From an optimization exercise on the open Yosys and OpenROAD flow, aimed at small area, a short achievable clock period and few clock cycles; shortcuts taken in it are not production practice. Where RTL was checked, it was by simulation tests only, not by an equivalence proof against the original. Some runs may be left out. An edit can pass the tests and still lose a function that they never use. No functional check of the RTL was part of runs 4 to 8.

==> flow/config.mk <==
export PLATFORM = sky130hd
export DESIGN_NAME = seq_multi
export DESIGN_NICKNAME = seq_multi
export VERILOG_FILES = /design/flow/design.v
export SDC_FILE = /design/flow/constraint.sdc
export NUM_CORES = 4
export LEC_CHECK = 0
export CAP_MARGIN = 20
export CORE_MARGIN = 2
export CORE_UTILIZATION = 40
export SLEW_MARGIN = 20
==> flow/constraint.sdc <==
create_clock -name core_clock -period 5.0 [get_ports {clk}]
set_input_delay 1.0000 -clock core_clock [delete_from_list [all_inputs] [get_ports {clk}]]
set_output_delay 1.0000 -clock core_clock [all_outputs]
set_load 0.01 [all_outputs]
==> flow/design.v <==
`timescale 1ns / 1ps
module seq_multi #(
    parameter WIDTH = 32
) 
(
    input wire logic clk,
    input wire logic rst,
    input wire logic start,
    input wire logic [WIDTH - 1:0] multiplier,
    input wire logic [WIDTH - 1:0] multiplicand,
    output logic busy,
    output logic [(WIDTH * 2) - 1:0] product
);
    logic[(WIDTH * 2):0] product_reg;
    logic[WIDTH - 1:0] multiplicand_reg;
    logic state;
    logic nextState;
    logic[7:0] counter;  
    localparam IDLE  = 1'b0;
    localparam BUSY  = 1'b1; 
    always_ff@(posedge clk)
    begin
        if (rst) begin
            state <= IDLE;
            counter <= 0;
            nextState <= IDLE;
        end else begin
        state <= nextState;
        case(state)
            IDLE:
                if (start) begin
                    product_reg <= multiplier;
                    multiplicand_reg <= multiplicand;
                    counter <= 0;
                    nextState <= BUSY;
                end
            BUSY: begin
                counter <= counter + 1;
                if (counter == WIDTH - 1)
                    nextState <= IDLE;
                else begin
                    if (product_reg[0])
                        product_reg <= {product_reg[(WIDTH * 2):WIDTH] + multiplicand_reg, product_reg[WIDTH - 1:0]} >> 1;
                    else
                        product_reg <= product_reg >> 1;
                end
            end 
        endcase
        end
    end
    assign busy = state == BUSY | nextState == BUSY;
    assign product = product_reg[(WIDTH * 2) - 1:0];
endmodule
==> flow/run.sh <==
#!/bin/bash
# synth_recipe.tcl (not shown) runs the flow's synth.tcl, then flattens the netlist and writes it again
# the make line also repeats each setting of config.mk as NAME=value (left out here)
make -C /OpenROAD-flow-scripts/flow DESIGN_CONFIG=/design/flow/config.mk WORK_HOME=/design/flow/orfs CLKGATE_MAP_FILE= SYNTH_SCRIPT=/design/flow/synth_recipe.tcl finish
==> run_1/top_view.png <==
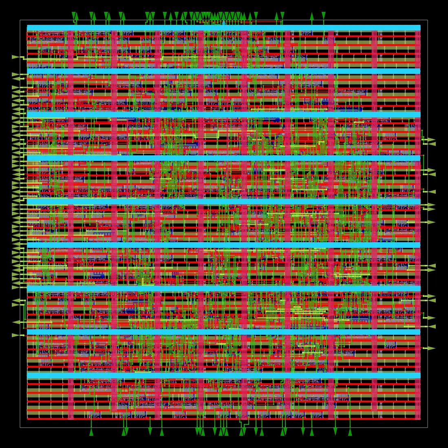
Die Wd: 128 microns
Finished Layout Cells: 866
die height: 128 microns
design area: 7890 sq um
io pins: 132

==> run_1/m1.png <==
Scale: 4 px per micron. Supply wires on this layer in gray.
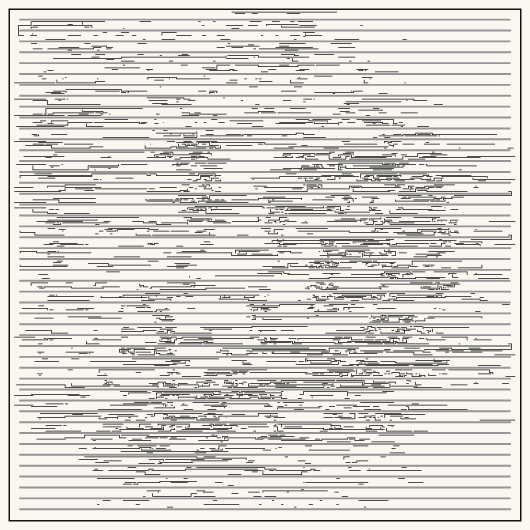
- longest straight run: 34.0 microns
- nets with wire on the layer: 710
- main direction: horizontal
detailed-route via count: 4,959
Total Wirelength: 16,000 microns
met1 usage: 25.6%

==> run_1/pinout.png <==
Scale: 4 px per micron. Pins as bars across the die edge, other pins in gray.
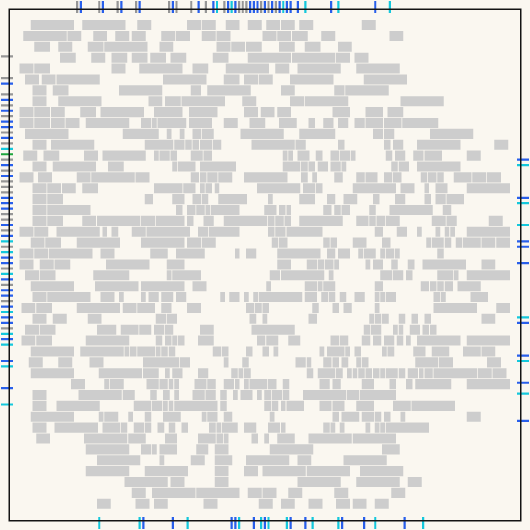
- product: blue (pins 64; direction output; edge 24 left, 20 top, 11 bottom, 9 right)
- multiplicand: cyan (pins 32; direction input; edge 11 bottom, 9 left, 6 right, 6 top)
- busy: green (pins 1; direction output; edge left)
- all pins by edge: 54 left, 41 top, 22 bottom, 15 right

==> impl_results.md, run 1 <==
- Status: finished clean
- Critical path launch point type: register
- Yosys warns: 1
- Largest net degree at the start of global routing: 48
- Grt ovf: 0
- Skew final: 0.0117 ns
- Final setup violation count: 0
- TritonCTS buffer count: 9
- Leading cell type in the layout, fill and taps excluded: clkdlybuf4s50_1
- Post-CTS Repair Setup Buffers: 0
- Number of synthesized flops with an enable pin: 96
- Fin crit share: 64.4%
- Metal1 wirelength: 7230 microns
- Cell Rows: 45
- Largest family of logic cells by synthesized area: compound AO/OA/AOI/OAI gates
- Max incr delay on CP: 0.49 ns
- Largest delay share family, worst path: compound AO/OA/AOI/OAI gates
- Placed Area: 7580 sq um
- Post-synthesis cell type count: 66
- WL met2: 7620 microns
- R2R depth: 8
- DP Worst Slack: 1.62 ns
- RSZ-0062 raised after global routing: no
- WP buf/inv: 0
- Number of global-route vias before repair: 5,017
- ANT nets after route: 0
- Syn Inst Count: 555
- Post-Synth Simple-Gate Area: 13.5%
- Placer Congestion: 0.884
- # resized after CTS: 0
- Max FO, Critical Path: 4
- Final core utilization: 52.5%
- Max_slew headroom: 33.9%
- Hold_sp: nextState
- # hold bufs at CTS: 0
- Hold Path Class: reg2reg
- Syn-to-layout area delta: 29.3%
- M3 GR Usage: 5.15%
- Post-synthesis mux area share: 7.05%
- R2R Setup Slk: 1.78 ns
- First-pass GRT wire length: 25,800 microns
- Worst-Skew Late Latency: 0.37 ns
- Die Area: 16,300 sq um
- Async set-reset flop share out of synthesis: 0%
- Crit path max-delay cell type: a211oi_1
- Max cap viols: 0
- I/O Buffers: 131
- CTS tree: done
- Reg2reg end: product_reg[57]
- Most used routing layer: met2
- Post-route setup TNS: 0 ns
- Fraction of layout cells with a size suffix above 1: 10.0%
- Worst path required time: 5.12 ns
- Crit path DAT: 3.34 ns
- PnR worst setup slack: 1.78 ns
- Fillers: 1,339
- Predominant post-synthesis flop cell: edfxtp_1
- Core box area: 15,000 sq um
- Worst-Margin Slew: 0.991 ns
Testbench counts for the RTL of run 1, summed over its fixed seeds: cycles 17,920.
## run 1: synthesized netlist by cell type (5+ instances only)
cell | instances | area (sq um)
mux2_2 | 32 | 360
nand2_1 | 40 | 150
a21oi_1 | 43 | 215
edfxtp_1 | 96 | 2880
a41oi_1 | 6 | 52.6
dfxtp_1 | 10 | 200
o21ai_0 | 33 | 165
a211oi_1 | 8 | 60.1
nand3_1 | 17 | 85.1
and3_1 | 7 | 43.8
mux2i_1 | 7 | 70.1
nor3_1 | 14 | 70.1
or3_1 | 8 | 50.1
nor2_1 | 45 | 169
xnor2_1 | 7 | 61.3
ha_1 | 33 | 413
nand4_1 | 15 | 93.8
a21o_1 | 18 | 135
inv_1 | 5 | 18.8
clkbuf_1 | 24 | 90.1
o211ai_1 | 5 | 37.5
## run 1: area by class of cell
type                    instances  area, sq um  share of cell area [%]
multi-input cells             414         2890                    36.7
inverters                       6         22.5                   0.285
clock buffers                  10          239                    3.03
flip-flops and latches        106         3080                    39.1
clock inverters                 6         67.6                   0.856
repair buffers                136         1350                    17.1
well taps                     188          235                    2.98
--- run 2 (diff from run 1) ---
==> flow/design.v (replaced) <==
module seq_multi #(
    parameter WIDTH = 32
)
(
    input wire logic clk,
    input wire logic rst,
    input wire logic start,
    input wire logic [WIDTH - 1:0] multiplier,
    input wire logic [WIDTH - 1:0] multiplicand,
    output logic busy,
    output logic [(WIDTH * 2) - 1:0] product
);
    logic [31:0] m;           
    logic [32:0] h;           
    logic [32:0] x;           
    logic [2:0]  cnt;
    logic neg_a, one_a, two_a, neg_b, one_b, two_b;
    wire accept = start & ~busy;
    function automatic [2:0] benc(input b1, input b0, input bp);
        benc[2] = b1 & ~(b0 & bp);                      
        benc[1] = b0 ^ bp;                              
        benc[0] = (b1 & ~b0 & ~bp) | (~b1 & b0 & bp);   
    endfunction
    wire [33:0] sel_a = ({34{one_a}} & {2'b00, m}) | ({34{two_a}} & {1'b0, m, 1'b0});
    wire [33:0] sel_b = ({34{one_b}} & {2'b00, m}) | ({34{two_b}} & {1'b0, m, 1'b0});
    wire [33:0] ppa = sel_a ^ {34{neg_a}};
    wire [33:0] ppb = sel_b ^ {34{neg_b}};
    wire [36:0] op_h  = {{4{h[32]}}, h};
    wire [36:0] op_a  = {{3{ppa[33]}}, ppa};
    wire [36:0] op_b  = {ppb[33], ppb, 2'b00};
    wire [36:0] cs_s, cs_c;
    assign cs_s[0] = op_h[0];
    assign cs_c[0] = op_a[0];
    assign cs_s[1] = op_h[1] ^ op_a[1] ^ neg_b;
    assign cs_c[1] = neg_b;
    genvar i;
    generate
        for (i = 2; i < 37; i = i + 1) begin : g_csa
            assign cs_s[i] = op_h[i] ^ op_a[i] ^ op_b[i];
        end
        for (i = 2; i < 37; i = i + 1) begin : g_csc
            if (i == 2)
                assign cs_c[i] = (op_h[1] & op_a[1]) | (op_h[1] & neg_b) | (op_a[1] & neg_b);
            else
                assign cs_c[i] = (op_h[i-1] & op_a[i-1]) | (op_h[i-1] & op_b[i-1]) | (op_a[i-1] & op_b[i-1]);
        end
    endgenerate
    wire [36:0] sum = cs_s + cs_c + {36'd0, neg_a};
    wire [2:0] nxt_a = benc(x[5], x[4], x[3]);
    wire [2:0] nxt_b = benc(x[7], x[6], x[5]);
    wire [2:0] ini_a = benc(multiplier[2], multiplier[1], 1'b0);
    wire [2:0] ini_b = benc(multiplier[4], multiplier[3], multiplier[2]);
    wire [31:0] p0 = multiplier[0] ? multiplicand : 32'd0;
    always_ff @(posedge clk) begin
        if (rst) begin
            busy <= 1'b0;
            cnt <= 3'd0;
        end else if (accept) begin
            busy <= 1'b1;
            cnt <= 3'd0;
        end else if (busy) begin
            cnt <= cnt + 3'd1;
            if (cnt == 3'd7)
                busy <= 1'b0;
        end
        if (accept) begin
            m <= multiplicand;
            h <= {2'b00, p0[31:1]};
            x <= {p0[0], 1'b0, multiplier[31:1]};
            {neg_a, one_a, two_a} <= ini_a;
            {neg_b, one_b, two_b} <= ini_b;
        end else if (busy) begin
            h <= sum[36:4];
            x <= {sum[3:0], x[32:4]};
            {neg_a, one_a, two_a} <= nxt_a;
            {neg_b, one_b, two_b} <= nxt_b;
        end
    end
    assign product = {h[30:0], x};
endmodule
==> run_2/pinout.png <==
Scale: 3 px per micron. Pins as bars across the die edge, other pins in gray.
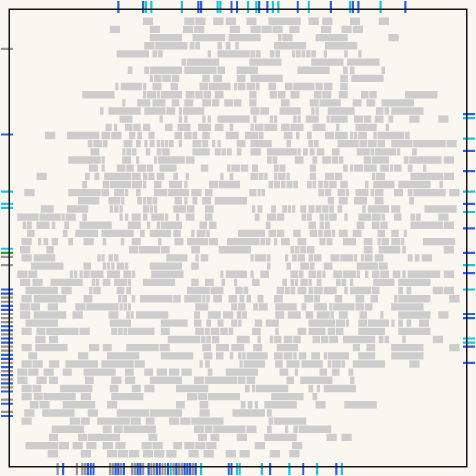
- product: blue (pins 64; direction output; edge 23 bottom, 17 left, 13 top, 11 right)
- multiplicand: cyan (pins 32; direction input; edge 12 top, 8 bottom, 8 right, 4 left)
- busy: green (pins 1; direction output; edge left)
- all pins by edge: 49 bottom, 39 left, 25 top, 19 right

==> run_2/closeup.png <==
Window x 13 to 63, y 89 to 139 microns. Cells in gray, sequential cells in the stronger gray; small squares are vias.
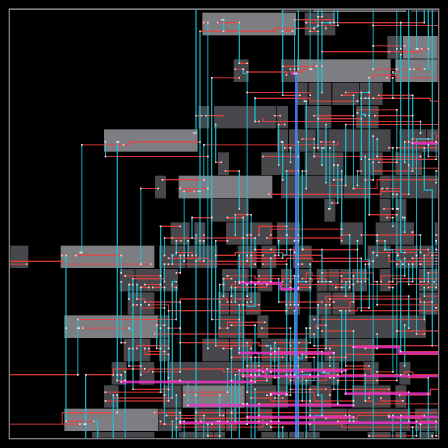
- M1: red
- M4: blue
- M3: magenta
- M2: cyan
- cells with their middle in the window: 113
- most frequent: inv_1 (14), xnor2_1 (9)
- sequential cells in the window: 8
- netlist names of flops here include: h (5), m (3)

==> run_2/clock_nets.png <==
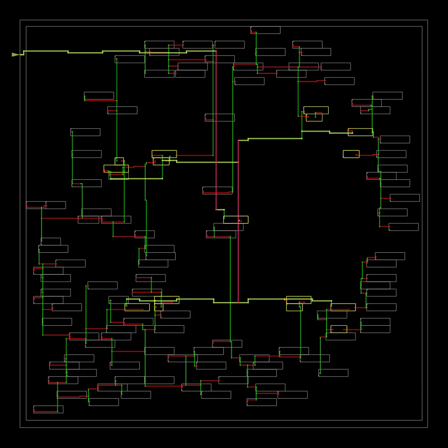
skew final: 0.0139 ns
Worst-Skew Late Latency: 0.37 ns

==> run_2/top_view.png <==
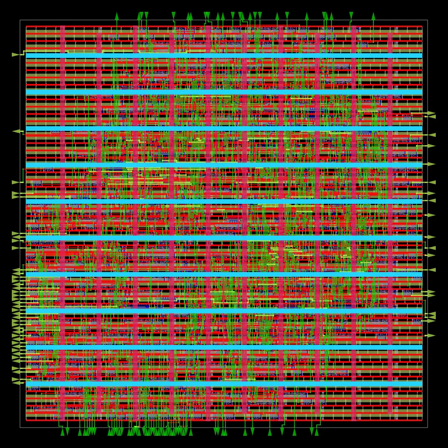
Die Area: 23,100 sq um
Finished Layout Cells: 1,260
die height: 152 microns
Die Wd: 152 microns
design area: 10,400 sq um

==> run 2 against run 1 <==
  * Still clean
  * Largest cell class is now multi-input gates
  * Flip-flop and latch count is 2 higher
==> impl_results.md, run 2 <==
- Crit path max-delay cell type: edfxtp_1
- First-pass GRT wire length: 36,100 microns (+40%)
- Mapped cell area: 8760 sq um
- CTS max path bufs: 2
- Status: finished clean
- Max Used Layer: met4
- Synth Area per Inst: 9.68 sq um
- Crit path DAT: 4.46 ns (+1.12 ns)
- # resized after CTS: 0 (unchanged)
- Setup crit end: h[27]
- TritonRoute pass-1 iters: 8
- Max FO, Critical Path: 14 (+10)
- Metal1 wirelength: 10,300 microns (+43%)
- Crit Path Category: reg2reg
- Largest delay share family, worst path: compound AO/OA/AOI/OAI gates
- Routed length per instance: 17.8 microns
- Crit. path cell count: 14
- R2R Setup Slk: 0.67 ns (-1.11 ns)
- GRT Util Overall: 19.4%
- Reg2reg end: h[27]
- Syn Inst Count: 905 (+63%)
- I/O Buffers: 131 (unchanged)
- Placed cells: 1,244
- CTS root buf: clkbuf_16
- Top-area cell type share of the netlist area: 34.6% (-13 points)
- Syn_nets: 1,048
- Async set-reset flop share out of synthesis: 0% (unchanged)
- Grt ovf: 0 (unchanged)
- Max_slew headroom: 35.4% (+1.5 points)
- Peak Freq: 231 MHz
- Yosys warns: 1 (unchanged)
- Most common library cells after synthesis: edfxtp_1 (101), inv_1 (101), xnor2_1 (84)
- Max cap viols: 0 (unchanged)
- Met1 usage: 26.0% (+0.44 points)
- Placer Congestion: 0.884 (about the same)
- Leading cell type in the layout, fill and taps excluded: clkdlybuf4s50_1
- Reg2reg start: neg_a
- Commonest non-fill, non-tap cells in the layout: clkdlybuf4s50_1 (131), edfxtp_1 (101), inv_1 (100)
- DRT iter0 DRCs: 566
- TritonCTS buffer count: 9 (unchanged)
- Post-CTS Repair Setup Buffers: 0 (unchanged)
- Worst Setup End Kind: register
- Fin crit share: 86.6% (+22 points)
- Detailed-route via count: 6,832 (+38%)
- R2R depth: 14 (+6)
- Crit path from: neg_a
- Hold Path Class: reg2reg
- Number of global-route vias before repair: 6,747 (+34%)
- CTS tree: done
- Most used routing layer: met2
- H-Tree Depth: 3
- Post-route setup TNS: 0 ns (unchanged)
- Hold Crit Depth: 2
- Fraction of layout cells with a size suffix above 1: 4.29% (-5.7 points)
- Final setup violation count: 0 (unchanged)
- Final min period: 4.33 ns
- Syn-to-layout area delta: 19.1%
- Worst path required time: 5.13 ns (about the same)
- Number of synthesized flops with an enable pin: 101 (+5.2%)
- Pins Over Slew Limit: 0
- Io pins: 132 (unchanged)
- Hold_sp: x[31]
- Total Wirelength: 22,400 microns (+40%)
- Post-synthesis cell type count: 62 (-6.1%)
- WP buf/inv: 3 (+3)
- Largest net degree at the start of global routing: 75 (+56%)
- Core box area: 21,700 sq um (+44%)
- Vias per cell: 5.42
- M3 GR Usage: 4.31% (-0.84 points)
- Critical path launch point type: register
- Placed Area: 10,100 sq um (+33%)
- Seq/Total Area, Yosys: 36.2%
- CP dominant cell by count: o21ai_1
- ANT nets after route: 0 (unchanged)
- Met2 track demand over resource: 32.5%
- Yosys top cell by area: edfxtp_1
- Met3 WL post-DR: 974 microns
- Area contributors post-synth: edfxtp_1 (35%), xnor2_1 (8.4%), fa_1 (8.0%)
- RSZ-0062 raised after global routing: no
- Hold Vio Cnt, Final: 0
- Worst-Margin Slew: 0.969 ns (-0.0221 ns)
- Max incr delay on CP: 0.56 ns (+0.07 ns)
- Sink Count: 108
- Cell Chain, Critical Path: inv_1, buf_4, xnor2_1, fa_1, inv_1, ha_1, a21o_1, a221o_1, o21ai_1, o21ai_1, a21oi_1, o21ai_1, nor4b_1, nor3_1
- Predominant post-synthesis flop cell: edfxtp_1
- Antenna violations before repair: 0
- Cell Rows: 54 (+20%)
- WL met2: 10,800 microns (+41%)
- Drt drc: 0
- # hold bufs at CTS: 0 (unchanged)
Testbench counts for the RTL of run 2, summed over its fixed seeds: cycles 4,608.
==> run 2: through the flow <==
| stage | hold WS [ns] | worst slack, ns | utilization [%] |
|---|---|---|---|
| floorplan | 0.500 | 0.594 | - |
| global placement | 0.513 | 0.767 | 46.6 |
| detailed placement | 0.516 | 0.702 | 46.6 |
| CTS | 0.533 | 0.683 | 48.1 |
| global route | 0.541 | 0.428 | 48.1 |
| finish | 0.523 | 0.670 | 48.1 |
==> run 2: logic make-up (layout without fill, tap and decap cells) <==
group                      count (synthesis)  in the layout  share of synthesized area [%]
AOI/OAI and AO/OA                        259            259                           20.9
xor gates and xnor gates                  98             98                           9.80
buffers and inverters                    189            264                           9.50
adders and majority gates                 76             76                           13.9
and+or+nand+nor                          172            172                           9.43
muxes                                      3              3                          0.357
DFF                                      108            108                           36.2
==> run 2: final cells by class <==
type                       count  area [sq um]
timing repair buffer         145          1440
fill                        2065         11300
clock inverter                 7          98.8
tap                          280           350
clock buffer                   9           225
sequential                   108          3170
multi-input combinational    608          4760
inverter                     103           389
--- run 3 (diff from run 2) ---
--- a/flow/config.mk
+++ b/flow/config.mk
@@ -7,2 +7,3 @@
 export LEC_CHECK = 0
+export ABC_CLOCK_PERIOD_IN_PS = 2000
 export CAP_MARGIN = 20
@@ -10,2 +11,3 @@
 export CORE_UTILIZATION = 40
+export SETUP_SLACK_MARGIN = 2.6
 export SLEW_MARGIN = 20
==> run_3/ff_map.png <==
Scale: 4 px per micron. Other sequential cells in the stronger gray, the rest of the logic in the fainter gray.
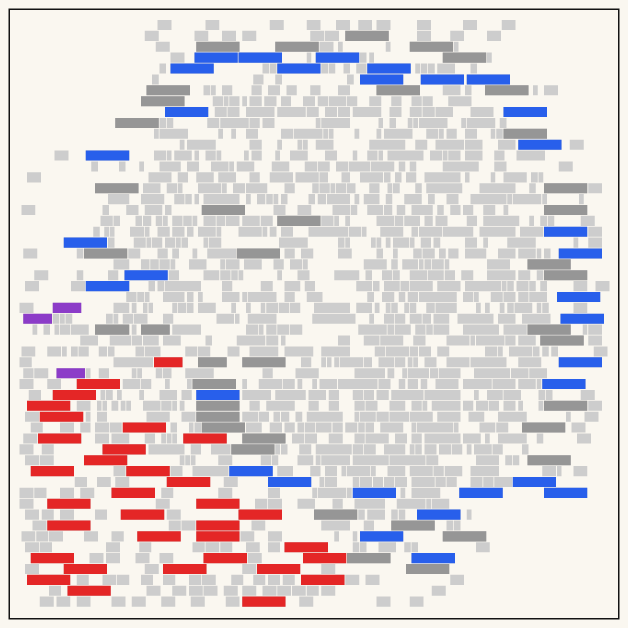
- x: red (placed flops 33)
- cnt: purple (placed flops 3)
- m: blue (placed flops 32; where all over the die)

==> run_3/clock_nets.png <==
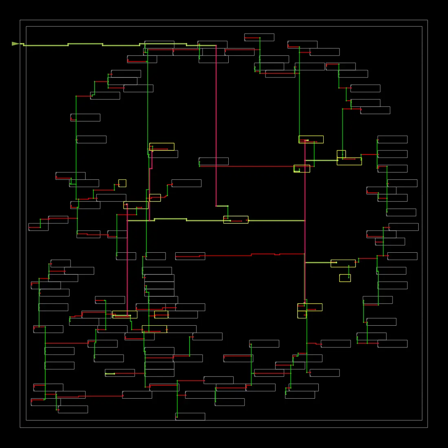
Sink Count: 108
sequential cell count: 108

==> run_3/m1.png <==
Scale: 3 px per micron. Supply wires on this layer in gray.
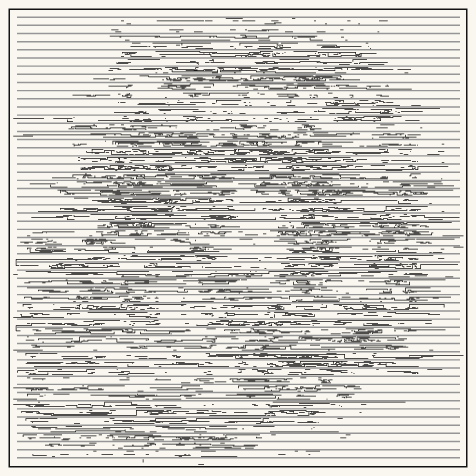
- wire length on this layer: 11,000 microns
- nets with wire on the layer: 1,057
- longest straight run: 44.2 microns
- share of all routed wire: 46%
- main direction: horizontal

==> run_3/pinout.png <==
Scale: 3 px per micron. Pins as bars across the die edge, other pins in gray.
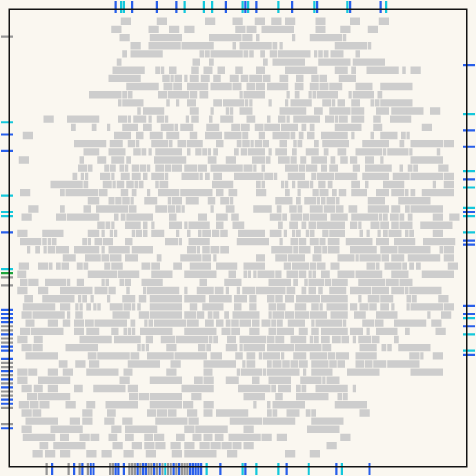
- multiplicand: cyan (pins 32; direction input; edge 11 top, 9 right, 7 bottom, 5 left)
- product: blue (pins 64; direction output; edge 25 bottom, 17 left, 11 right, 11 top)
- busy: green (pins 1; direction output; edge left)

==> run 3 against run 2 <==
  * Critical path depth stayed put
  * Non-clock buffer count is 45 higher
  * Via count is 4.3% higher
  * Fmax is 17% higher
==> impl_results.md, run 3 <==
- Skew final: 0.0140 ns (+0.0000813 ns)
- Worst-Skew Late Latency: 0.37 ns (about the same)
- Reg2reg end: h[26]
- Number of global-route vias before repair: 7,169 (+6.3%)
- Routed length per instance: 18.6 microns (+4.4%)
- I/O Buffers: 131 (unchanged)
- Fin crit share: 74.2% (-12 points)
- Seq/Total Area, Yosys: 36.2% (unchanged)
- # diodes: 0
- Most used routing layer: met2
- Syn_nets: 1,048 (unchanged)
- Max cap viols: 0 (unchanged)
- PnR worst setup slack: 1.29 ns (+0.617 ns)
- Max incr delay on CP: 0.45 ns (-0.11 ns)
- Mapped cell area: 8760 sq um (unchanged)
- Met1 usage: 27.6% (+1.6 points)
- CP dominant cell by count: a211o_1
- Pins Over Slew Limit: 0 (unchanged)
- Area contributors post-synth: edfxtp_1 (35%), xnor2_1 (8.4%), fa_1 (8.0%)
- Met2 track demand over resource: 34.5% (+2.0 points)
- Hold Path Class: reg2reg
- Async set-reset flop share out of synthesis: 0% (unchanged)
- Metal1 wirelength: 11,000 microns (+6.8%)
- Die height: 152 microns (unchanged)
- Crit. path cell count: 14 (unchanged)
- Post-CTS Repair Setup Buffers: 32 (+32)
- M3 GR Usage: 3.68% (-0.63 points)
- Max FO, Critical Path: 6 (-8)
- H-Tree Depth: 3 (unchanged)
- Yosys warns: 1 (unchanged)
- Post-synthesis cell type count: 62 (unchanged)
- Crit path DAT: 3.82 ns (-0.64 ns)
- Setup crit end: h[26]
- Cell Chain, Critical Path: buf_6, buf_4, a22oi_2, xnor2_2, fa_2, ha_2, a211o_1, a211oi_2, nor2_1, a211o_1, a2111oi_4, nor4_2, mux2i_1, o311ai_1
- Max Used Layer: met4
- Drt drc: 0 (unchanged)
- Most common library cells after synthesis: edfxtp_1 (101), inv_1 (101), xnor2_1 (84)
- Final #Nets: 1,164
- CTS tree: done
- Largest net degree at the start of global routing: 55 (-27%)
- Peak Freq: 269 MHz (+17%)
- Fillers: 1,910 (-7.5%)
- R2R Setup Slk: 1.29 ns (+0.62 ns)
- Number of synthesized flops with an enable pin: 101 (unchanged)
- First-pass GRT wire length: 38,400 microns (+6.5%)
- WL met2: 11,800 microns (+9.8%)
- Hold path endpoint: x[31]
- Hold_sp: x[31]
- R2R depth: 14 (unchanged)
- WP buf/inv: 2 (-1)
- Fraction of layout cells with a size suffix above 1: 23.0% (+19 points)
- Synthesized flop and latch total: 108
- Cell Rows: 54 (unchanged)
- Grt ovf: 0 (unchanged)
- DRT iter0 DRCs: 492 (-13%)
- CTS max path bufs: 2 (unchanged)
- TritonCTS buffer count: 9 (unchanged)
- Crit path max-delay cell type: fa_2
- Crit path from: one_a
- HPWL Detailed: 16,900 microns
- Predominant post-synthesis flop cell: edfxtp_1
- Die Wd: 152 microns (unchanged)
- Io pins: 132 (unchanged)
- Worst path required time: 5.10 ns (-0.03 ns)
- TritonRoute pass-1 iters: 5 (-3)
- Met3 WL post-DR: 937 microns (-3.8%)
- Final min period: 3.71 ns (-0.617 ns)
- Vias per cell: 5.46 (+0.63%)
- Critical path launch point type: register
- Max_slew headroom: 48.2% (+13 points)
- GRT Util Overall: 20.7% (+1.2 points)
- Top-area cell type share of the netlist area: 34.6% (unchanged)
- Worst Setup End Kind: register
- RSZ-0062 raised after global routing: yes
- Post-route setup TNS: 0 ns (unchanged)
- Leading cell type in the layout, fill and taps excluded: clkdlybuf4s50_1
- Crit Path Category: reg2reg
- Design area: 11,900 sq um (+14%)
- Total Wirelength: 24,300 microns (+8.3%)
- Die Area: 23,100 sq um (unchanged)
- Core box area: 21,700 sq um (unchanged)
- Reg2reg start: one_a
- Syn-to-layout area delta: 36.1%
- Final Hold Slack: 0.522 ns (-0.000630 ns)
- Final setup violation count: 0 (unchanged)
- DP Worst Slack: 0.657 ns (-0.0454 ns)
- Yosys top cell by area: edfxtp_1
- Detailed-route via count: 7,126 (+4.3%)
- Hold Crit Depth: 2 (unchanged)
- # hold bufs at CTS: 0 (unchanged)
- Status: finished clean
- Hold Vio Cnt, Final: 0 (unchanged)
- Initial core utilization: 40.4%
- Largest delay share family, worst path: compound AO/OA/AOI/OAI gates
- Worst-Margin Slew: 0.774 ns (-0.195 ns)
- ANT nets after route: 0 (unchanged)
- Placer Congestion: 0.858 (-2.8%)
- Commonest non-fill, non-tap cells in the layout: clkdlybuf4s50_1 (127), edfxtp_1 (101), inv_1 (94)
- Placed Area: 10,400 sq um (+2.5%)
- Synth Area per Inst: 9.68 sq um (unchanged)
- # resized after CTS: 100 (+100)
- Antenna violations before repair: 0 (unchanged)
- Syn Inst Count: 905 (unchanged)
- CTS root buf: clkbuf_16
- Clock-pin slew on the worst setup and hold paths: 0.08 ns
## run 3: cell counts after synthesis
Identical to the previous run, type by type.
## run 3: cells by family (layout without fill, tap and decap cells)
| kind of cell | count (synthesis) | count (layout) | share of synthesized area, % |
|---|---|---|---|
| fa+ha+maj | 76 | 76 | 13.9 |
| compound gates | 259 | 259 | 20.9 |
| xor+xnor | 98 | 98 | 9.80 |
| flops | 108 | 108 | 36.2 |
| mux | 3 | 3 | 0.357 |
| buf+inv | 189 | 310 | 9.50 |
| simple gates | 172 | 172 | 9.43 |
## run 3: layout make-up
type / instances / area [sq um] / area share, %
Multi-Input combinational cell: 608 / 5750 / 48.2
Sequential cell: 108 / 3180 / 26.6
Timing Repair Buffer: 190 / 1910 / 16.0
Inverter: 103 / 434 / 3.64
Tap cell: 280 / 350 / 2.94
Clock buffer: 10 / 239 / 2.00
Clock inverter: 6 / 63.8 / 0.535
Timing Repair inverter: 1 / 8.76 / 0.0734
## run 3: metrics by stage
step	util, %	instances
after floorplan	-	905
after global placement	47.8	1242
after detailed placement	47.8	1242
after CTS	52.8	1293
after global routing	55.0	1306
final	55.0	1306
--- run 4: outline of the changes from run 3 ---
flow/design.v: 80 -> 859 lines; modules unchanged: 0
  seq_multi: edited, 80 -> 859 lines
--- a/flow/config.mk
+++ b/flow/config.mk
@@ -6,8 +6,6 @@
 export NUM_CORES = 4
 export LEC_CHECK = 0
-export ABC_CLOCK_PERIOD_IN_PS = 2000
 export CAP_MARGIN = 20
 export CORE_MARGIN = 2
 export CORE_UTILIZATION = 40
-export SETUP_SLACK_MARGIN = 2.6
 export SLEW_MARGIN = 20
==> run_4/closeup.png <==
Window x 34 to 84, y 154 to 204 microns. Cells in gray, sequential cells in the stronger gray; small squares are vias.
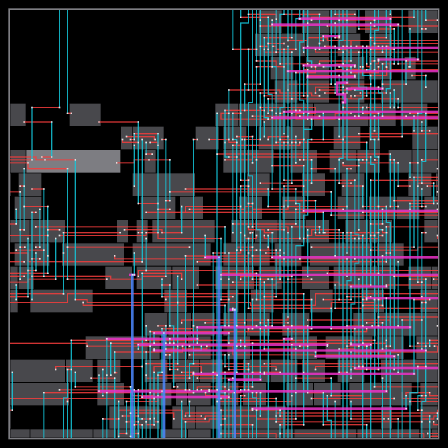
- M3: magenta
- M1: red
- M2: cyan
- M4: blue
- sequential cells in the window: 1
- most frequent: a22oi_1 (37), xnor2_1 (34), buf_4 (32)
- cells with their middle in the window: 147
- netlist names of flops here include: q (1)

==> run_4/top_view.png <==
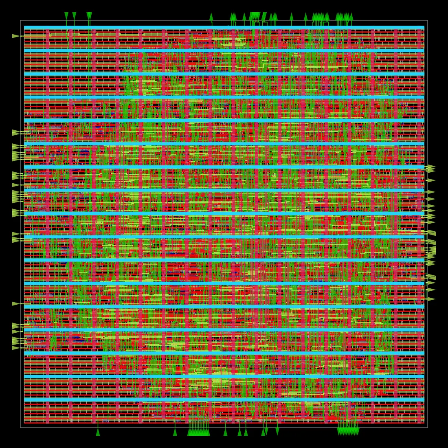
die height: 238 microns
Die Wd: 238 microns

==> run_4/pinout.png <==
Scale: 2 px per micron. Pins as bars across the die edge, other pins in gray.
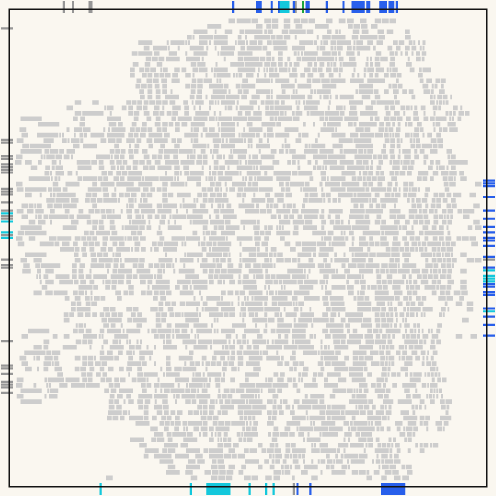
- product: blue (pins 64; direction output; edge 28 top, 21 right, 15 bottom)
- busy: green (pins 1; direction output; edge top)
- multiplicand: cyan (pins 32; direction input; edge 18 bottom, 5 top, 5 right, 4 left)
I/O Buffers: 131

==> run_4/clock_nets.png <==
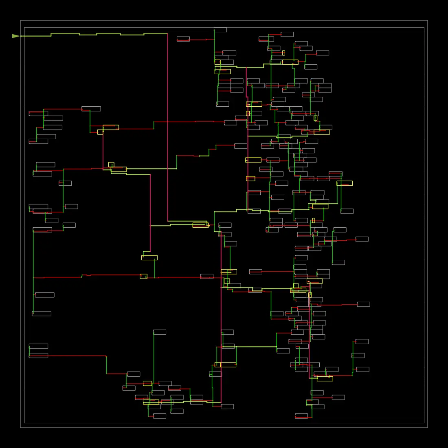
TritonCTS buffer count: 17
sequential cell count: 176

==> run 4 against run 3 <==
  * The layout now fails its checks (setup timing)
  * Clock-buffer cell count up 11
  * Utilization fell by 1.9 points
  * Via count rose to 2.9 times the previous value
  * Synthesized cell count grew to 2.8 times the previous value
  * Non-clock buffer count increased by 392
==> impl_results.md, run 4 <==
- Placer Congestion: 0.974 (+13%)
- Commonest non-fill, non-tap cells in the layout: buf_4 (415), inv_1 (276), xnor2_1 (270)
- Vias per cell: 5.75 (+5.3%)
- Sink Count: 176 (+63%)
- Peak Freq: 197 MHz (-27%)
- Pins Over Slew Limit: 0 (unchanged)
- Mapped cell area: 21,900 sq um (+150%)
- Io pins: 132 (unchanged)
- Met3 WL post-DR: 7830 microns (+740%)
- TritonRoute pass-1 iters: 6 (+1)
- Cell Chain, Critical Path: ha_4, nand4_1, or3_4, or2_1, or3b_1, o2111a_2, buf_6, buf_6, a211o_4, a21o_4, a211o_1, o221ai_4, fa_1, fa_2, fa_2, buf_12, mux2i_1, o21ai_1
- Fin crit share: 102% (+27 points)
- Worst path required time: 5.37 ns (+0.27 ns)
- Design area: 28,700 sq um (+140%)
- Synthesized flop and latch total: 176 (+63%)
- Detailed-route via count: 20,794 (+190%)
- Seq/Total Area, Yosys: 16.8% (-19 points)
- Drt drc: 0 (unchanged)
- Crit path DAT: 5.45 ns (+1.63 ns)
- Final setup violation count: 6 (+6)
- First-pass GRT wire length: 128,000 microns (+230%)
- Number of synthesized flops with an enable pin: 15 (-85%)
- Syn Inst Count: 2,500 (+180%)
- PnR worst setup slack: -0.0778 ns (-1.37 ns)
- WL met2: 36,600 microns (+210%)
- Post-route setup TNS: -0.265 ns (-0.265 ns)
- Placed Area: 26,800 sq um (+160%)
- Area of the multi-input gates: 17,400 sq um (+200%)
- Area occupied by registers: 3700 sq um (+16%)
- Status: failed layout checks
- DP Worst Slack: -0.530 ns (-1.19 ns)
- Cell Rows: 85 (+57%)
- Fraction of layout cells with a size suffix above 1: 26.4% (+3.4 points)
- ANT nets after route: 0 (unchanged)
- Compound-Gate Fraction of Synth Area: 21.8% (+0.97 points)
- WP buf/inv: 3 (+1)
- GRT Util Overall: 30.0% (+9.3 points)
- M3 GR Usage: 4.97% (+1.3 points)
- Total Wirelength: 85,200 microns (+250%)
- Violated Checks: setup timing
- HPWL Detailed: 69,300 microns (+310%)
- Final Hold Slack: 0.592 ns (+0.0702 ns)
- CTS max path bufs: 2 (unchanged)
- Worst-Skew Late Latency: 0.50 ns (+0.13 ns)
- Post-Synth Simple-Gate Area: 9.04% (-0.38 points)
- Number of global-route vias before repair: 20,606 (+190%)
- Post-synthesis mux area share: 3.70% (+3.3 points)
- Yosys top cell by area: fa_1
- Finished Layout Cells: 3,619 (+180%)
- Initial core utilization: 40.5% (+0.15 points)
- Max cap viols: 0 (unchanged)
- Predominant post-synthesis flop cell: dfxtp_1
- Synth Area per Inst: 8.76 sq um (-9.5%)
- XOR/XNOR Fraction of Synth Area: 12.8% (+3.0 points)
- # resized after CTS: 129 (+29%)
- Met1 usage: 43.9% (+16 points)
run 4: area by class of cell:
type / count / area share, %
inverter: 288 / 3.77
clock buffer: 21 / 1.61
sequential: 176 / 12.9
tap: 696 / 3.04
timing repair buffer: 582 / 17.7
multi-input combinational: 1846 / 60.7
clock inverter: 10 / 0.270
run 4: worst register-to-register path: cells and delay by family, from the launching register on:
family / cells / cell delay, ns
AND/OR/NAND/NOR: 4 / 1.05
AO/OA/AOI/OAI: 6 / 1.21
multiplexers: 1 / 0.13
buffers and inverters: 3 / 0.40
adder cells (fa/ha/maj): 4 / 1.82
flip-flops: 1 / 0.34
run 4: worst paths after layout:
path / from / endpoint / slack [ns] / depth (start not counted)
hold / removal: m[0] / s[17] / 0.59 / 2
setup / recovery: s[29] / s[38] / -0.08 / 18
hold reg to reg: m[0] / s[17] / 0.59 / 2
setup reg to reg: s[29] / s[38] / -0.08 / 18
==> run 5: too many edits to list; what changed since run 4 <==
flow/design.v: 859 -> 970 lines; modules unchanged: 0
  seq_multi: edited, 859 -> 970 lines
==> run_5/clock_nets.png <==
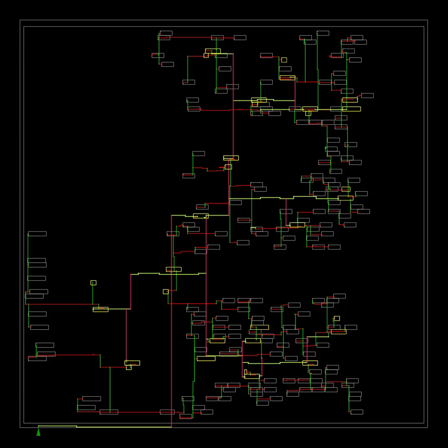
Worst-Skew Late Latency: 0.50 ns
final-layout clock buffer total: 19
Sink Count: 176
skew final: 0.0115 ns

==> run_5/top_view.png <==
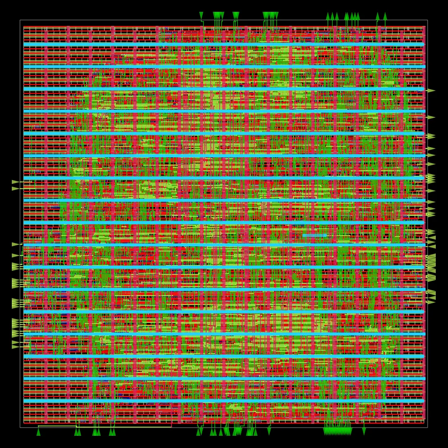
Cell Rows: 89
Finished Layout Cells: 3,960
Total Wirelength: 103,000 microns

==> run_5/closeup.png <==
Window x 37 to 87, y 162 to 212 microns. Cells in gray, sequential cells in the stronger gray; small squares are vias.
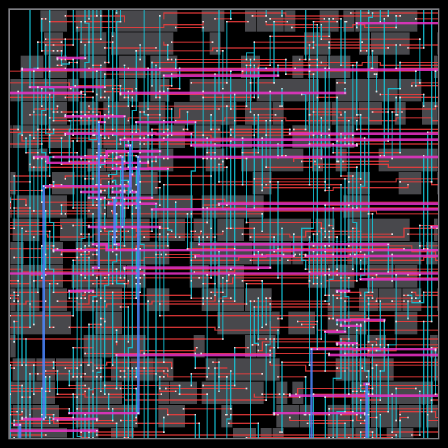
- M4: blue
- M2: cyan
- M1: red
- M3: magenta
- most frequent: o22ai_1 (46), xnor2_1 (42), buf_4 (31)
- cells with their middle in the window: 175
- sequential cells in the window: 0

==> run_5/ff_map.png <==
Scale: 3 px per micron. Other sequential cells in the stronger gray, the rest of the logic in the fainter gray.
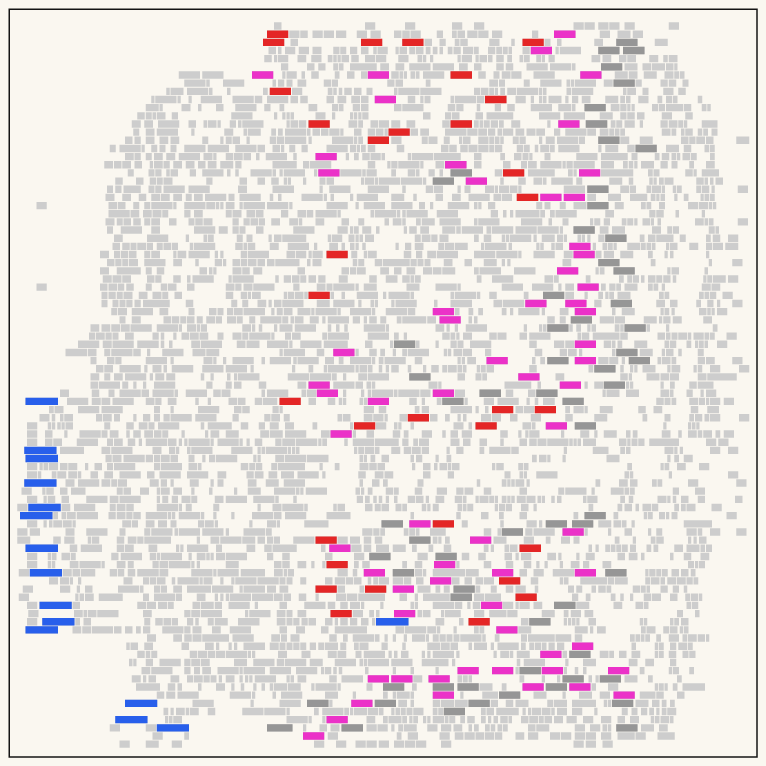
- c: magenta (placed flops 64)
- m: red (placed flops 32)
- q: blue (placed flops 15)
- not colored: 65

==> run 5 against run 4 <==
  * Wire length is 21% higher
  * Non-clock buffer count is 68 lower
  * Area after synthesis is 9.4% higher
  * Clock-buffer cell count is 2 lower
  * Now clean on timing, DRC and antenna
  * Flip-flop and latch count stayed put
  * Synthesized cell count is 16% higher
  * Largest cell class unchanged
  * Via count is 13% higher
==> impl_results.md, run 5 <==
- Io pins: 132 (unchanged)
- Metal1 wirelength: 44,300 microns
- Crit path from: s[22]
- Antenna violations before repair: 2
- Yosys top cell by area: fa_1
- Syn-to-layout area delta: 23.0%
- H-Tree Depth: 4
- Worst-Margin Slew: 0.796 ns
- Predominant post-synthesis flop cell: dfxtp_1
- Vias per cell: 5.92 (+3.1%)
- Mapped cell area: 24,000 sq um (+9.4%)
- Met2 track demand over resource: 48.7%
- Max cap viols: 0 (unchanged)
- DRT iter0 DRCs: 2,947
- Crit path max-delay cell type: clkdlybuf4s50_1
- Most common cell in the netlist: inv_1
- Synthesized flop and latch total: 176 (unchanged)
- # hold bufs at CTS: 0
- Max incr delay on CP: 0.60 ns
- Synth Area per Inst: 8.27 sq um (-5.6%)
- Number of global-route vias before repair: 23,232 (+13%)
- Met3 WL post-DR: 11,400 microns (+45%)
- Post-route setup TNS: 0 ns (+0.265 ns)
- I/O Buffers: 131 (unchanged)
- CTS max path bufs: 2 (unchanged)
- Most common library cells after synthesis: inv_1 (358), fa_1 (282), xnor2_1 (265)
- First-pass GRT wire length: 152,000 microns (+19%)
- WL met2: 43,400 microns (+19%)
- Post-CTS Repair Setup Buffers: 2
- Critical path launch point type: register
- Pins Over Slew Limit: 0 (unchanged)
- Die Wd: 249 microns (+4.5%)
- Final #Nets: 3,628
- Hold path endpoint: m[19]
- Reg2reg end: s[31]
- Met1 usage: 47.2% (+3.3 points)
- Status: finished clean
- Peak Freq: 204 MHz (+3.7%)
- Design area: 29,500 sq um (+2.8%)
- Commonest non-fill, non-tap cells in the layout: inv_1 (357), buf_4 (351), fa_1 (269)
- Detailed-route via count: 23,448 (+13%)
- Seq/Total Area, Yosys: 15.3% (-1.4 points)
- Syn Inst Count: 2,899 (+16%)
- Yosys warns: 1
- Max Used Layer: met5
- Number of synthesized flops with an enable pin: 15 (unchanged)
- Crit path DAT: 3.89 ns (-1.56 ns)
- Die height: 249 microns (+4.5%)
- PnR worst setup slack: 0.106 ns (+0.183 ns)
- Leading cell type in the layout, fill and taps excluded: inv_1
- Fraction of layout cells with a size suffix above 1: 15.9% (-10 points)
- TritonRoute pass-1 iters: 6 (unchanged)
- Placed Area: 28,600 sq um (+6.6%)
- # resized after CTS: 11 (-91%)
- Cell Chain, Critical Path: ha_2, and3_1, and3_1, a21oi_1, o21ai_1, a31oi_4, o41ai_4, a311oi_2, xnor2_1, clkdlybuf4s50_1
- R2R Setup Slk: 0.18 ns (+0.26 ns)
- Core box area: 59,100 sq um
- Async set-reset flop share out of synthesis: 0%
- Hold Crit Depth: 2 (unchanged)
- DP Worst Slack: -0.512 ns (+0.0175 ns)
- Max FO, Critical Path: 9
- ANT nets after route: 0 (unchanged)
- Placer Congestion: 1.01 (+3.7%)
- Initial core utilization: 40.5% (about the same)
- GRT Util Overall: 33.0% (+3.0 points)
- M3 GR Usage: 6.96% (+2.0 points)
- Reg2reg start: busy
- Top-area cell type share of the netlist area: 23.6%
- Setup crit end: product[61]
- Final min period: 4.89 ns
- Fin crit share: 97.9% (-3.7 points)
- Worst path required time: 4.00 ns (-1.37 ns)
- Most used routing layer: met2
- R2R depth: 16 (-2)
- Worst Setup End Kind: output port
- Hold Vio Cnt, Final: 0
- Final setup violation count: 0 (-6)
- Final Hold Slack: 0.546 ns (-0.0463 ns)
- TritonCTS buffer count: 17 (unchanged)
- HPWL Detailed: 85,100 microns (+23%)
- Clock-pin slew on the worst setup and hold paths: 0.08 ns
- Drt drc: 0 (unchanged)
- CTS root buf: clkbuf_16
- Hold_sp: m[19]
==> run 5: layout make-up <==
class | count | area [sq um] | share of cell area [%]
antenna | 1 | 2.50 | 0.00849
inverter | 363 | 1360 | 4.63
multi-input combinational | 2102 | 18300 | 62.0
sequential | 176 | 3680 | 12.5
clock inverter | 12 | 170 | 0.577
timing repair buffer | 514 | 4580 | 15.5
clock buffer | 19 | 443 | 1.50
tap | 773 | 967 | 3.28
==> run 5: kinds of logic after synthesis <==
group	share of synthesized area, %
flip-flops	15.3
adder cells (fa/ha/maj)	29.0
XOR/XNOR	11.4
buffers and inverters	9.81
multiplexers	3.34
other	0.0156
AO/OA/AOI/OAI	21.1
AND/OR/NAND/NOR	10.0
==> run 5: critical path: cells and delay by family (launching register included) <==
family          cells  cell delay (ns)
buf+inv             1             0.60
xor+xnor            1             0.31
compound gates      5             1.13
fa+ha+maj           1             0.50
simple gates        2             0.52
flops               1             0.31
--- run 6 (diff from run 5) ---
==> flow/flow/run.sh (new file) <==
#!/bin/bash
# The standard layout, with the port buffers made of buf_4 cells instead of the
# delay-buffer cells buffer_ports picks by default.
set -euo pipefail
export BUFFER_PORTS_ARGS="-buffer_cell sky130_fd_sc_hd__buf_4"
bash standard.sh finish > standard.log 2>&1
==> flow/standard.sh (new file) <==
#!/bin/bash
# synth_recipe.tcl (not shown) runs the flow's synth.tcl, then flattens the netlist and writes it again
# the make line also repeats each setting of config.mk as NAME=value (left out here)
make -C /OpenROAD-flow-scripts/flow DESIGN_CONFIG=/design/flow/config.mk WORK_HOME=/design/flow/orfs CLKGATE_MAP_FILE= SYNTH_SCRIPT=/design/flow/synth_recipe.tcl "${@:-finish}"
removed: flow/run.sh
==> run_6/m1.png <==
Scale: 2 px per micron. Supply wires on this layer in gray.
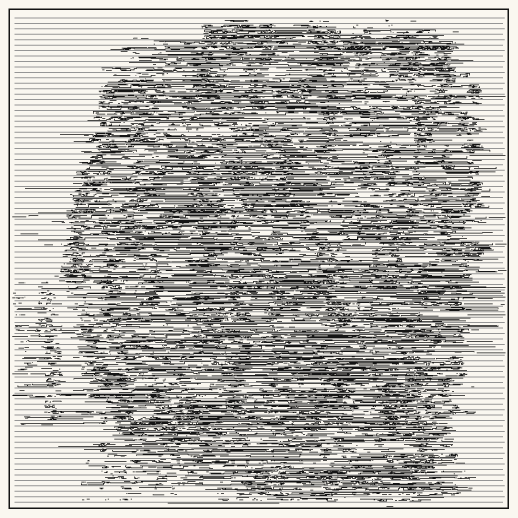
- wire length on this layer: 43.7 mm
- nets with wire on the layer: 3,257
- main direction: horizontal
- longest straight run: 108 microns
- share of all routed wire: 43%

==> run_6/clock_nets.png <==
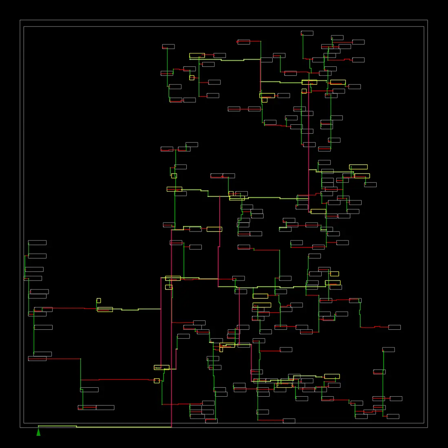
skew final: 0.0169 ns
final-layout clock buffer total: 18

==> run_6/top_view.png <==
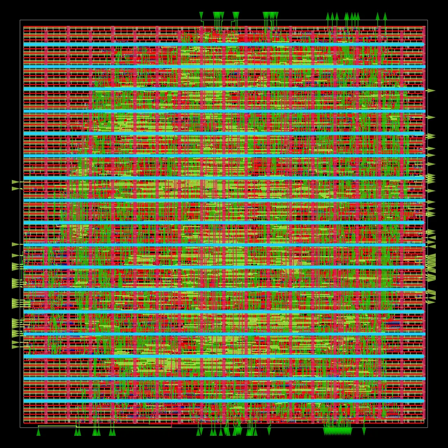
design area: 27,800 sq um
Die Area: 61,900 sq um
final core utilization: 47.0%
Finished Layout Cells: 3,792

==> run_6/closeup.png <==
Window x 37 to 87, y 162 to 212 microns. Cells in gray, sequential cells in the stronger gray; small squares are vias.
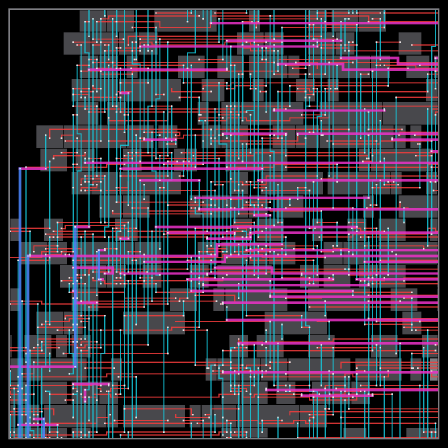
- M3: magenta
- M2: cyan
- M4: blue
- M1: red
- cells with their middle in the window: 155
- sequential cells in the window: 0
- most frequent: o22ai_1 (46), xnor2_1 (42), fa_1 (25)

==> run 6 against run 5 <==
  * Still clean
  * Utilization shrank 2.9 points
  * Flip-flop and latch count is the same
  * Via count shrank 3.0%
==> impl_results.md, run 6 <==
- Status: finished clean
- Top-area cell type share of the netlist area: 23.6% (unchanged)
- TritonCTS buffer count: 17 (unchanged)
- Crit path max-delay cell type: dfxtp_4
- Hold path endpoint: m[19]
- Worst-Skew Late Latency: 0.50 ns (about the same)
- Peak Freq: 205 MHz (+0.52%)
- WL met2: 43,300 microns (-0.35%)
- Met2 track demand over resource: 48.6% (-0.14 points)
- Most common cell in the netlist: inv_1
- Worst path required time: 5.39 ns (+1.39 ns)
- Inverters: 363 (unchanged)
- Total Wirelength: 102,000 microns (-0.89%)
- Hold Crit Depth: 2 (unchanged)
- Post-route setup TNS: 0 ns (unchanged)
- Seq/Total Area, Yosys: 15.3% (unchanged)
- Critical path launch point type: register
- Predominant post-synthesis flop cell: dfxtp_1
- Worst Setup End Kind: register
- Number of synthesized flops with an enable pin: 15 (unchanged)
- Async set-reset flop share out of synthesis: 0% (unchanged)
- Met1 usage: 46.1% (-1.1 points)
- Final min period: 4.87 ns (-0.0255 ns)
- # hold bufs at CTS: 0 (unchanged)
- Max FO, Critical Path: 60 (+51)
- Io pins: 132 (unchanged)
- Final setup violation count: 0 (unchanged)
- Post-CTS Repair Setup Buffers: 0 (-2)
- Clock-pin slew on the worst setup and hold paths: 0.08 ns (about the same)
- Sink Count: 176 (unchanged)
- Hold_sp: m[19]
- M3 GR Usage: 7.84% (+0.88 points)
- R2R Setup Slk: 0.13 ns (-0.05 ns)
- Taps Inserted: 773 (unchanged)
- Hold Vio Cnt, Final: 0 (unchanged)
- Syn Inst Count: 2,899 (unchanged)
- Mapped cell area: 24,000 sq um (unchanged)
- Max cap viols: 0 (unchanged)
- Pins Over Slew Limit: 0 (unchanged)
- Drt drc: 0 (unchanged)
- Met3 WL post-DR: 11,200 microns (-1.5%)
- Fin crit share: 97.4% (-0.51 points)
- I/O Buffers: 131 (unchanged)
- Area of the multi-input gates: 18,100 sq um (-0.99%)
- Yosys warns: 1 (unchanged)
- TritonRoute pass-1 iters: 6 (unchanged)
- Area occupied by registers: 3680 sq um (unchanged)
- Cell Rows: 89 (unchanged)
- Antenna violations before repair: 2 (unchanged)
- ANT nets after route: 0 (unchanged)
- Multi-input combinational cell count: 2,102 (unchanged)
- Final #Nets: 3,461 (-4.6%)
- First-pass GRT wire length: 150,000 microns (-1.3%)
- Worst-Margin Slew: 0.778 ns (-0.0185 ns)
- Yosys top cell by area: fa_1
- # diodes: 2 (+1)
- Most used routing layer: met2
- Largest class: multi-input gates
- Number of non-clock buffers: 347 (-32%)
- DRT iter0 DRCs: 2,711 (-8.0%)
- Placed Area: 27,100 sq um (-5.0%)
- CTS max path bufs: 2 (unchanged)
==> run 6: worst max-delay path by stage <==
stage	from	endpoint	slack [ns]	cells past startpoint
3_5_place_dp	multiplier[5]	s[26]	-0.38	15
5_1_grt	c[0]	product[62]	0.03	12
4_1_cts	c[0]	product[56]	0.09	11
6_report	busy	s[27]	0.13	18
2_1_floorplan	multiplier[1]	s[19]	0.04	16
3_3_place_gp	multiplier[5]	s[26]	-0.39	15
==> run 6: logic make-up after synthesis <==
| kind of cell | count (synthesis) | synth area share, % |
|---|---|---|
| AO/OA/AOI/OAI | 796 | 21.1 |
| buffers and inverters | 621 | 9.81 |
| AND/OR/NAND/NOR | 528 | 10.0 |
| adder cells (fa/ha/maj) | 387 | 29.0 |
| XOR/XNOR | 310 | 11.4 |
| flip-flops | 176 | 15.3 |
| multiplexers | 80 | 3.34 |
| other | 1 | 0.0156 |
==> run 6: critical path, delay by kind of cell (launching register included) <==
family	cells	cell delay (ns)
and+or+nand+nor	2	0.20
buffers and inverters	6	0.88
muxes	2	0.47
DFF	1	0.55
AOI/OAI and AO/OA	4	0.73
adders and majority gates	4	1.83
--- run 7 (diff from run 6) ---
--- a/flow/config.mk
+++ b/flow/config.mk
@@ -10,2 +10,3 @@
 export CORE_UTILIZATION = 40
+export SETUP_SLACK_MARGIN = 0.5
 export SLEW_MARGIN = 20
==> run_7/pinout.png <==
Scale: 2 px per micron. Pins as bars across the die edge, other pins in gray.
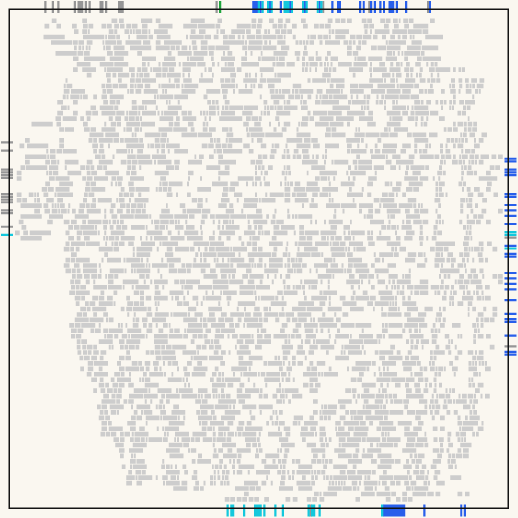
- product: blue (pins 64; direction output; edge 25 right, 24 top, 15 bottom)
- busy: green (pins 1; direction output; edge top)
- multiplicand: cyan (pins 32; direction input; edge 16 bottom, 12 top, 3 right, 1 left)
- all pins by edge: 56 top, 32 bottom, 30 right, 14 left
die height: 249 microns
Die Wd: 249 microns

==> run_7/top_view.png <==
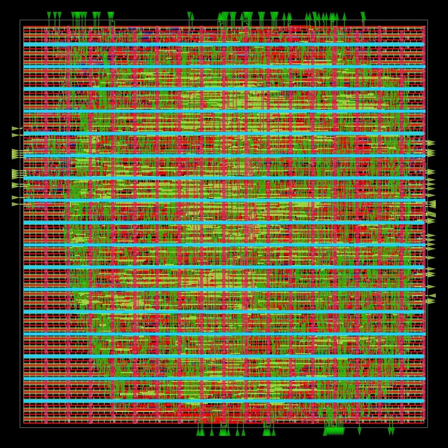
Total Wirelength: 105,000 microns
final core utilization: 48.7%
design area: 28,800 sq um

==> run_7/ff_map.png <==
Scale: 3 px per micron. Other sequential cells in the stronger gray, the rest of the logic in the fainter gray.
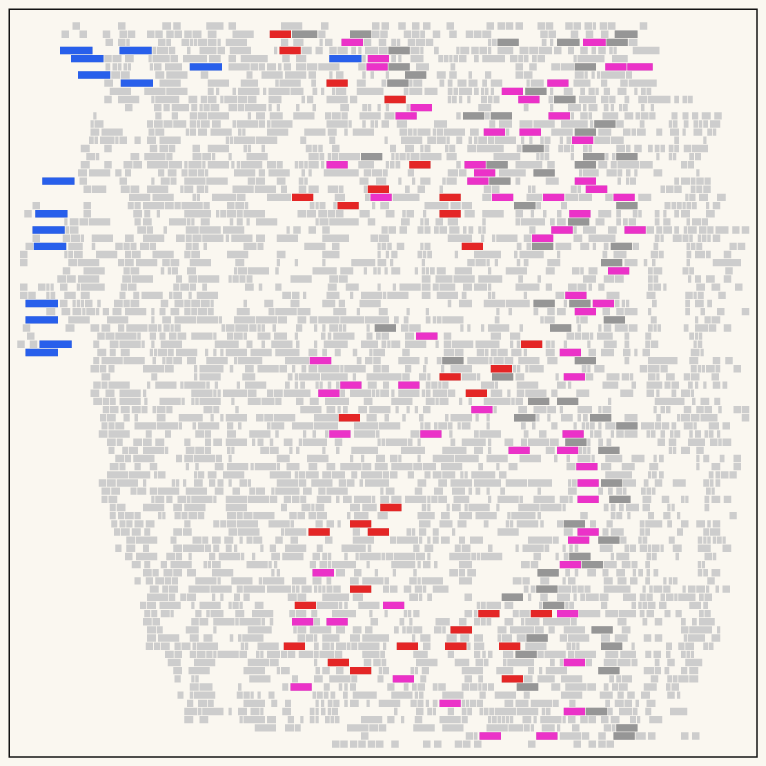
- c: magenta (placed flops 64)
- q: blue (placed flops 15)
- m: red (placed flops 32)

==> run_7/closeup.png <==
Window x 37 to 87, y 162 to 212 microns. Cells in gray, sequential cells in the stronger gray; small squares are vias.
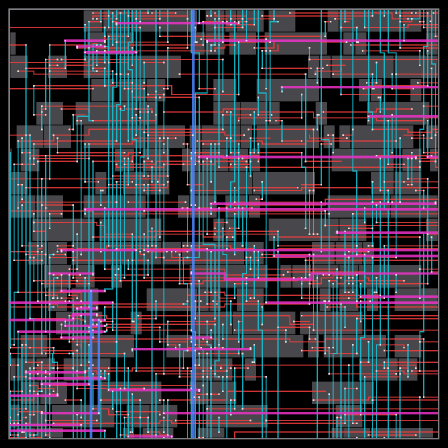
- M2: cyan
- M4: blue
- M1: red
- M3: magenta
- sequential cells in the window: 0
- cells with their middle in the window: 153
- most frequent: xnor2_1 (37), o22ai_1 (34), fa_1 (32)

==> run 7 against run 6 <==
  * Still clean on timing, DRC and antenna
  * Non-clock buffer count fell by 3
  * Fmax grew 8.3%
  * Synthesized cell count unchanged
  * Critical path depth is 8 lower
  * Flip-flop and latch count unchanged
  * Die area did not move
  * Clock skew shrank 0.0019 ns
  * Clock-buffer cell count shrank 1
  * Via count increased by 1.7%
  * Largest cell class unchanged
==> impl_results.md, run 7 <==
- Status: finished clean
- Leading cell type in the layout, fill and taps excluded: inv_1
- WL met2: 45,700 microns (+5.6%)
- Syn-to-layout area delta: 20.1%
- # resized after CTS: 45
- Worst Setup End Kind: output port
- Top-area cell type share of the netlist area: 23.6% (unchanged)
- Hold Path Class: reg2reg
- Max cap viols: 0 (unchanged)
- Hold Crit Depth: 2 (unchanged)
- Fraction of layout cells with a size suffix above 1: 20.2%
- Worst path required time: 4.00 ns (-1.39 ns)
- Worst-Margin Slew: 0.813 ns (+0.0352 ns)
- CTS tree: done
- CTS max path bufs: 2 (unchanged)
- I/O Buffers: 131 (unchanged)
- Vias per cell: 6.10
- Multi-input combinational cell count: 2,102 (unchanged)
- Final min period: 4.50 ns (-0.373 ns)
- Sequential cell count: 176
- Core box area: 59,100 sq um
- Most common cell in the netlist: inv_1
- Synth Area per Inst: 8.27 sq um
- Cell Rows: 89 (unchanged)
- Max FO, Critical Path: 7 (-88%)
- Most common library cells after synthesis: inv_1 (358), fa_1 (282), xnor2_1 (265)
- GRT Util Overall: 33.1%
- PnR worst setup slack: 0.504 ns
- TritonCTS buffer count: 17 (unchanged)
- # diodes: 2 (unchanged)
- Placer Congestion: 1.00
- Crit path DAT: 3.50 ns
- Max Used Layer: met4
- Met1 usage: 47.8% (+1.7 points)
- Number of global-route vias before repair: 22,228
- Area occupied by registers: 3680 sq um (+0.20%)
- Antenna violations before repair: 4 (+2)
- Final-layout clock buffer total: 17 (-1)
- Critical path launch point type: register
- Area contributors post-synth: fa_1 (24%), dfxtp_1 (13%), xnor2_1 (9.7%)
- Hold Vio Cnt, Final: 0 (unchanged)
- Cell Chain, Critical Path: ha_2, and3_1, and3_1, a21oi_1, o21ai_1, a31oi_4, o41a_1, o31a_1, xnor2_2, buf_4
- NonClk Buf Share: 10.9%
- Seq area share: 12.8%
- Pins Over Slew Limit: 0 (unchanged)
- DRT iter0 DRCs: 2,935 (+8.3%)
- HPWL Detailed: 82,000 microns
- CTS root buf: clkbuf_16
- Multi-input gate share of total cell area: 66.0%
- Detailed-route via count: 23,128
- Commonest non-fill, non-tap cells in the layout: inv_1 (345), buf_4 (301), xnor2_1 (258)
- TritonRoute pass-1 iters: 6 (unchanged)
- Largest net degree at the start of global routing: 60
- Reg2reg start: busy
- Io pins: 132 (unchanged)
- # hold bufs at CTS: 0 (unchanged)
- Max incr delay on CP: 0.54 ns
- Final setup violation count: 0 (unchanged)
- M3 GR Usage: 6.69% (-1.1 points)
- Syn_nets: 3,353
- CP dominant cell by count: and3_1
- Finished Layout Cells: 3,792 (unchanged)
- Fin crit share: 89.9% (-7.5 points)
- R2R depth: 15
- RSZ-0062 raised after global routing: yes
- Metal1 wirelength: 44,600 microns
- DP Worst Slack: -0.00891 ns
- Largest class: multi-input gates
- Yosys top cell by area: fa_1
- Number of synthesized flops with an enable pin: 15 (unchanged)
- Final #Nets: 3,458 (-0.087%)
- Met2 track demand over resource: 49.8% (+1.3 points)
- Crit Path Category: reg2out
- Hold path endpoint: m[18]
- Mapped cell area: 24,000 sq um (unchanged)
- Met3 WL post-DR: 11,200 microns (about the same)
- Largest delay share family, worst path: compound AO/OA/AOI/OAI gates
- Crit path max-delay cell type: o41a_1
- Fillers: 5,693
- Syn Inst Count: 2,899 (unchanged)
- Reg2reg end: c[26]
- Initial core utilization: 40.5%
- Taps Inserted: 773 (unchanged)
- Area of the multi-input gates: 19,000 sq um (+5.0%)
- Sink Count: 176 (unchanged)
- Predominant post-synthesis flop cell: dfxtp_1
- ANT nets after route: 0 (unchanged)
- Post-synthesis cell type count: 73
- Post-CTS Repair Setup Buffers: 8 (+8)
- Inverters: 363 (unchanged)
- Post-route setup TNS: 0 ns (unchanged)
- WP buf/inv: 1 (-5)
- First-pass GRT wire length: 152,000 microns (+1.4%)
- Yosys warns: 1 (unchanged)
- Drt drc: 0 (unchanged)
- Clock-pin slew on the worst setup and hold paths: 0.08 ns (about the same)
- Clock-cell share: 2.20%
- Max_slew headroom: 45.7%
- Async set-reset flop share out of synthesis: 0% (unchanged)
- H-Tree Depth: 4
- Hold_sp: m[18]
- Routed length per instance: 27.6 microns
- R2R Setup Slk: 0.51 ns (+0.38 ns)
- Peak Freq: 222 MHz (+8.3%)
- Worst-Skew Late Latency: 0.51 ns (about the same)
- Synthesized flop and latch total: 176
- Placed cells: 3,709
- Skew final: 0.0150 ns (-0.00185 ns)
- Number of non-clock buffers: 344 (-0.86%)
- Grt ovf: 0
- Die Area: 61,900 sq um (unchanged)
- Most used routing layer: met2
- Seq/Total Area, Yosys: 15.3% (unchanged)
## run 7: worst max path at each step
stage | start | endpoint | slack [ns] | cells past startpoint
3_3_place_gp | multiplier[3] | s[27] | 0.003 | 18
4_1_cts | multiplier[1] | s[20] | 0.46 | 18
5_1_grt | q[17] | s[20] | 0.40 | 17
3_5_place_dp | multiplier[3] | s[27] | -0.009 | 18
2_1_floorplan | multiplier[1] | s[19] | 0.46 | 16
6_report | s[24] | product[53] | 0.50 | 10
## run 7: stage by stage
stage	area [sq um]	hold slack [ns]	utilization (%)
floorplan	24200	0.508	-
global placement	26800	0.498	45.3
detailed placement	26800	0.518	45.3
CTS	27800	0.537	47.0
global route	28800	0.552	48.7
finish	28800	0.548	48.7
## run 7: logic make-up after synthesis
kind of cell,Yosys count,share of synthesized area [%]
AOI/OAI and AO/OA,796,21.1
xor gates and xnor gates,310,11.4
adders and majority gates,387,29.0
buffers and inverters,621,9.81
DFF,176,15.3
muxes,80,3.34
other,1,0.0156
and+or+nand+nor,528,10.0
==> run 8: too many edits to list; what changed since run 7 <==
flow/design.v: 970 -> 975 lines; modules unchanged: 0
  seq_multi: edited, 970 -> 975 lines
==> run_8/m1.png <==
Scale: 2 px per micron. Supply wires on this layer in gray.
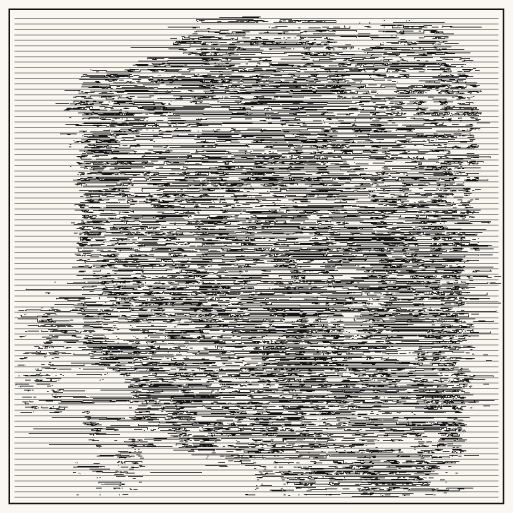
- main direction: horizontal
- share of all routed wire: 42%

==> run_8/top_view.png <==
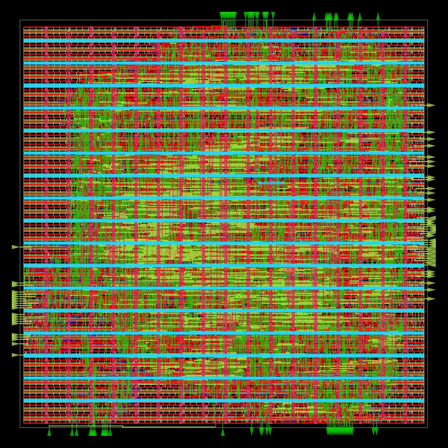
final core utilization: 48.6%
Die Area: 60,700 sq um
Die Wd: 246 microns

==> run_8/ff_map.png <==
Scale: 3 px per micron. Other sequential cells in the stronger gray, the rest of the logic in the fainter gray.
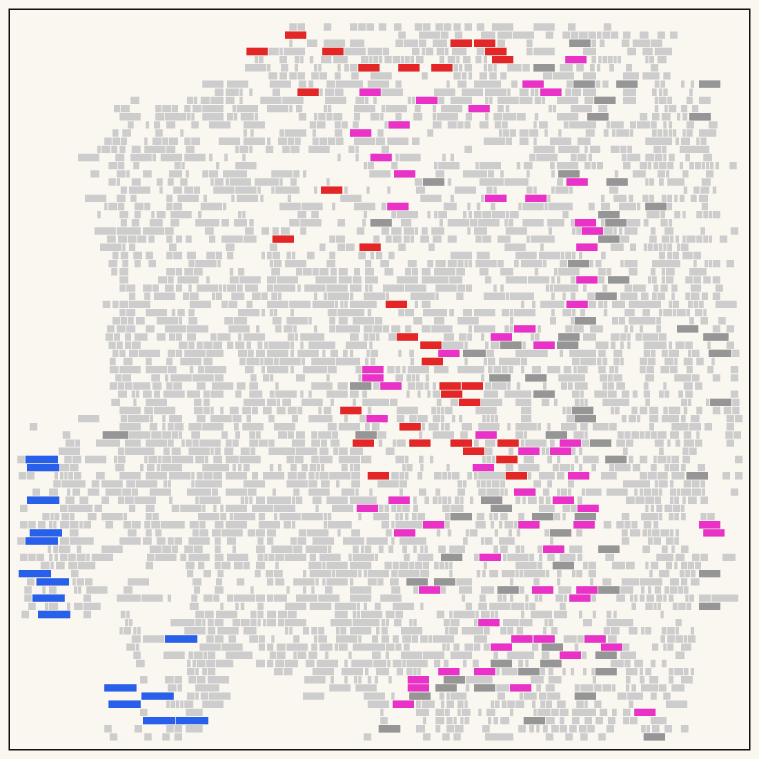
- c: magenta (placed flops 64)
- m: red (placed flops 32)
- q: blue (placed flops 15; where bottom left)
- not colored: 69

==> run_8/pinout.png <==
Scale: 2 px per micron. Pins as bars across the die edge, other pins in gray.
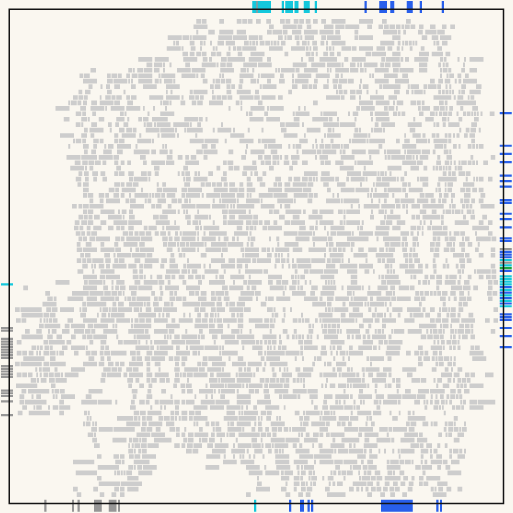
- busy: green (pins 1; direction output; edge right)
- product: blue (pins 64; direction output; edge 28 right, 24 bottom, 12 top)
- multiplicand: cyan (pins 32; direction input; edge 20 top, 10 right, 1 left, 1 bottom)
- all pins by edge: 41 right, 37 bottom, 33 top, 21 left

==> run 8 against run 7 <==
  * Fmax is 0.60% higher
  * Worst hold slack worse by 0.13 ns
  * Utilization is 0.061 points lower
  * Global-route usage is 0.051 points higher
  * First-iteration DRC count is 6.7% lower
  * Critical endpoint is now product[57]
  * Cell area is 2.2% lower
  * Highest routed layer is now met5
==> impl_results.md, run 8 <==
- Vias per cell: 6.01 (-1.4%)
- Clock-cell share: 2.14% (-0.066 points)
- Seq/Total Area, Yosys: 16.0% (+0.65 points)
- Hold_sp: busy
- RSZ-0062 raised after global routing: yes
- Peak Freq: 224 MHz (+0.60%)
- Multi-input combinational cell count: 2,029 (-3.5%)
- # hold bufs at CTS: 0 (unchanged)
- Reg2reg end: s[24]
- Worst Setup End Kind: output port
- Hold path endpoint: busy
- Max Used Layer: met5
- Area occupied by registers: 3760 sq um (+2.1%)
- Number of global-route vias before repair: 21,467 (-3.4%)
- Largest delay share family, worst path: compound AO/OA/AOI/OAI gates
- Max FO, Critical Path: 9 (+2)
- NonClk Buf Share: 11.3% (+0.39 points)
- Pins Over Slew Limit: 0 (unchanged)
- Leading cell type in the layout, fill and taps excluded: inv_1
- TritonCTS buffer count: 17 (unchanged)
- Syn-to-layout area delta: 19.9%
- Sequential cell count: 180 (+2.3%)
- Skew final: 0.0154 ns (+0.000324 ns)
- Post-synthesis cell type count: 76 (+4.1%)
- Async set-reset flop share out of synthesis: 0% (unchanged)
- ANT nets after route: 0 (unchanged)
- Initial core utilization: 40.6% (about the same)
- Final min period: 4.47 ns (-0.0269 ns)
- Largest net degree at the start of global routing: 56 (-6.7%)
- Multi-input gate share of total cell area: 65.0% (-0.94 points)
- Crit path from: c[22]
- Crit Path Category: reg2out
- First-pass GRT wire length: 146,000 microns (-4.0%)
- Hold Path Class: reg2reg
- Fin crit share: 89.4% (-0.54 points)
- M3 GR Usage: 9.96% (+3.3 points)
- Grt ovf: 0 (unchanged)
- Max cap viols: 0 (unchanged)
- Antenna violations before repair: 1 (-3)
- Worst-Skew Late Latency: 0.51 ns (about the same)
- DRT iter0 DRCs: 2,739 (-6.7%)
- Clock-pin slew on the worst setup and hold paths: 0.08 ns (about the same)
- Yosys warns: 1 (unchanged)
- CTS tree: done
- CTS max path bufs: 2 (unchanged)
- Area contributors post-synth: fa_1 (24%), dfxtp_1 (14%), xnor2_1 (9.5%)
- Finished Layout Cells: 3,701 (-2.4%)
- CTS root buf: clkbuf_16
- TritonRoute pass-1 iters: 6 (unchanged)
- Drt drc: 0 (unchanged)
- Final setup violation count: 0 (unchanged)
- Placer Congestion: 0.999 (-0.59%)
- R2R Setup Slk: 0.54 ns (+0.03 ns)
- Crit path max-delay cell type: ha_2
- Mapped cell area: 23,500 sq um (-2.0%)
- Reg2reg start: q[19]
- Number of synthesized flops with an enable pin: 15 (unchanged)
- Crit path DAT: 3.47 ns (-0.03 ns)
- Final Hold Slack: 0.416 ns (-0.132 ns)
- Status: finished clean
- Most used routing layer: met2
- Commonest non-fill, non-tap cells in the layout: inv_1 (349), buf_4 (282), o22ai_1 (258)
- Max incr delay on CP: 0.37 ns (-0.17 ns)
- Crit. path cell count: 11 (+1)
- Final #Nets: 3,378 (-2.3%)
- H-Tree Depth: 4 (unchanged)
- Core box area: 57,900 sq um (-2.1%)
- Inverters: 361 (-0.55%)
- WP buf/inv: 2 (+1)
- Yosys top cell by area: fa_1
- Hold Crit Depth: 1 (-1)
- # resized after CTS: 35 (-22%)
- Max_slew headroom: 37.1% (-8.5 points)
- Routed length per instance: 27.5 microns (-0.43%)
- Fraction of layout cells with a size suffix above 1: 18.7% (-1.5 points)
- Seq area share: 13.4% (+0.56 points)
- Fillers: 5,611 (-1.4%)
- Synthesized flop and latch total: 180 (+2.3%)
- # diodes: 1 (-1)
- Syn Inst Count: 2,780 (-4.1%)
- Met2 track demand over resource: 48.0% (-1.8 points)
- Worst-Margin Slew: 0.917 ns (+0.104 ns)
- Hold Vio Cnt, Final: 0 (unchanged)
- I/O Buffers: 131 (unchanged)
- HPWL Detailed: 78,200 microns (-4.6%)
- Detailed-route via count: 22,246 (-3.8%)
- GRT Util Overall: 33.1% (+0.051 points)
- Most common library cells after synthesis: inv_1 (354), fa_1 (282), o22ai_1 (267)
- Predominant post-synthesis flop cell: dfxtp_1
- Io pins: 132 (unchanged)
- Metal1 wirelength: 42,200 microns (-5.3%)
- Sink Count: 180 (+2.3%)
- Total Wirelength: 102,000 microns (-2.8%)
- Top-area cell type share of the netlist area: 24.0% (+0.47 points)
- Met1 usage: 46.9% (-0.92 points)
- Critical path launch point type: register
- Cell Chain, Critical Path: ha_2, a21o_1, a21o_1, a211oi_1, o31a_1, o221ai_2, a31oi_4, o311ai_1, xnor2_1, buf_4, buf_4
- Cell Rows: 88 (-1.1%)
- Most common cell in the netlist: inv_1
- Taps Inserted: 765 (-1.0%)
- Number of non-clock buffers: 334 (-2.9%)
- Placed cells: 3,624 (-2.3%)
run 8: cell count changes after synthesis, moves of 22 or more:
cell,delta
a21oi_1,-89
nor2_1,-50
clkbuf_1,-46
xor2_1,+41
mux2i_1,-37
a221oi_1,-34
o21ai_0,+31
nand2_1,+22
run 8: through the flow:
stage          area (sq um)  worst slack [ns]  TNS, ns
2_1_floorplan         23600             0.481        0
3_3_place_gp          26500            -0.259    -1.74
3_5_place_dp          26500            -0.280    -2.78
4_1_cts               27400             0.502        0
5_1_grt               28200             0.397        0
6_report              28200             0.531        0
run 8: kinds of logic after synthesis:
| group | share of synthesized area, % |
|---|---|
| AND/OR/NAND/NOR | 10.2 |
| buffers and inverters | 9.31 |
| AO/OA/AOI/OAI | 20.3 |
| multiplexers | 1.88 |
| adder cells (fa/ha/maj) | 29.7 |
| flip-flops | 16.0 |
| XOR/XNOR | 12.6 |

==> gallery <==
M1 wires.
picture 1
Scale: 2 px per micron. Supply wires on this layer in gray.
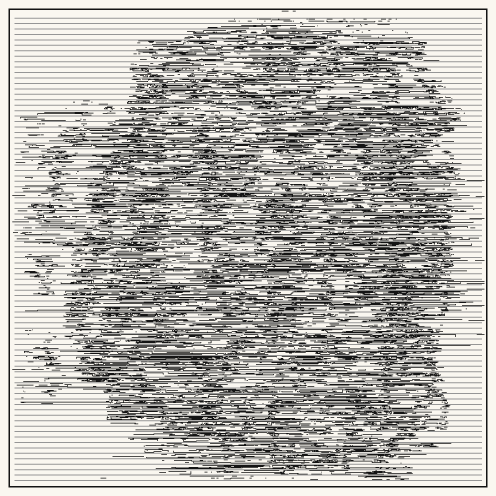
picture 2
Scale: 3 px per micron. Supply wires on this layer in gray.
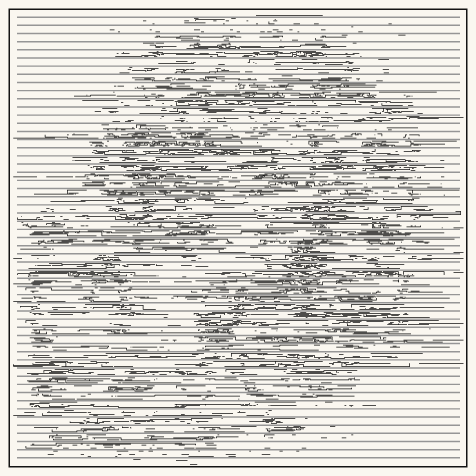
picture 3
Scale: 2 px per micron. Supply wires on this layer in gray.
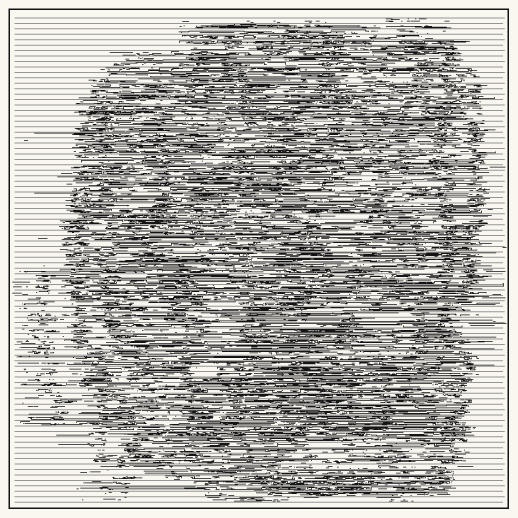
picture 4
Scale: 2 px per micron. Supply wires on this layer in gray.
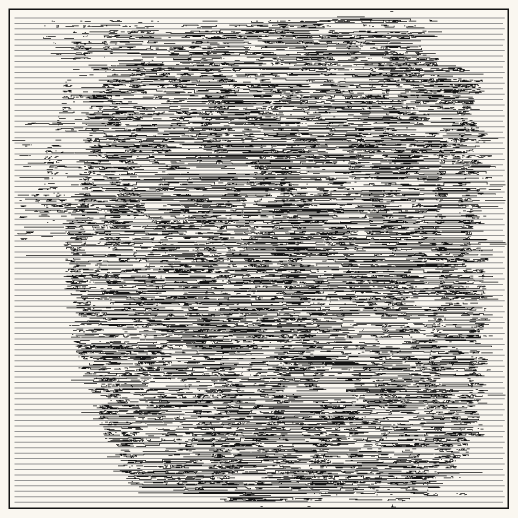
Of these, smallest die: picture 2
| picture | from |
|---|---|
| picture 3 | run 5 |
| picture 2 | run 2 |
| picture 4 | run 7 |
| picture 1 | run 4 |


==> gallery <==
A small window of the routed layout.
(a)
Window x 7 to 57, y 71 to 121 microns. Cells in gray, sequential cells in the stronger gray; small squares are vias.
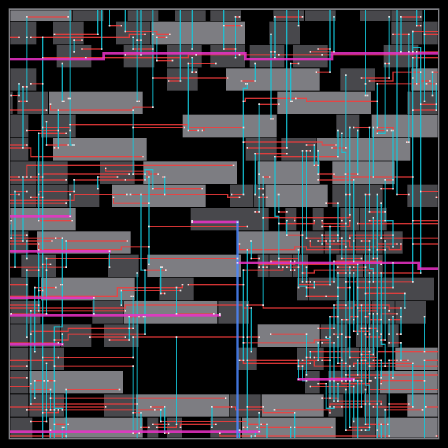
(b)
Window x 13 to 63, y 89 to 139 microns. Cells in gray, sequential cells in the stronger gray; small squares are vias.
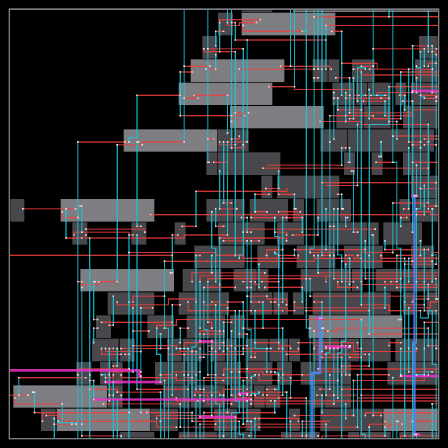
(c)
Window x 37 to 87, y 160 to 210 microns. Cells in gray, sequential cells in the stronger gray; small squares are vias.
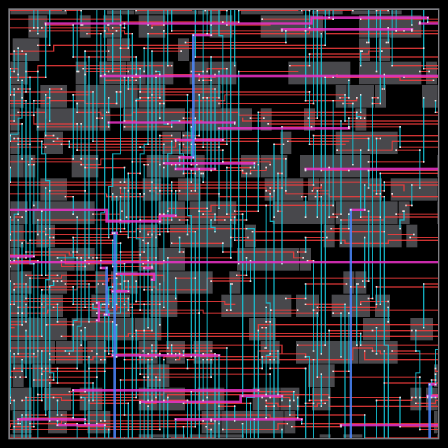
| from | picture |
|---|---|
| run 1 | (a) |
| run 3 | (b) |
| run 8 | (c) |

Key to (c):
- M3: magenta
- M1: red
- M2: cyan
- M4: blue
- cells with their middle in the window: 138
- most frequent: o22ai_1 (33), xnor2_1 (31), inv_1 (27)
- sequential cells in the window: 0

==> afterwards: timing with drivers on the ports <==
How much do the figures lean on ideal ports? The routed layouts below were timed once more, with nothing changed but the port constraints. Step 1 assumes that a clkbuf_16 drives the clock port and a buf_2 every other input. Step 2, shift: input delay + t, output delay - t, t = (earliest + latest rising clock arrival at the registers) / 2. This alone moves slack from input paths to output paths. Three values: no drivers, after step 1, after step 2; two values: the first two.
run	t (ns)	setup slack, ns	hold slack, ns	pins driven straight from the clock port
run 1	0.401	1.778 / 1.778 / 1.671	0.498 / 0.498 / 0.498	1
run 2	0.412	0.670 / 0.670 / 0.670	0.523 / 0.523 / 0.523	1
run 3	0.407	1.288 / 1.288 / 1.288	0.522 / 0.522 / 0.522	1
run 4	0.555	-0.078 / -0.078 / -0.432	0.592 / 0.592 / 0.592	1
run 5	0.549	0.106 / 0.050 / -0.403	0.546 / 0.546 / 0.546	1
run 6	0.552	0.131 / 0.123 / -0.328	0.534 / 0.534 / 0.534	1
run 7	0.571	0.504 / 0.437 / 0.011	0.548 / 0.548 / 0.548	1
run 8	0.554	0.531 / 0.478 / 0.043	0.416 / 0.416 / 0.416	1
Met with ideal ports but missed after step 2: setup timing in run 5 and run 6. For run 5, which loses most, drivers alone change the setup slack by -0.056 ns; drivers and shift together by -0.509 ns.
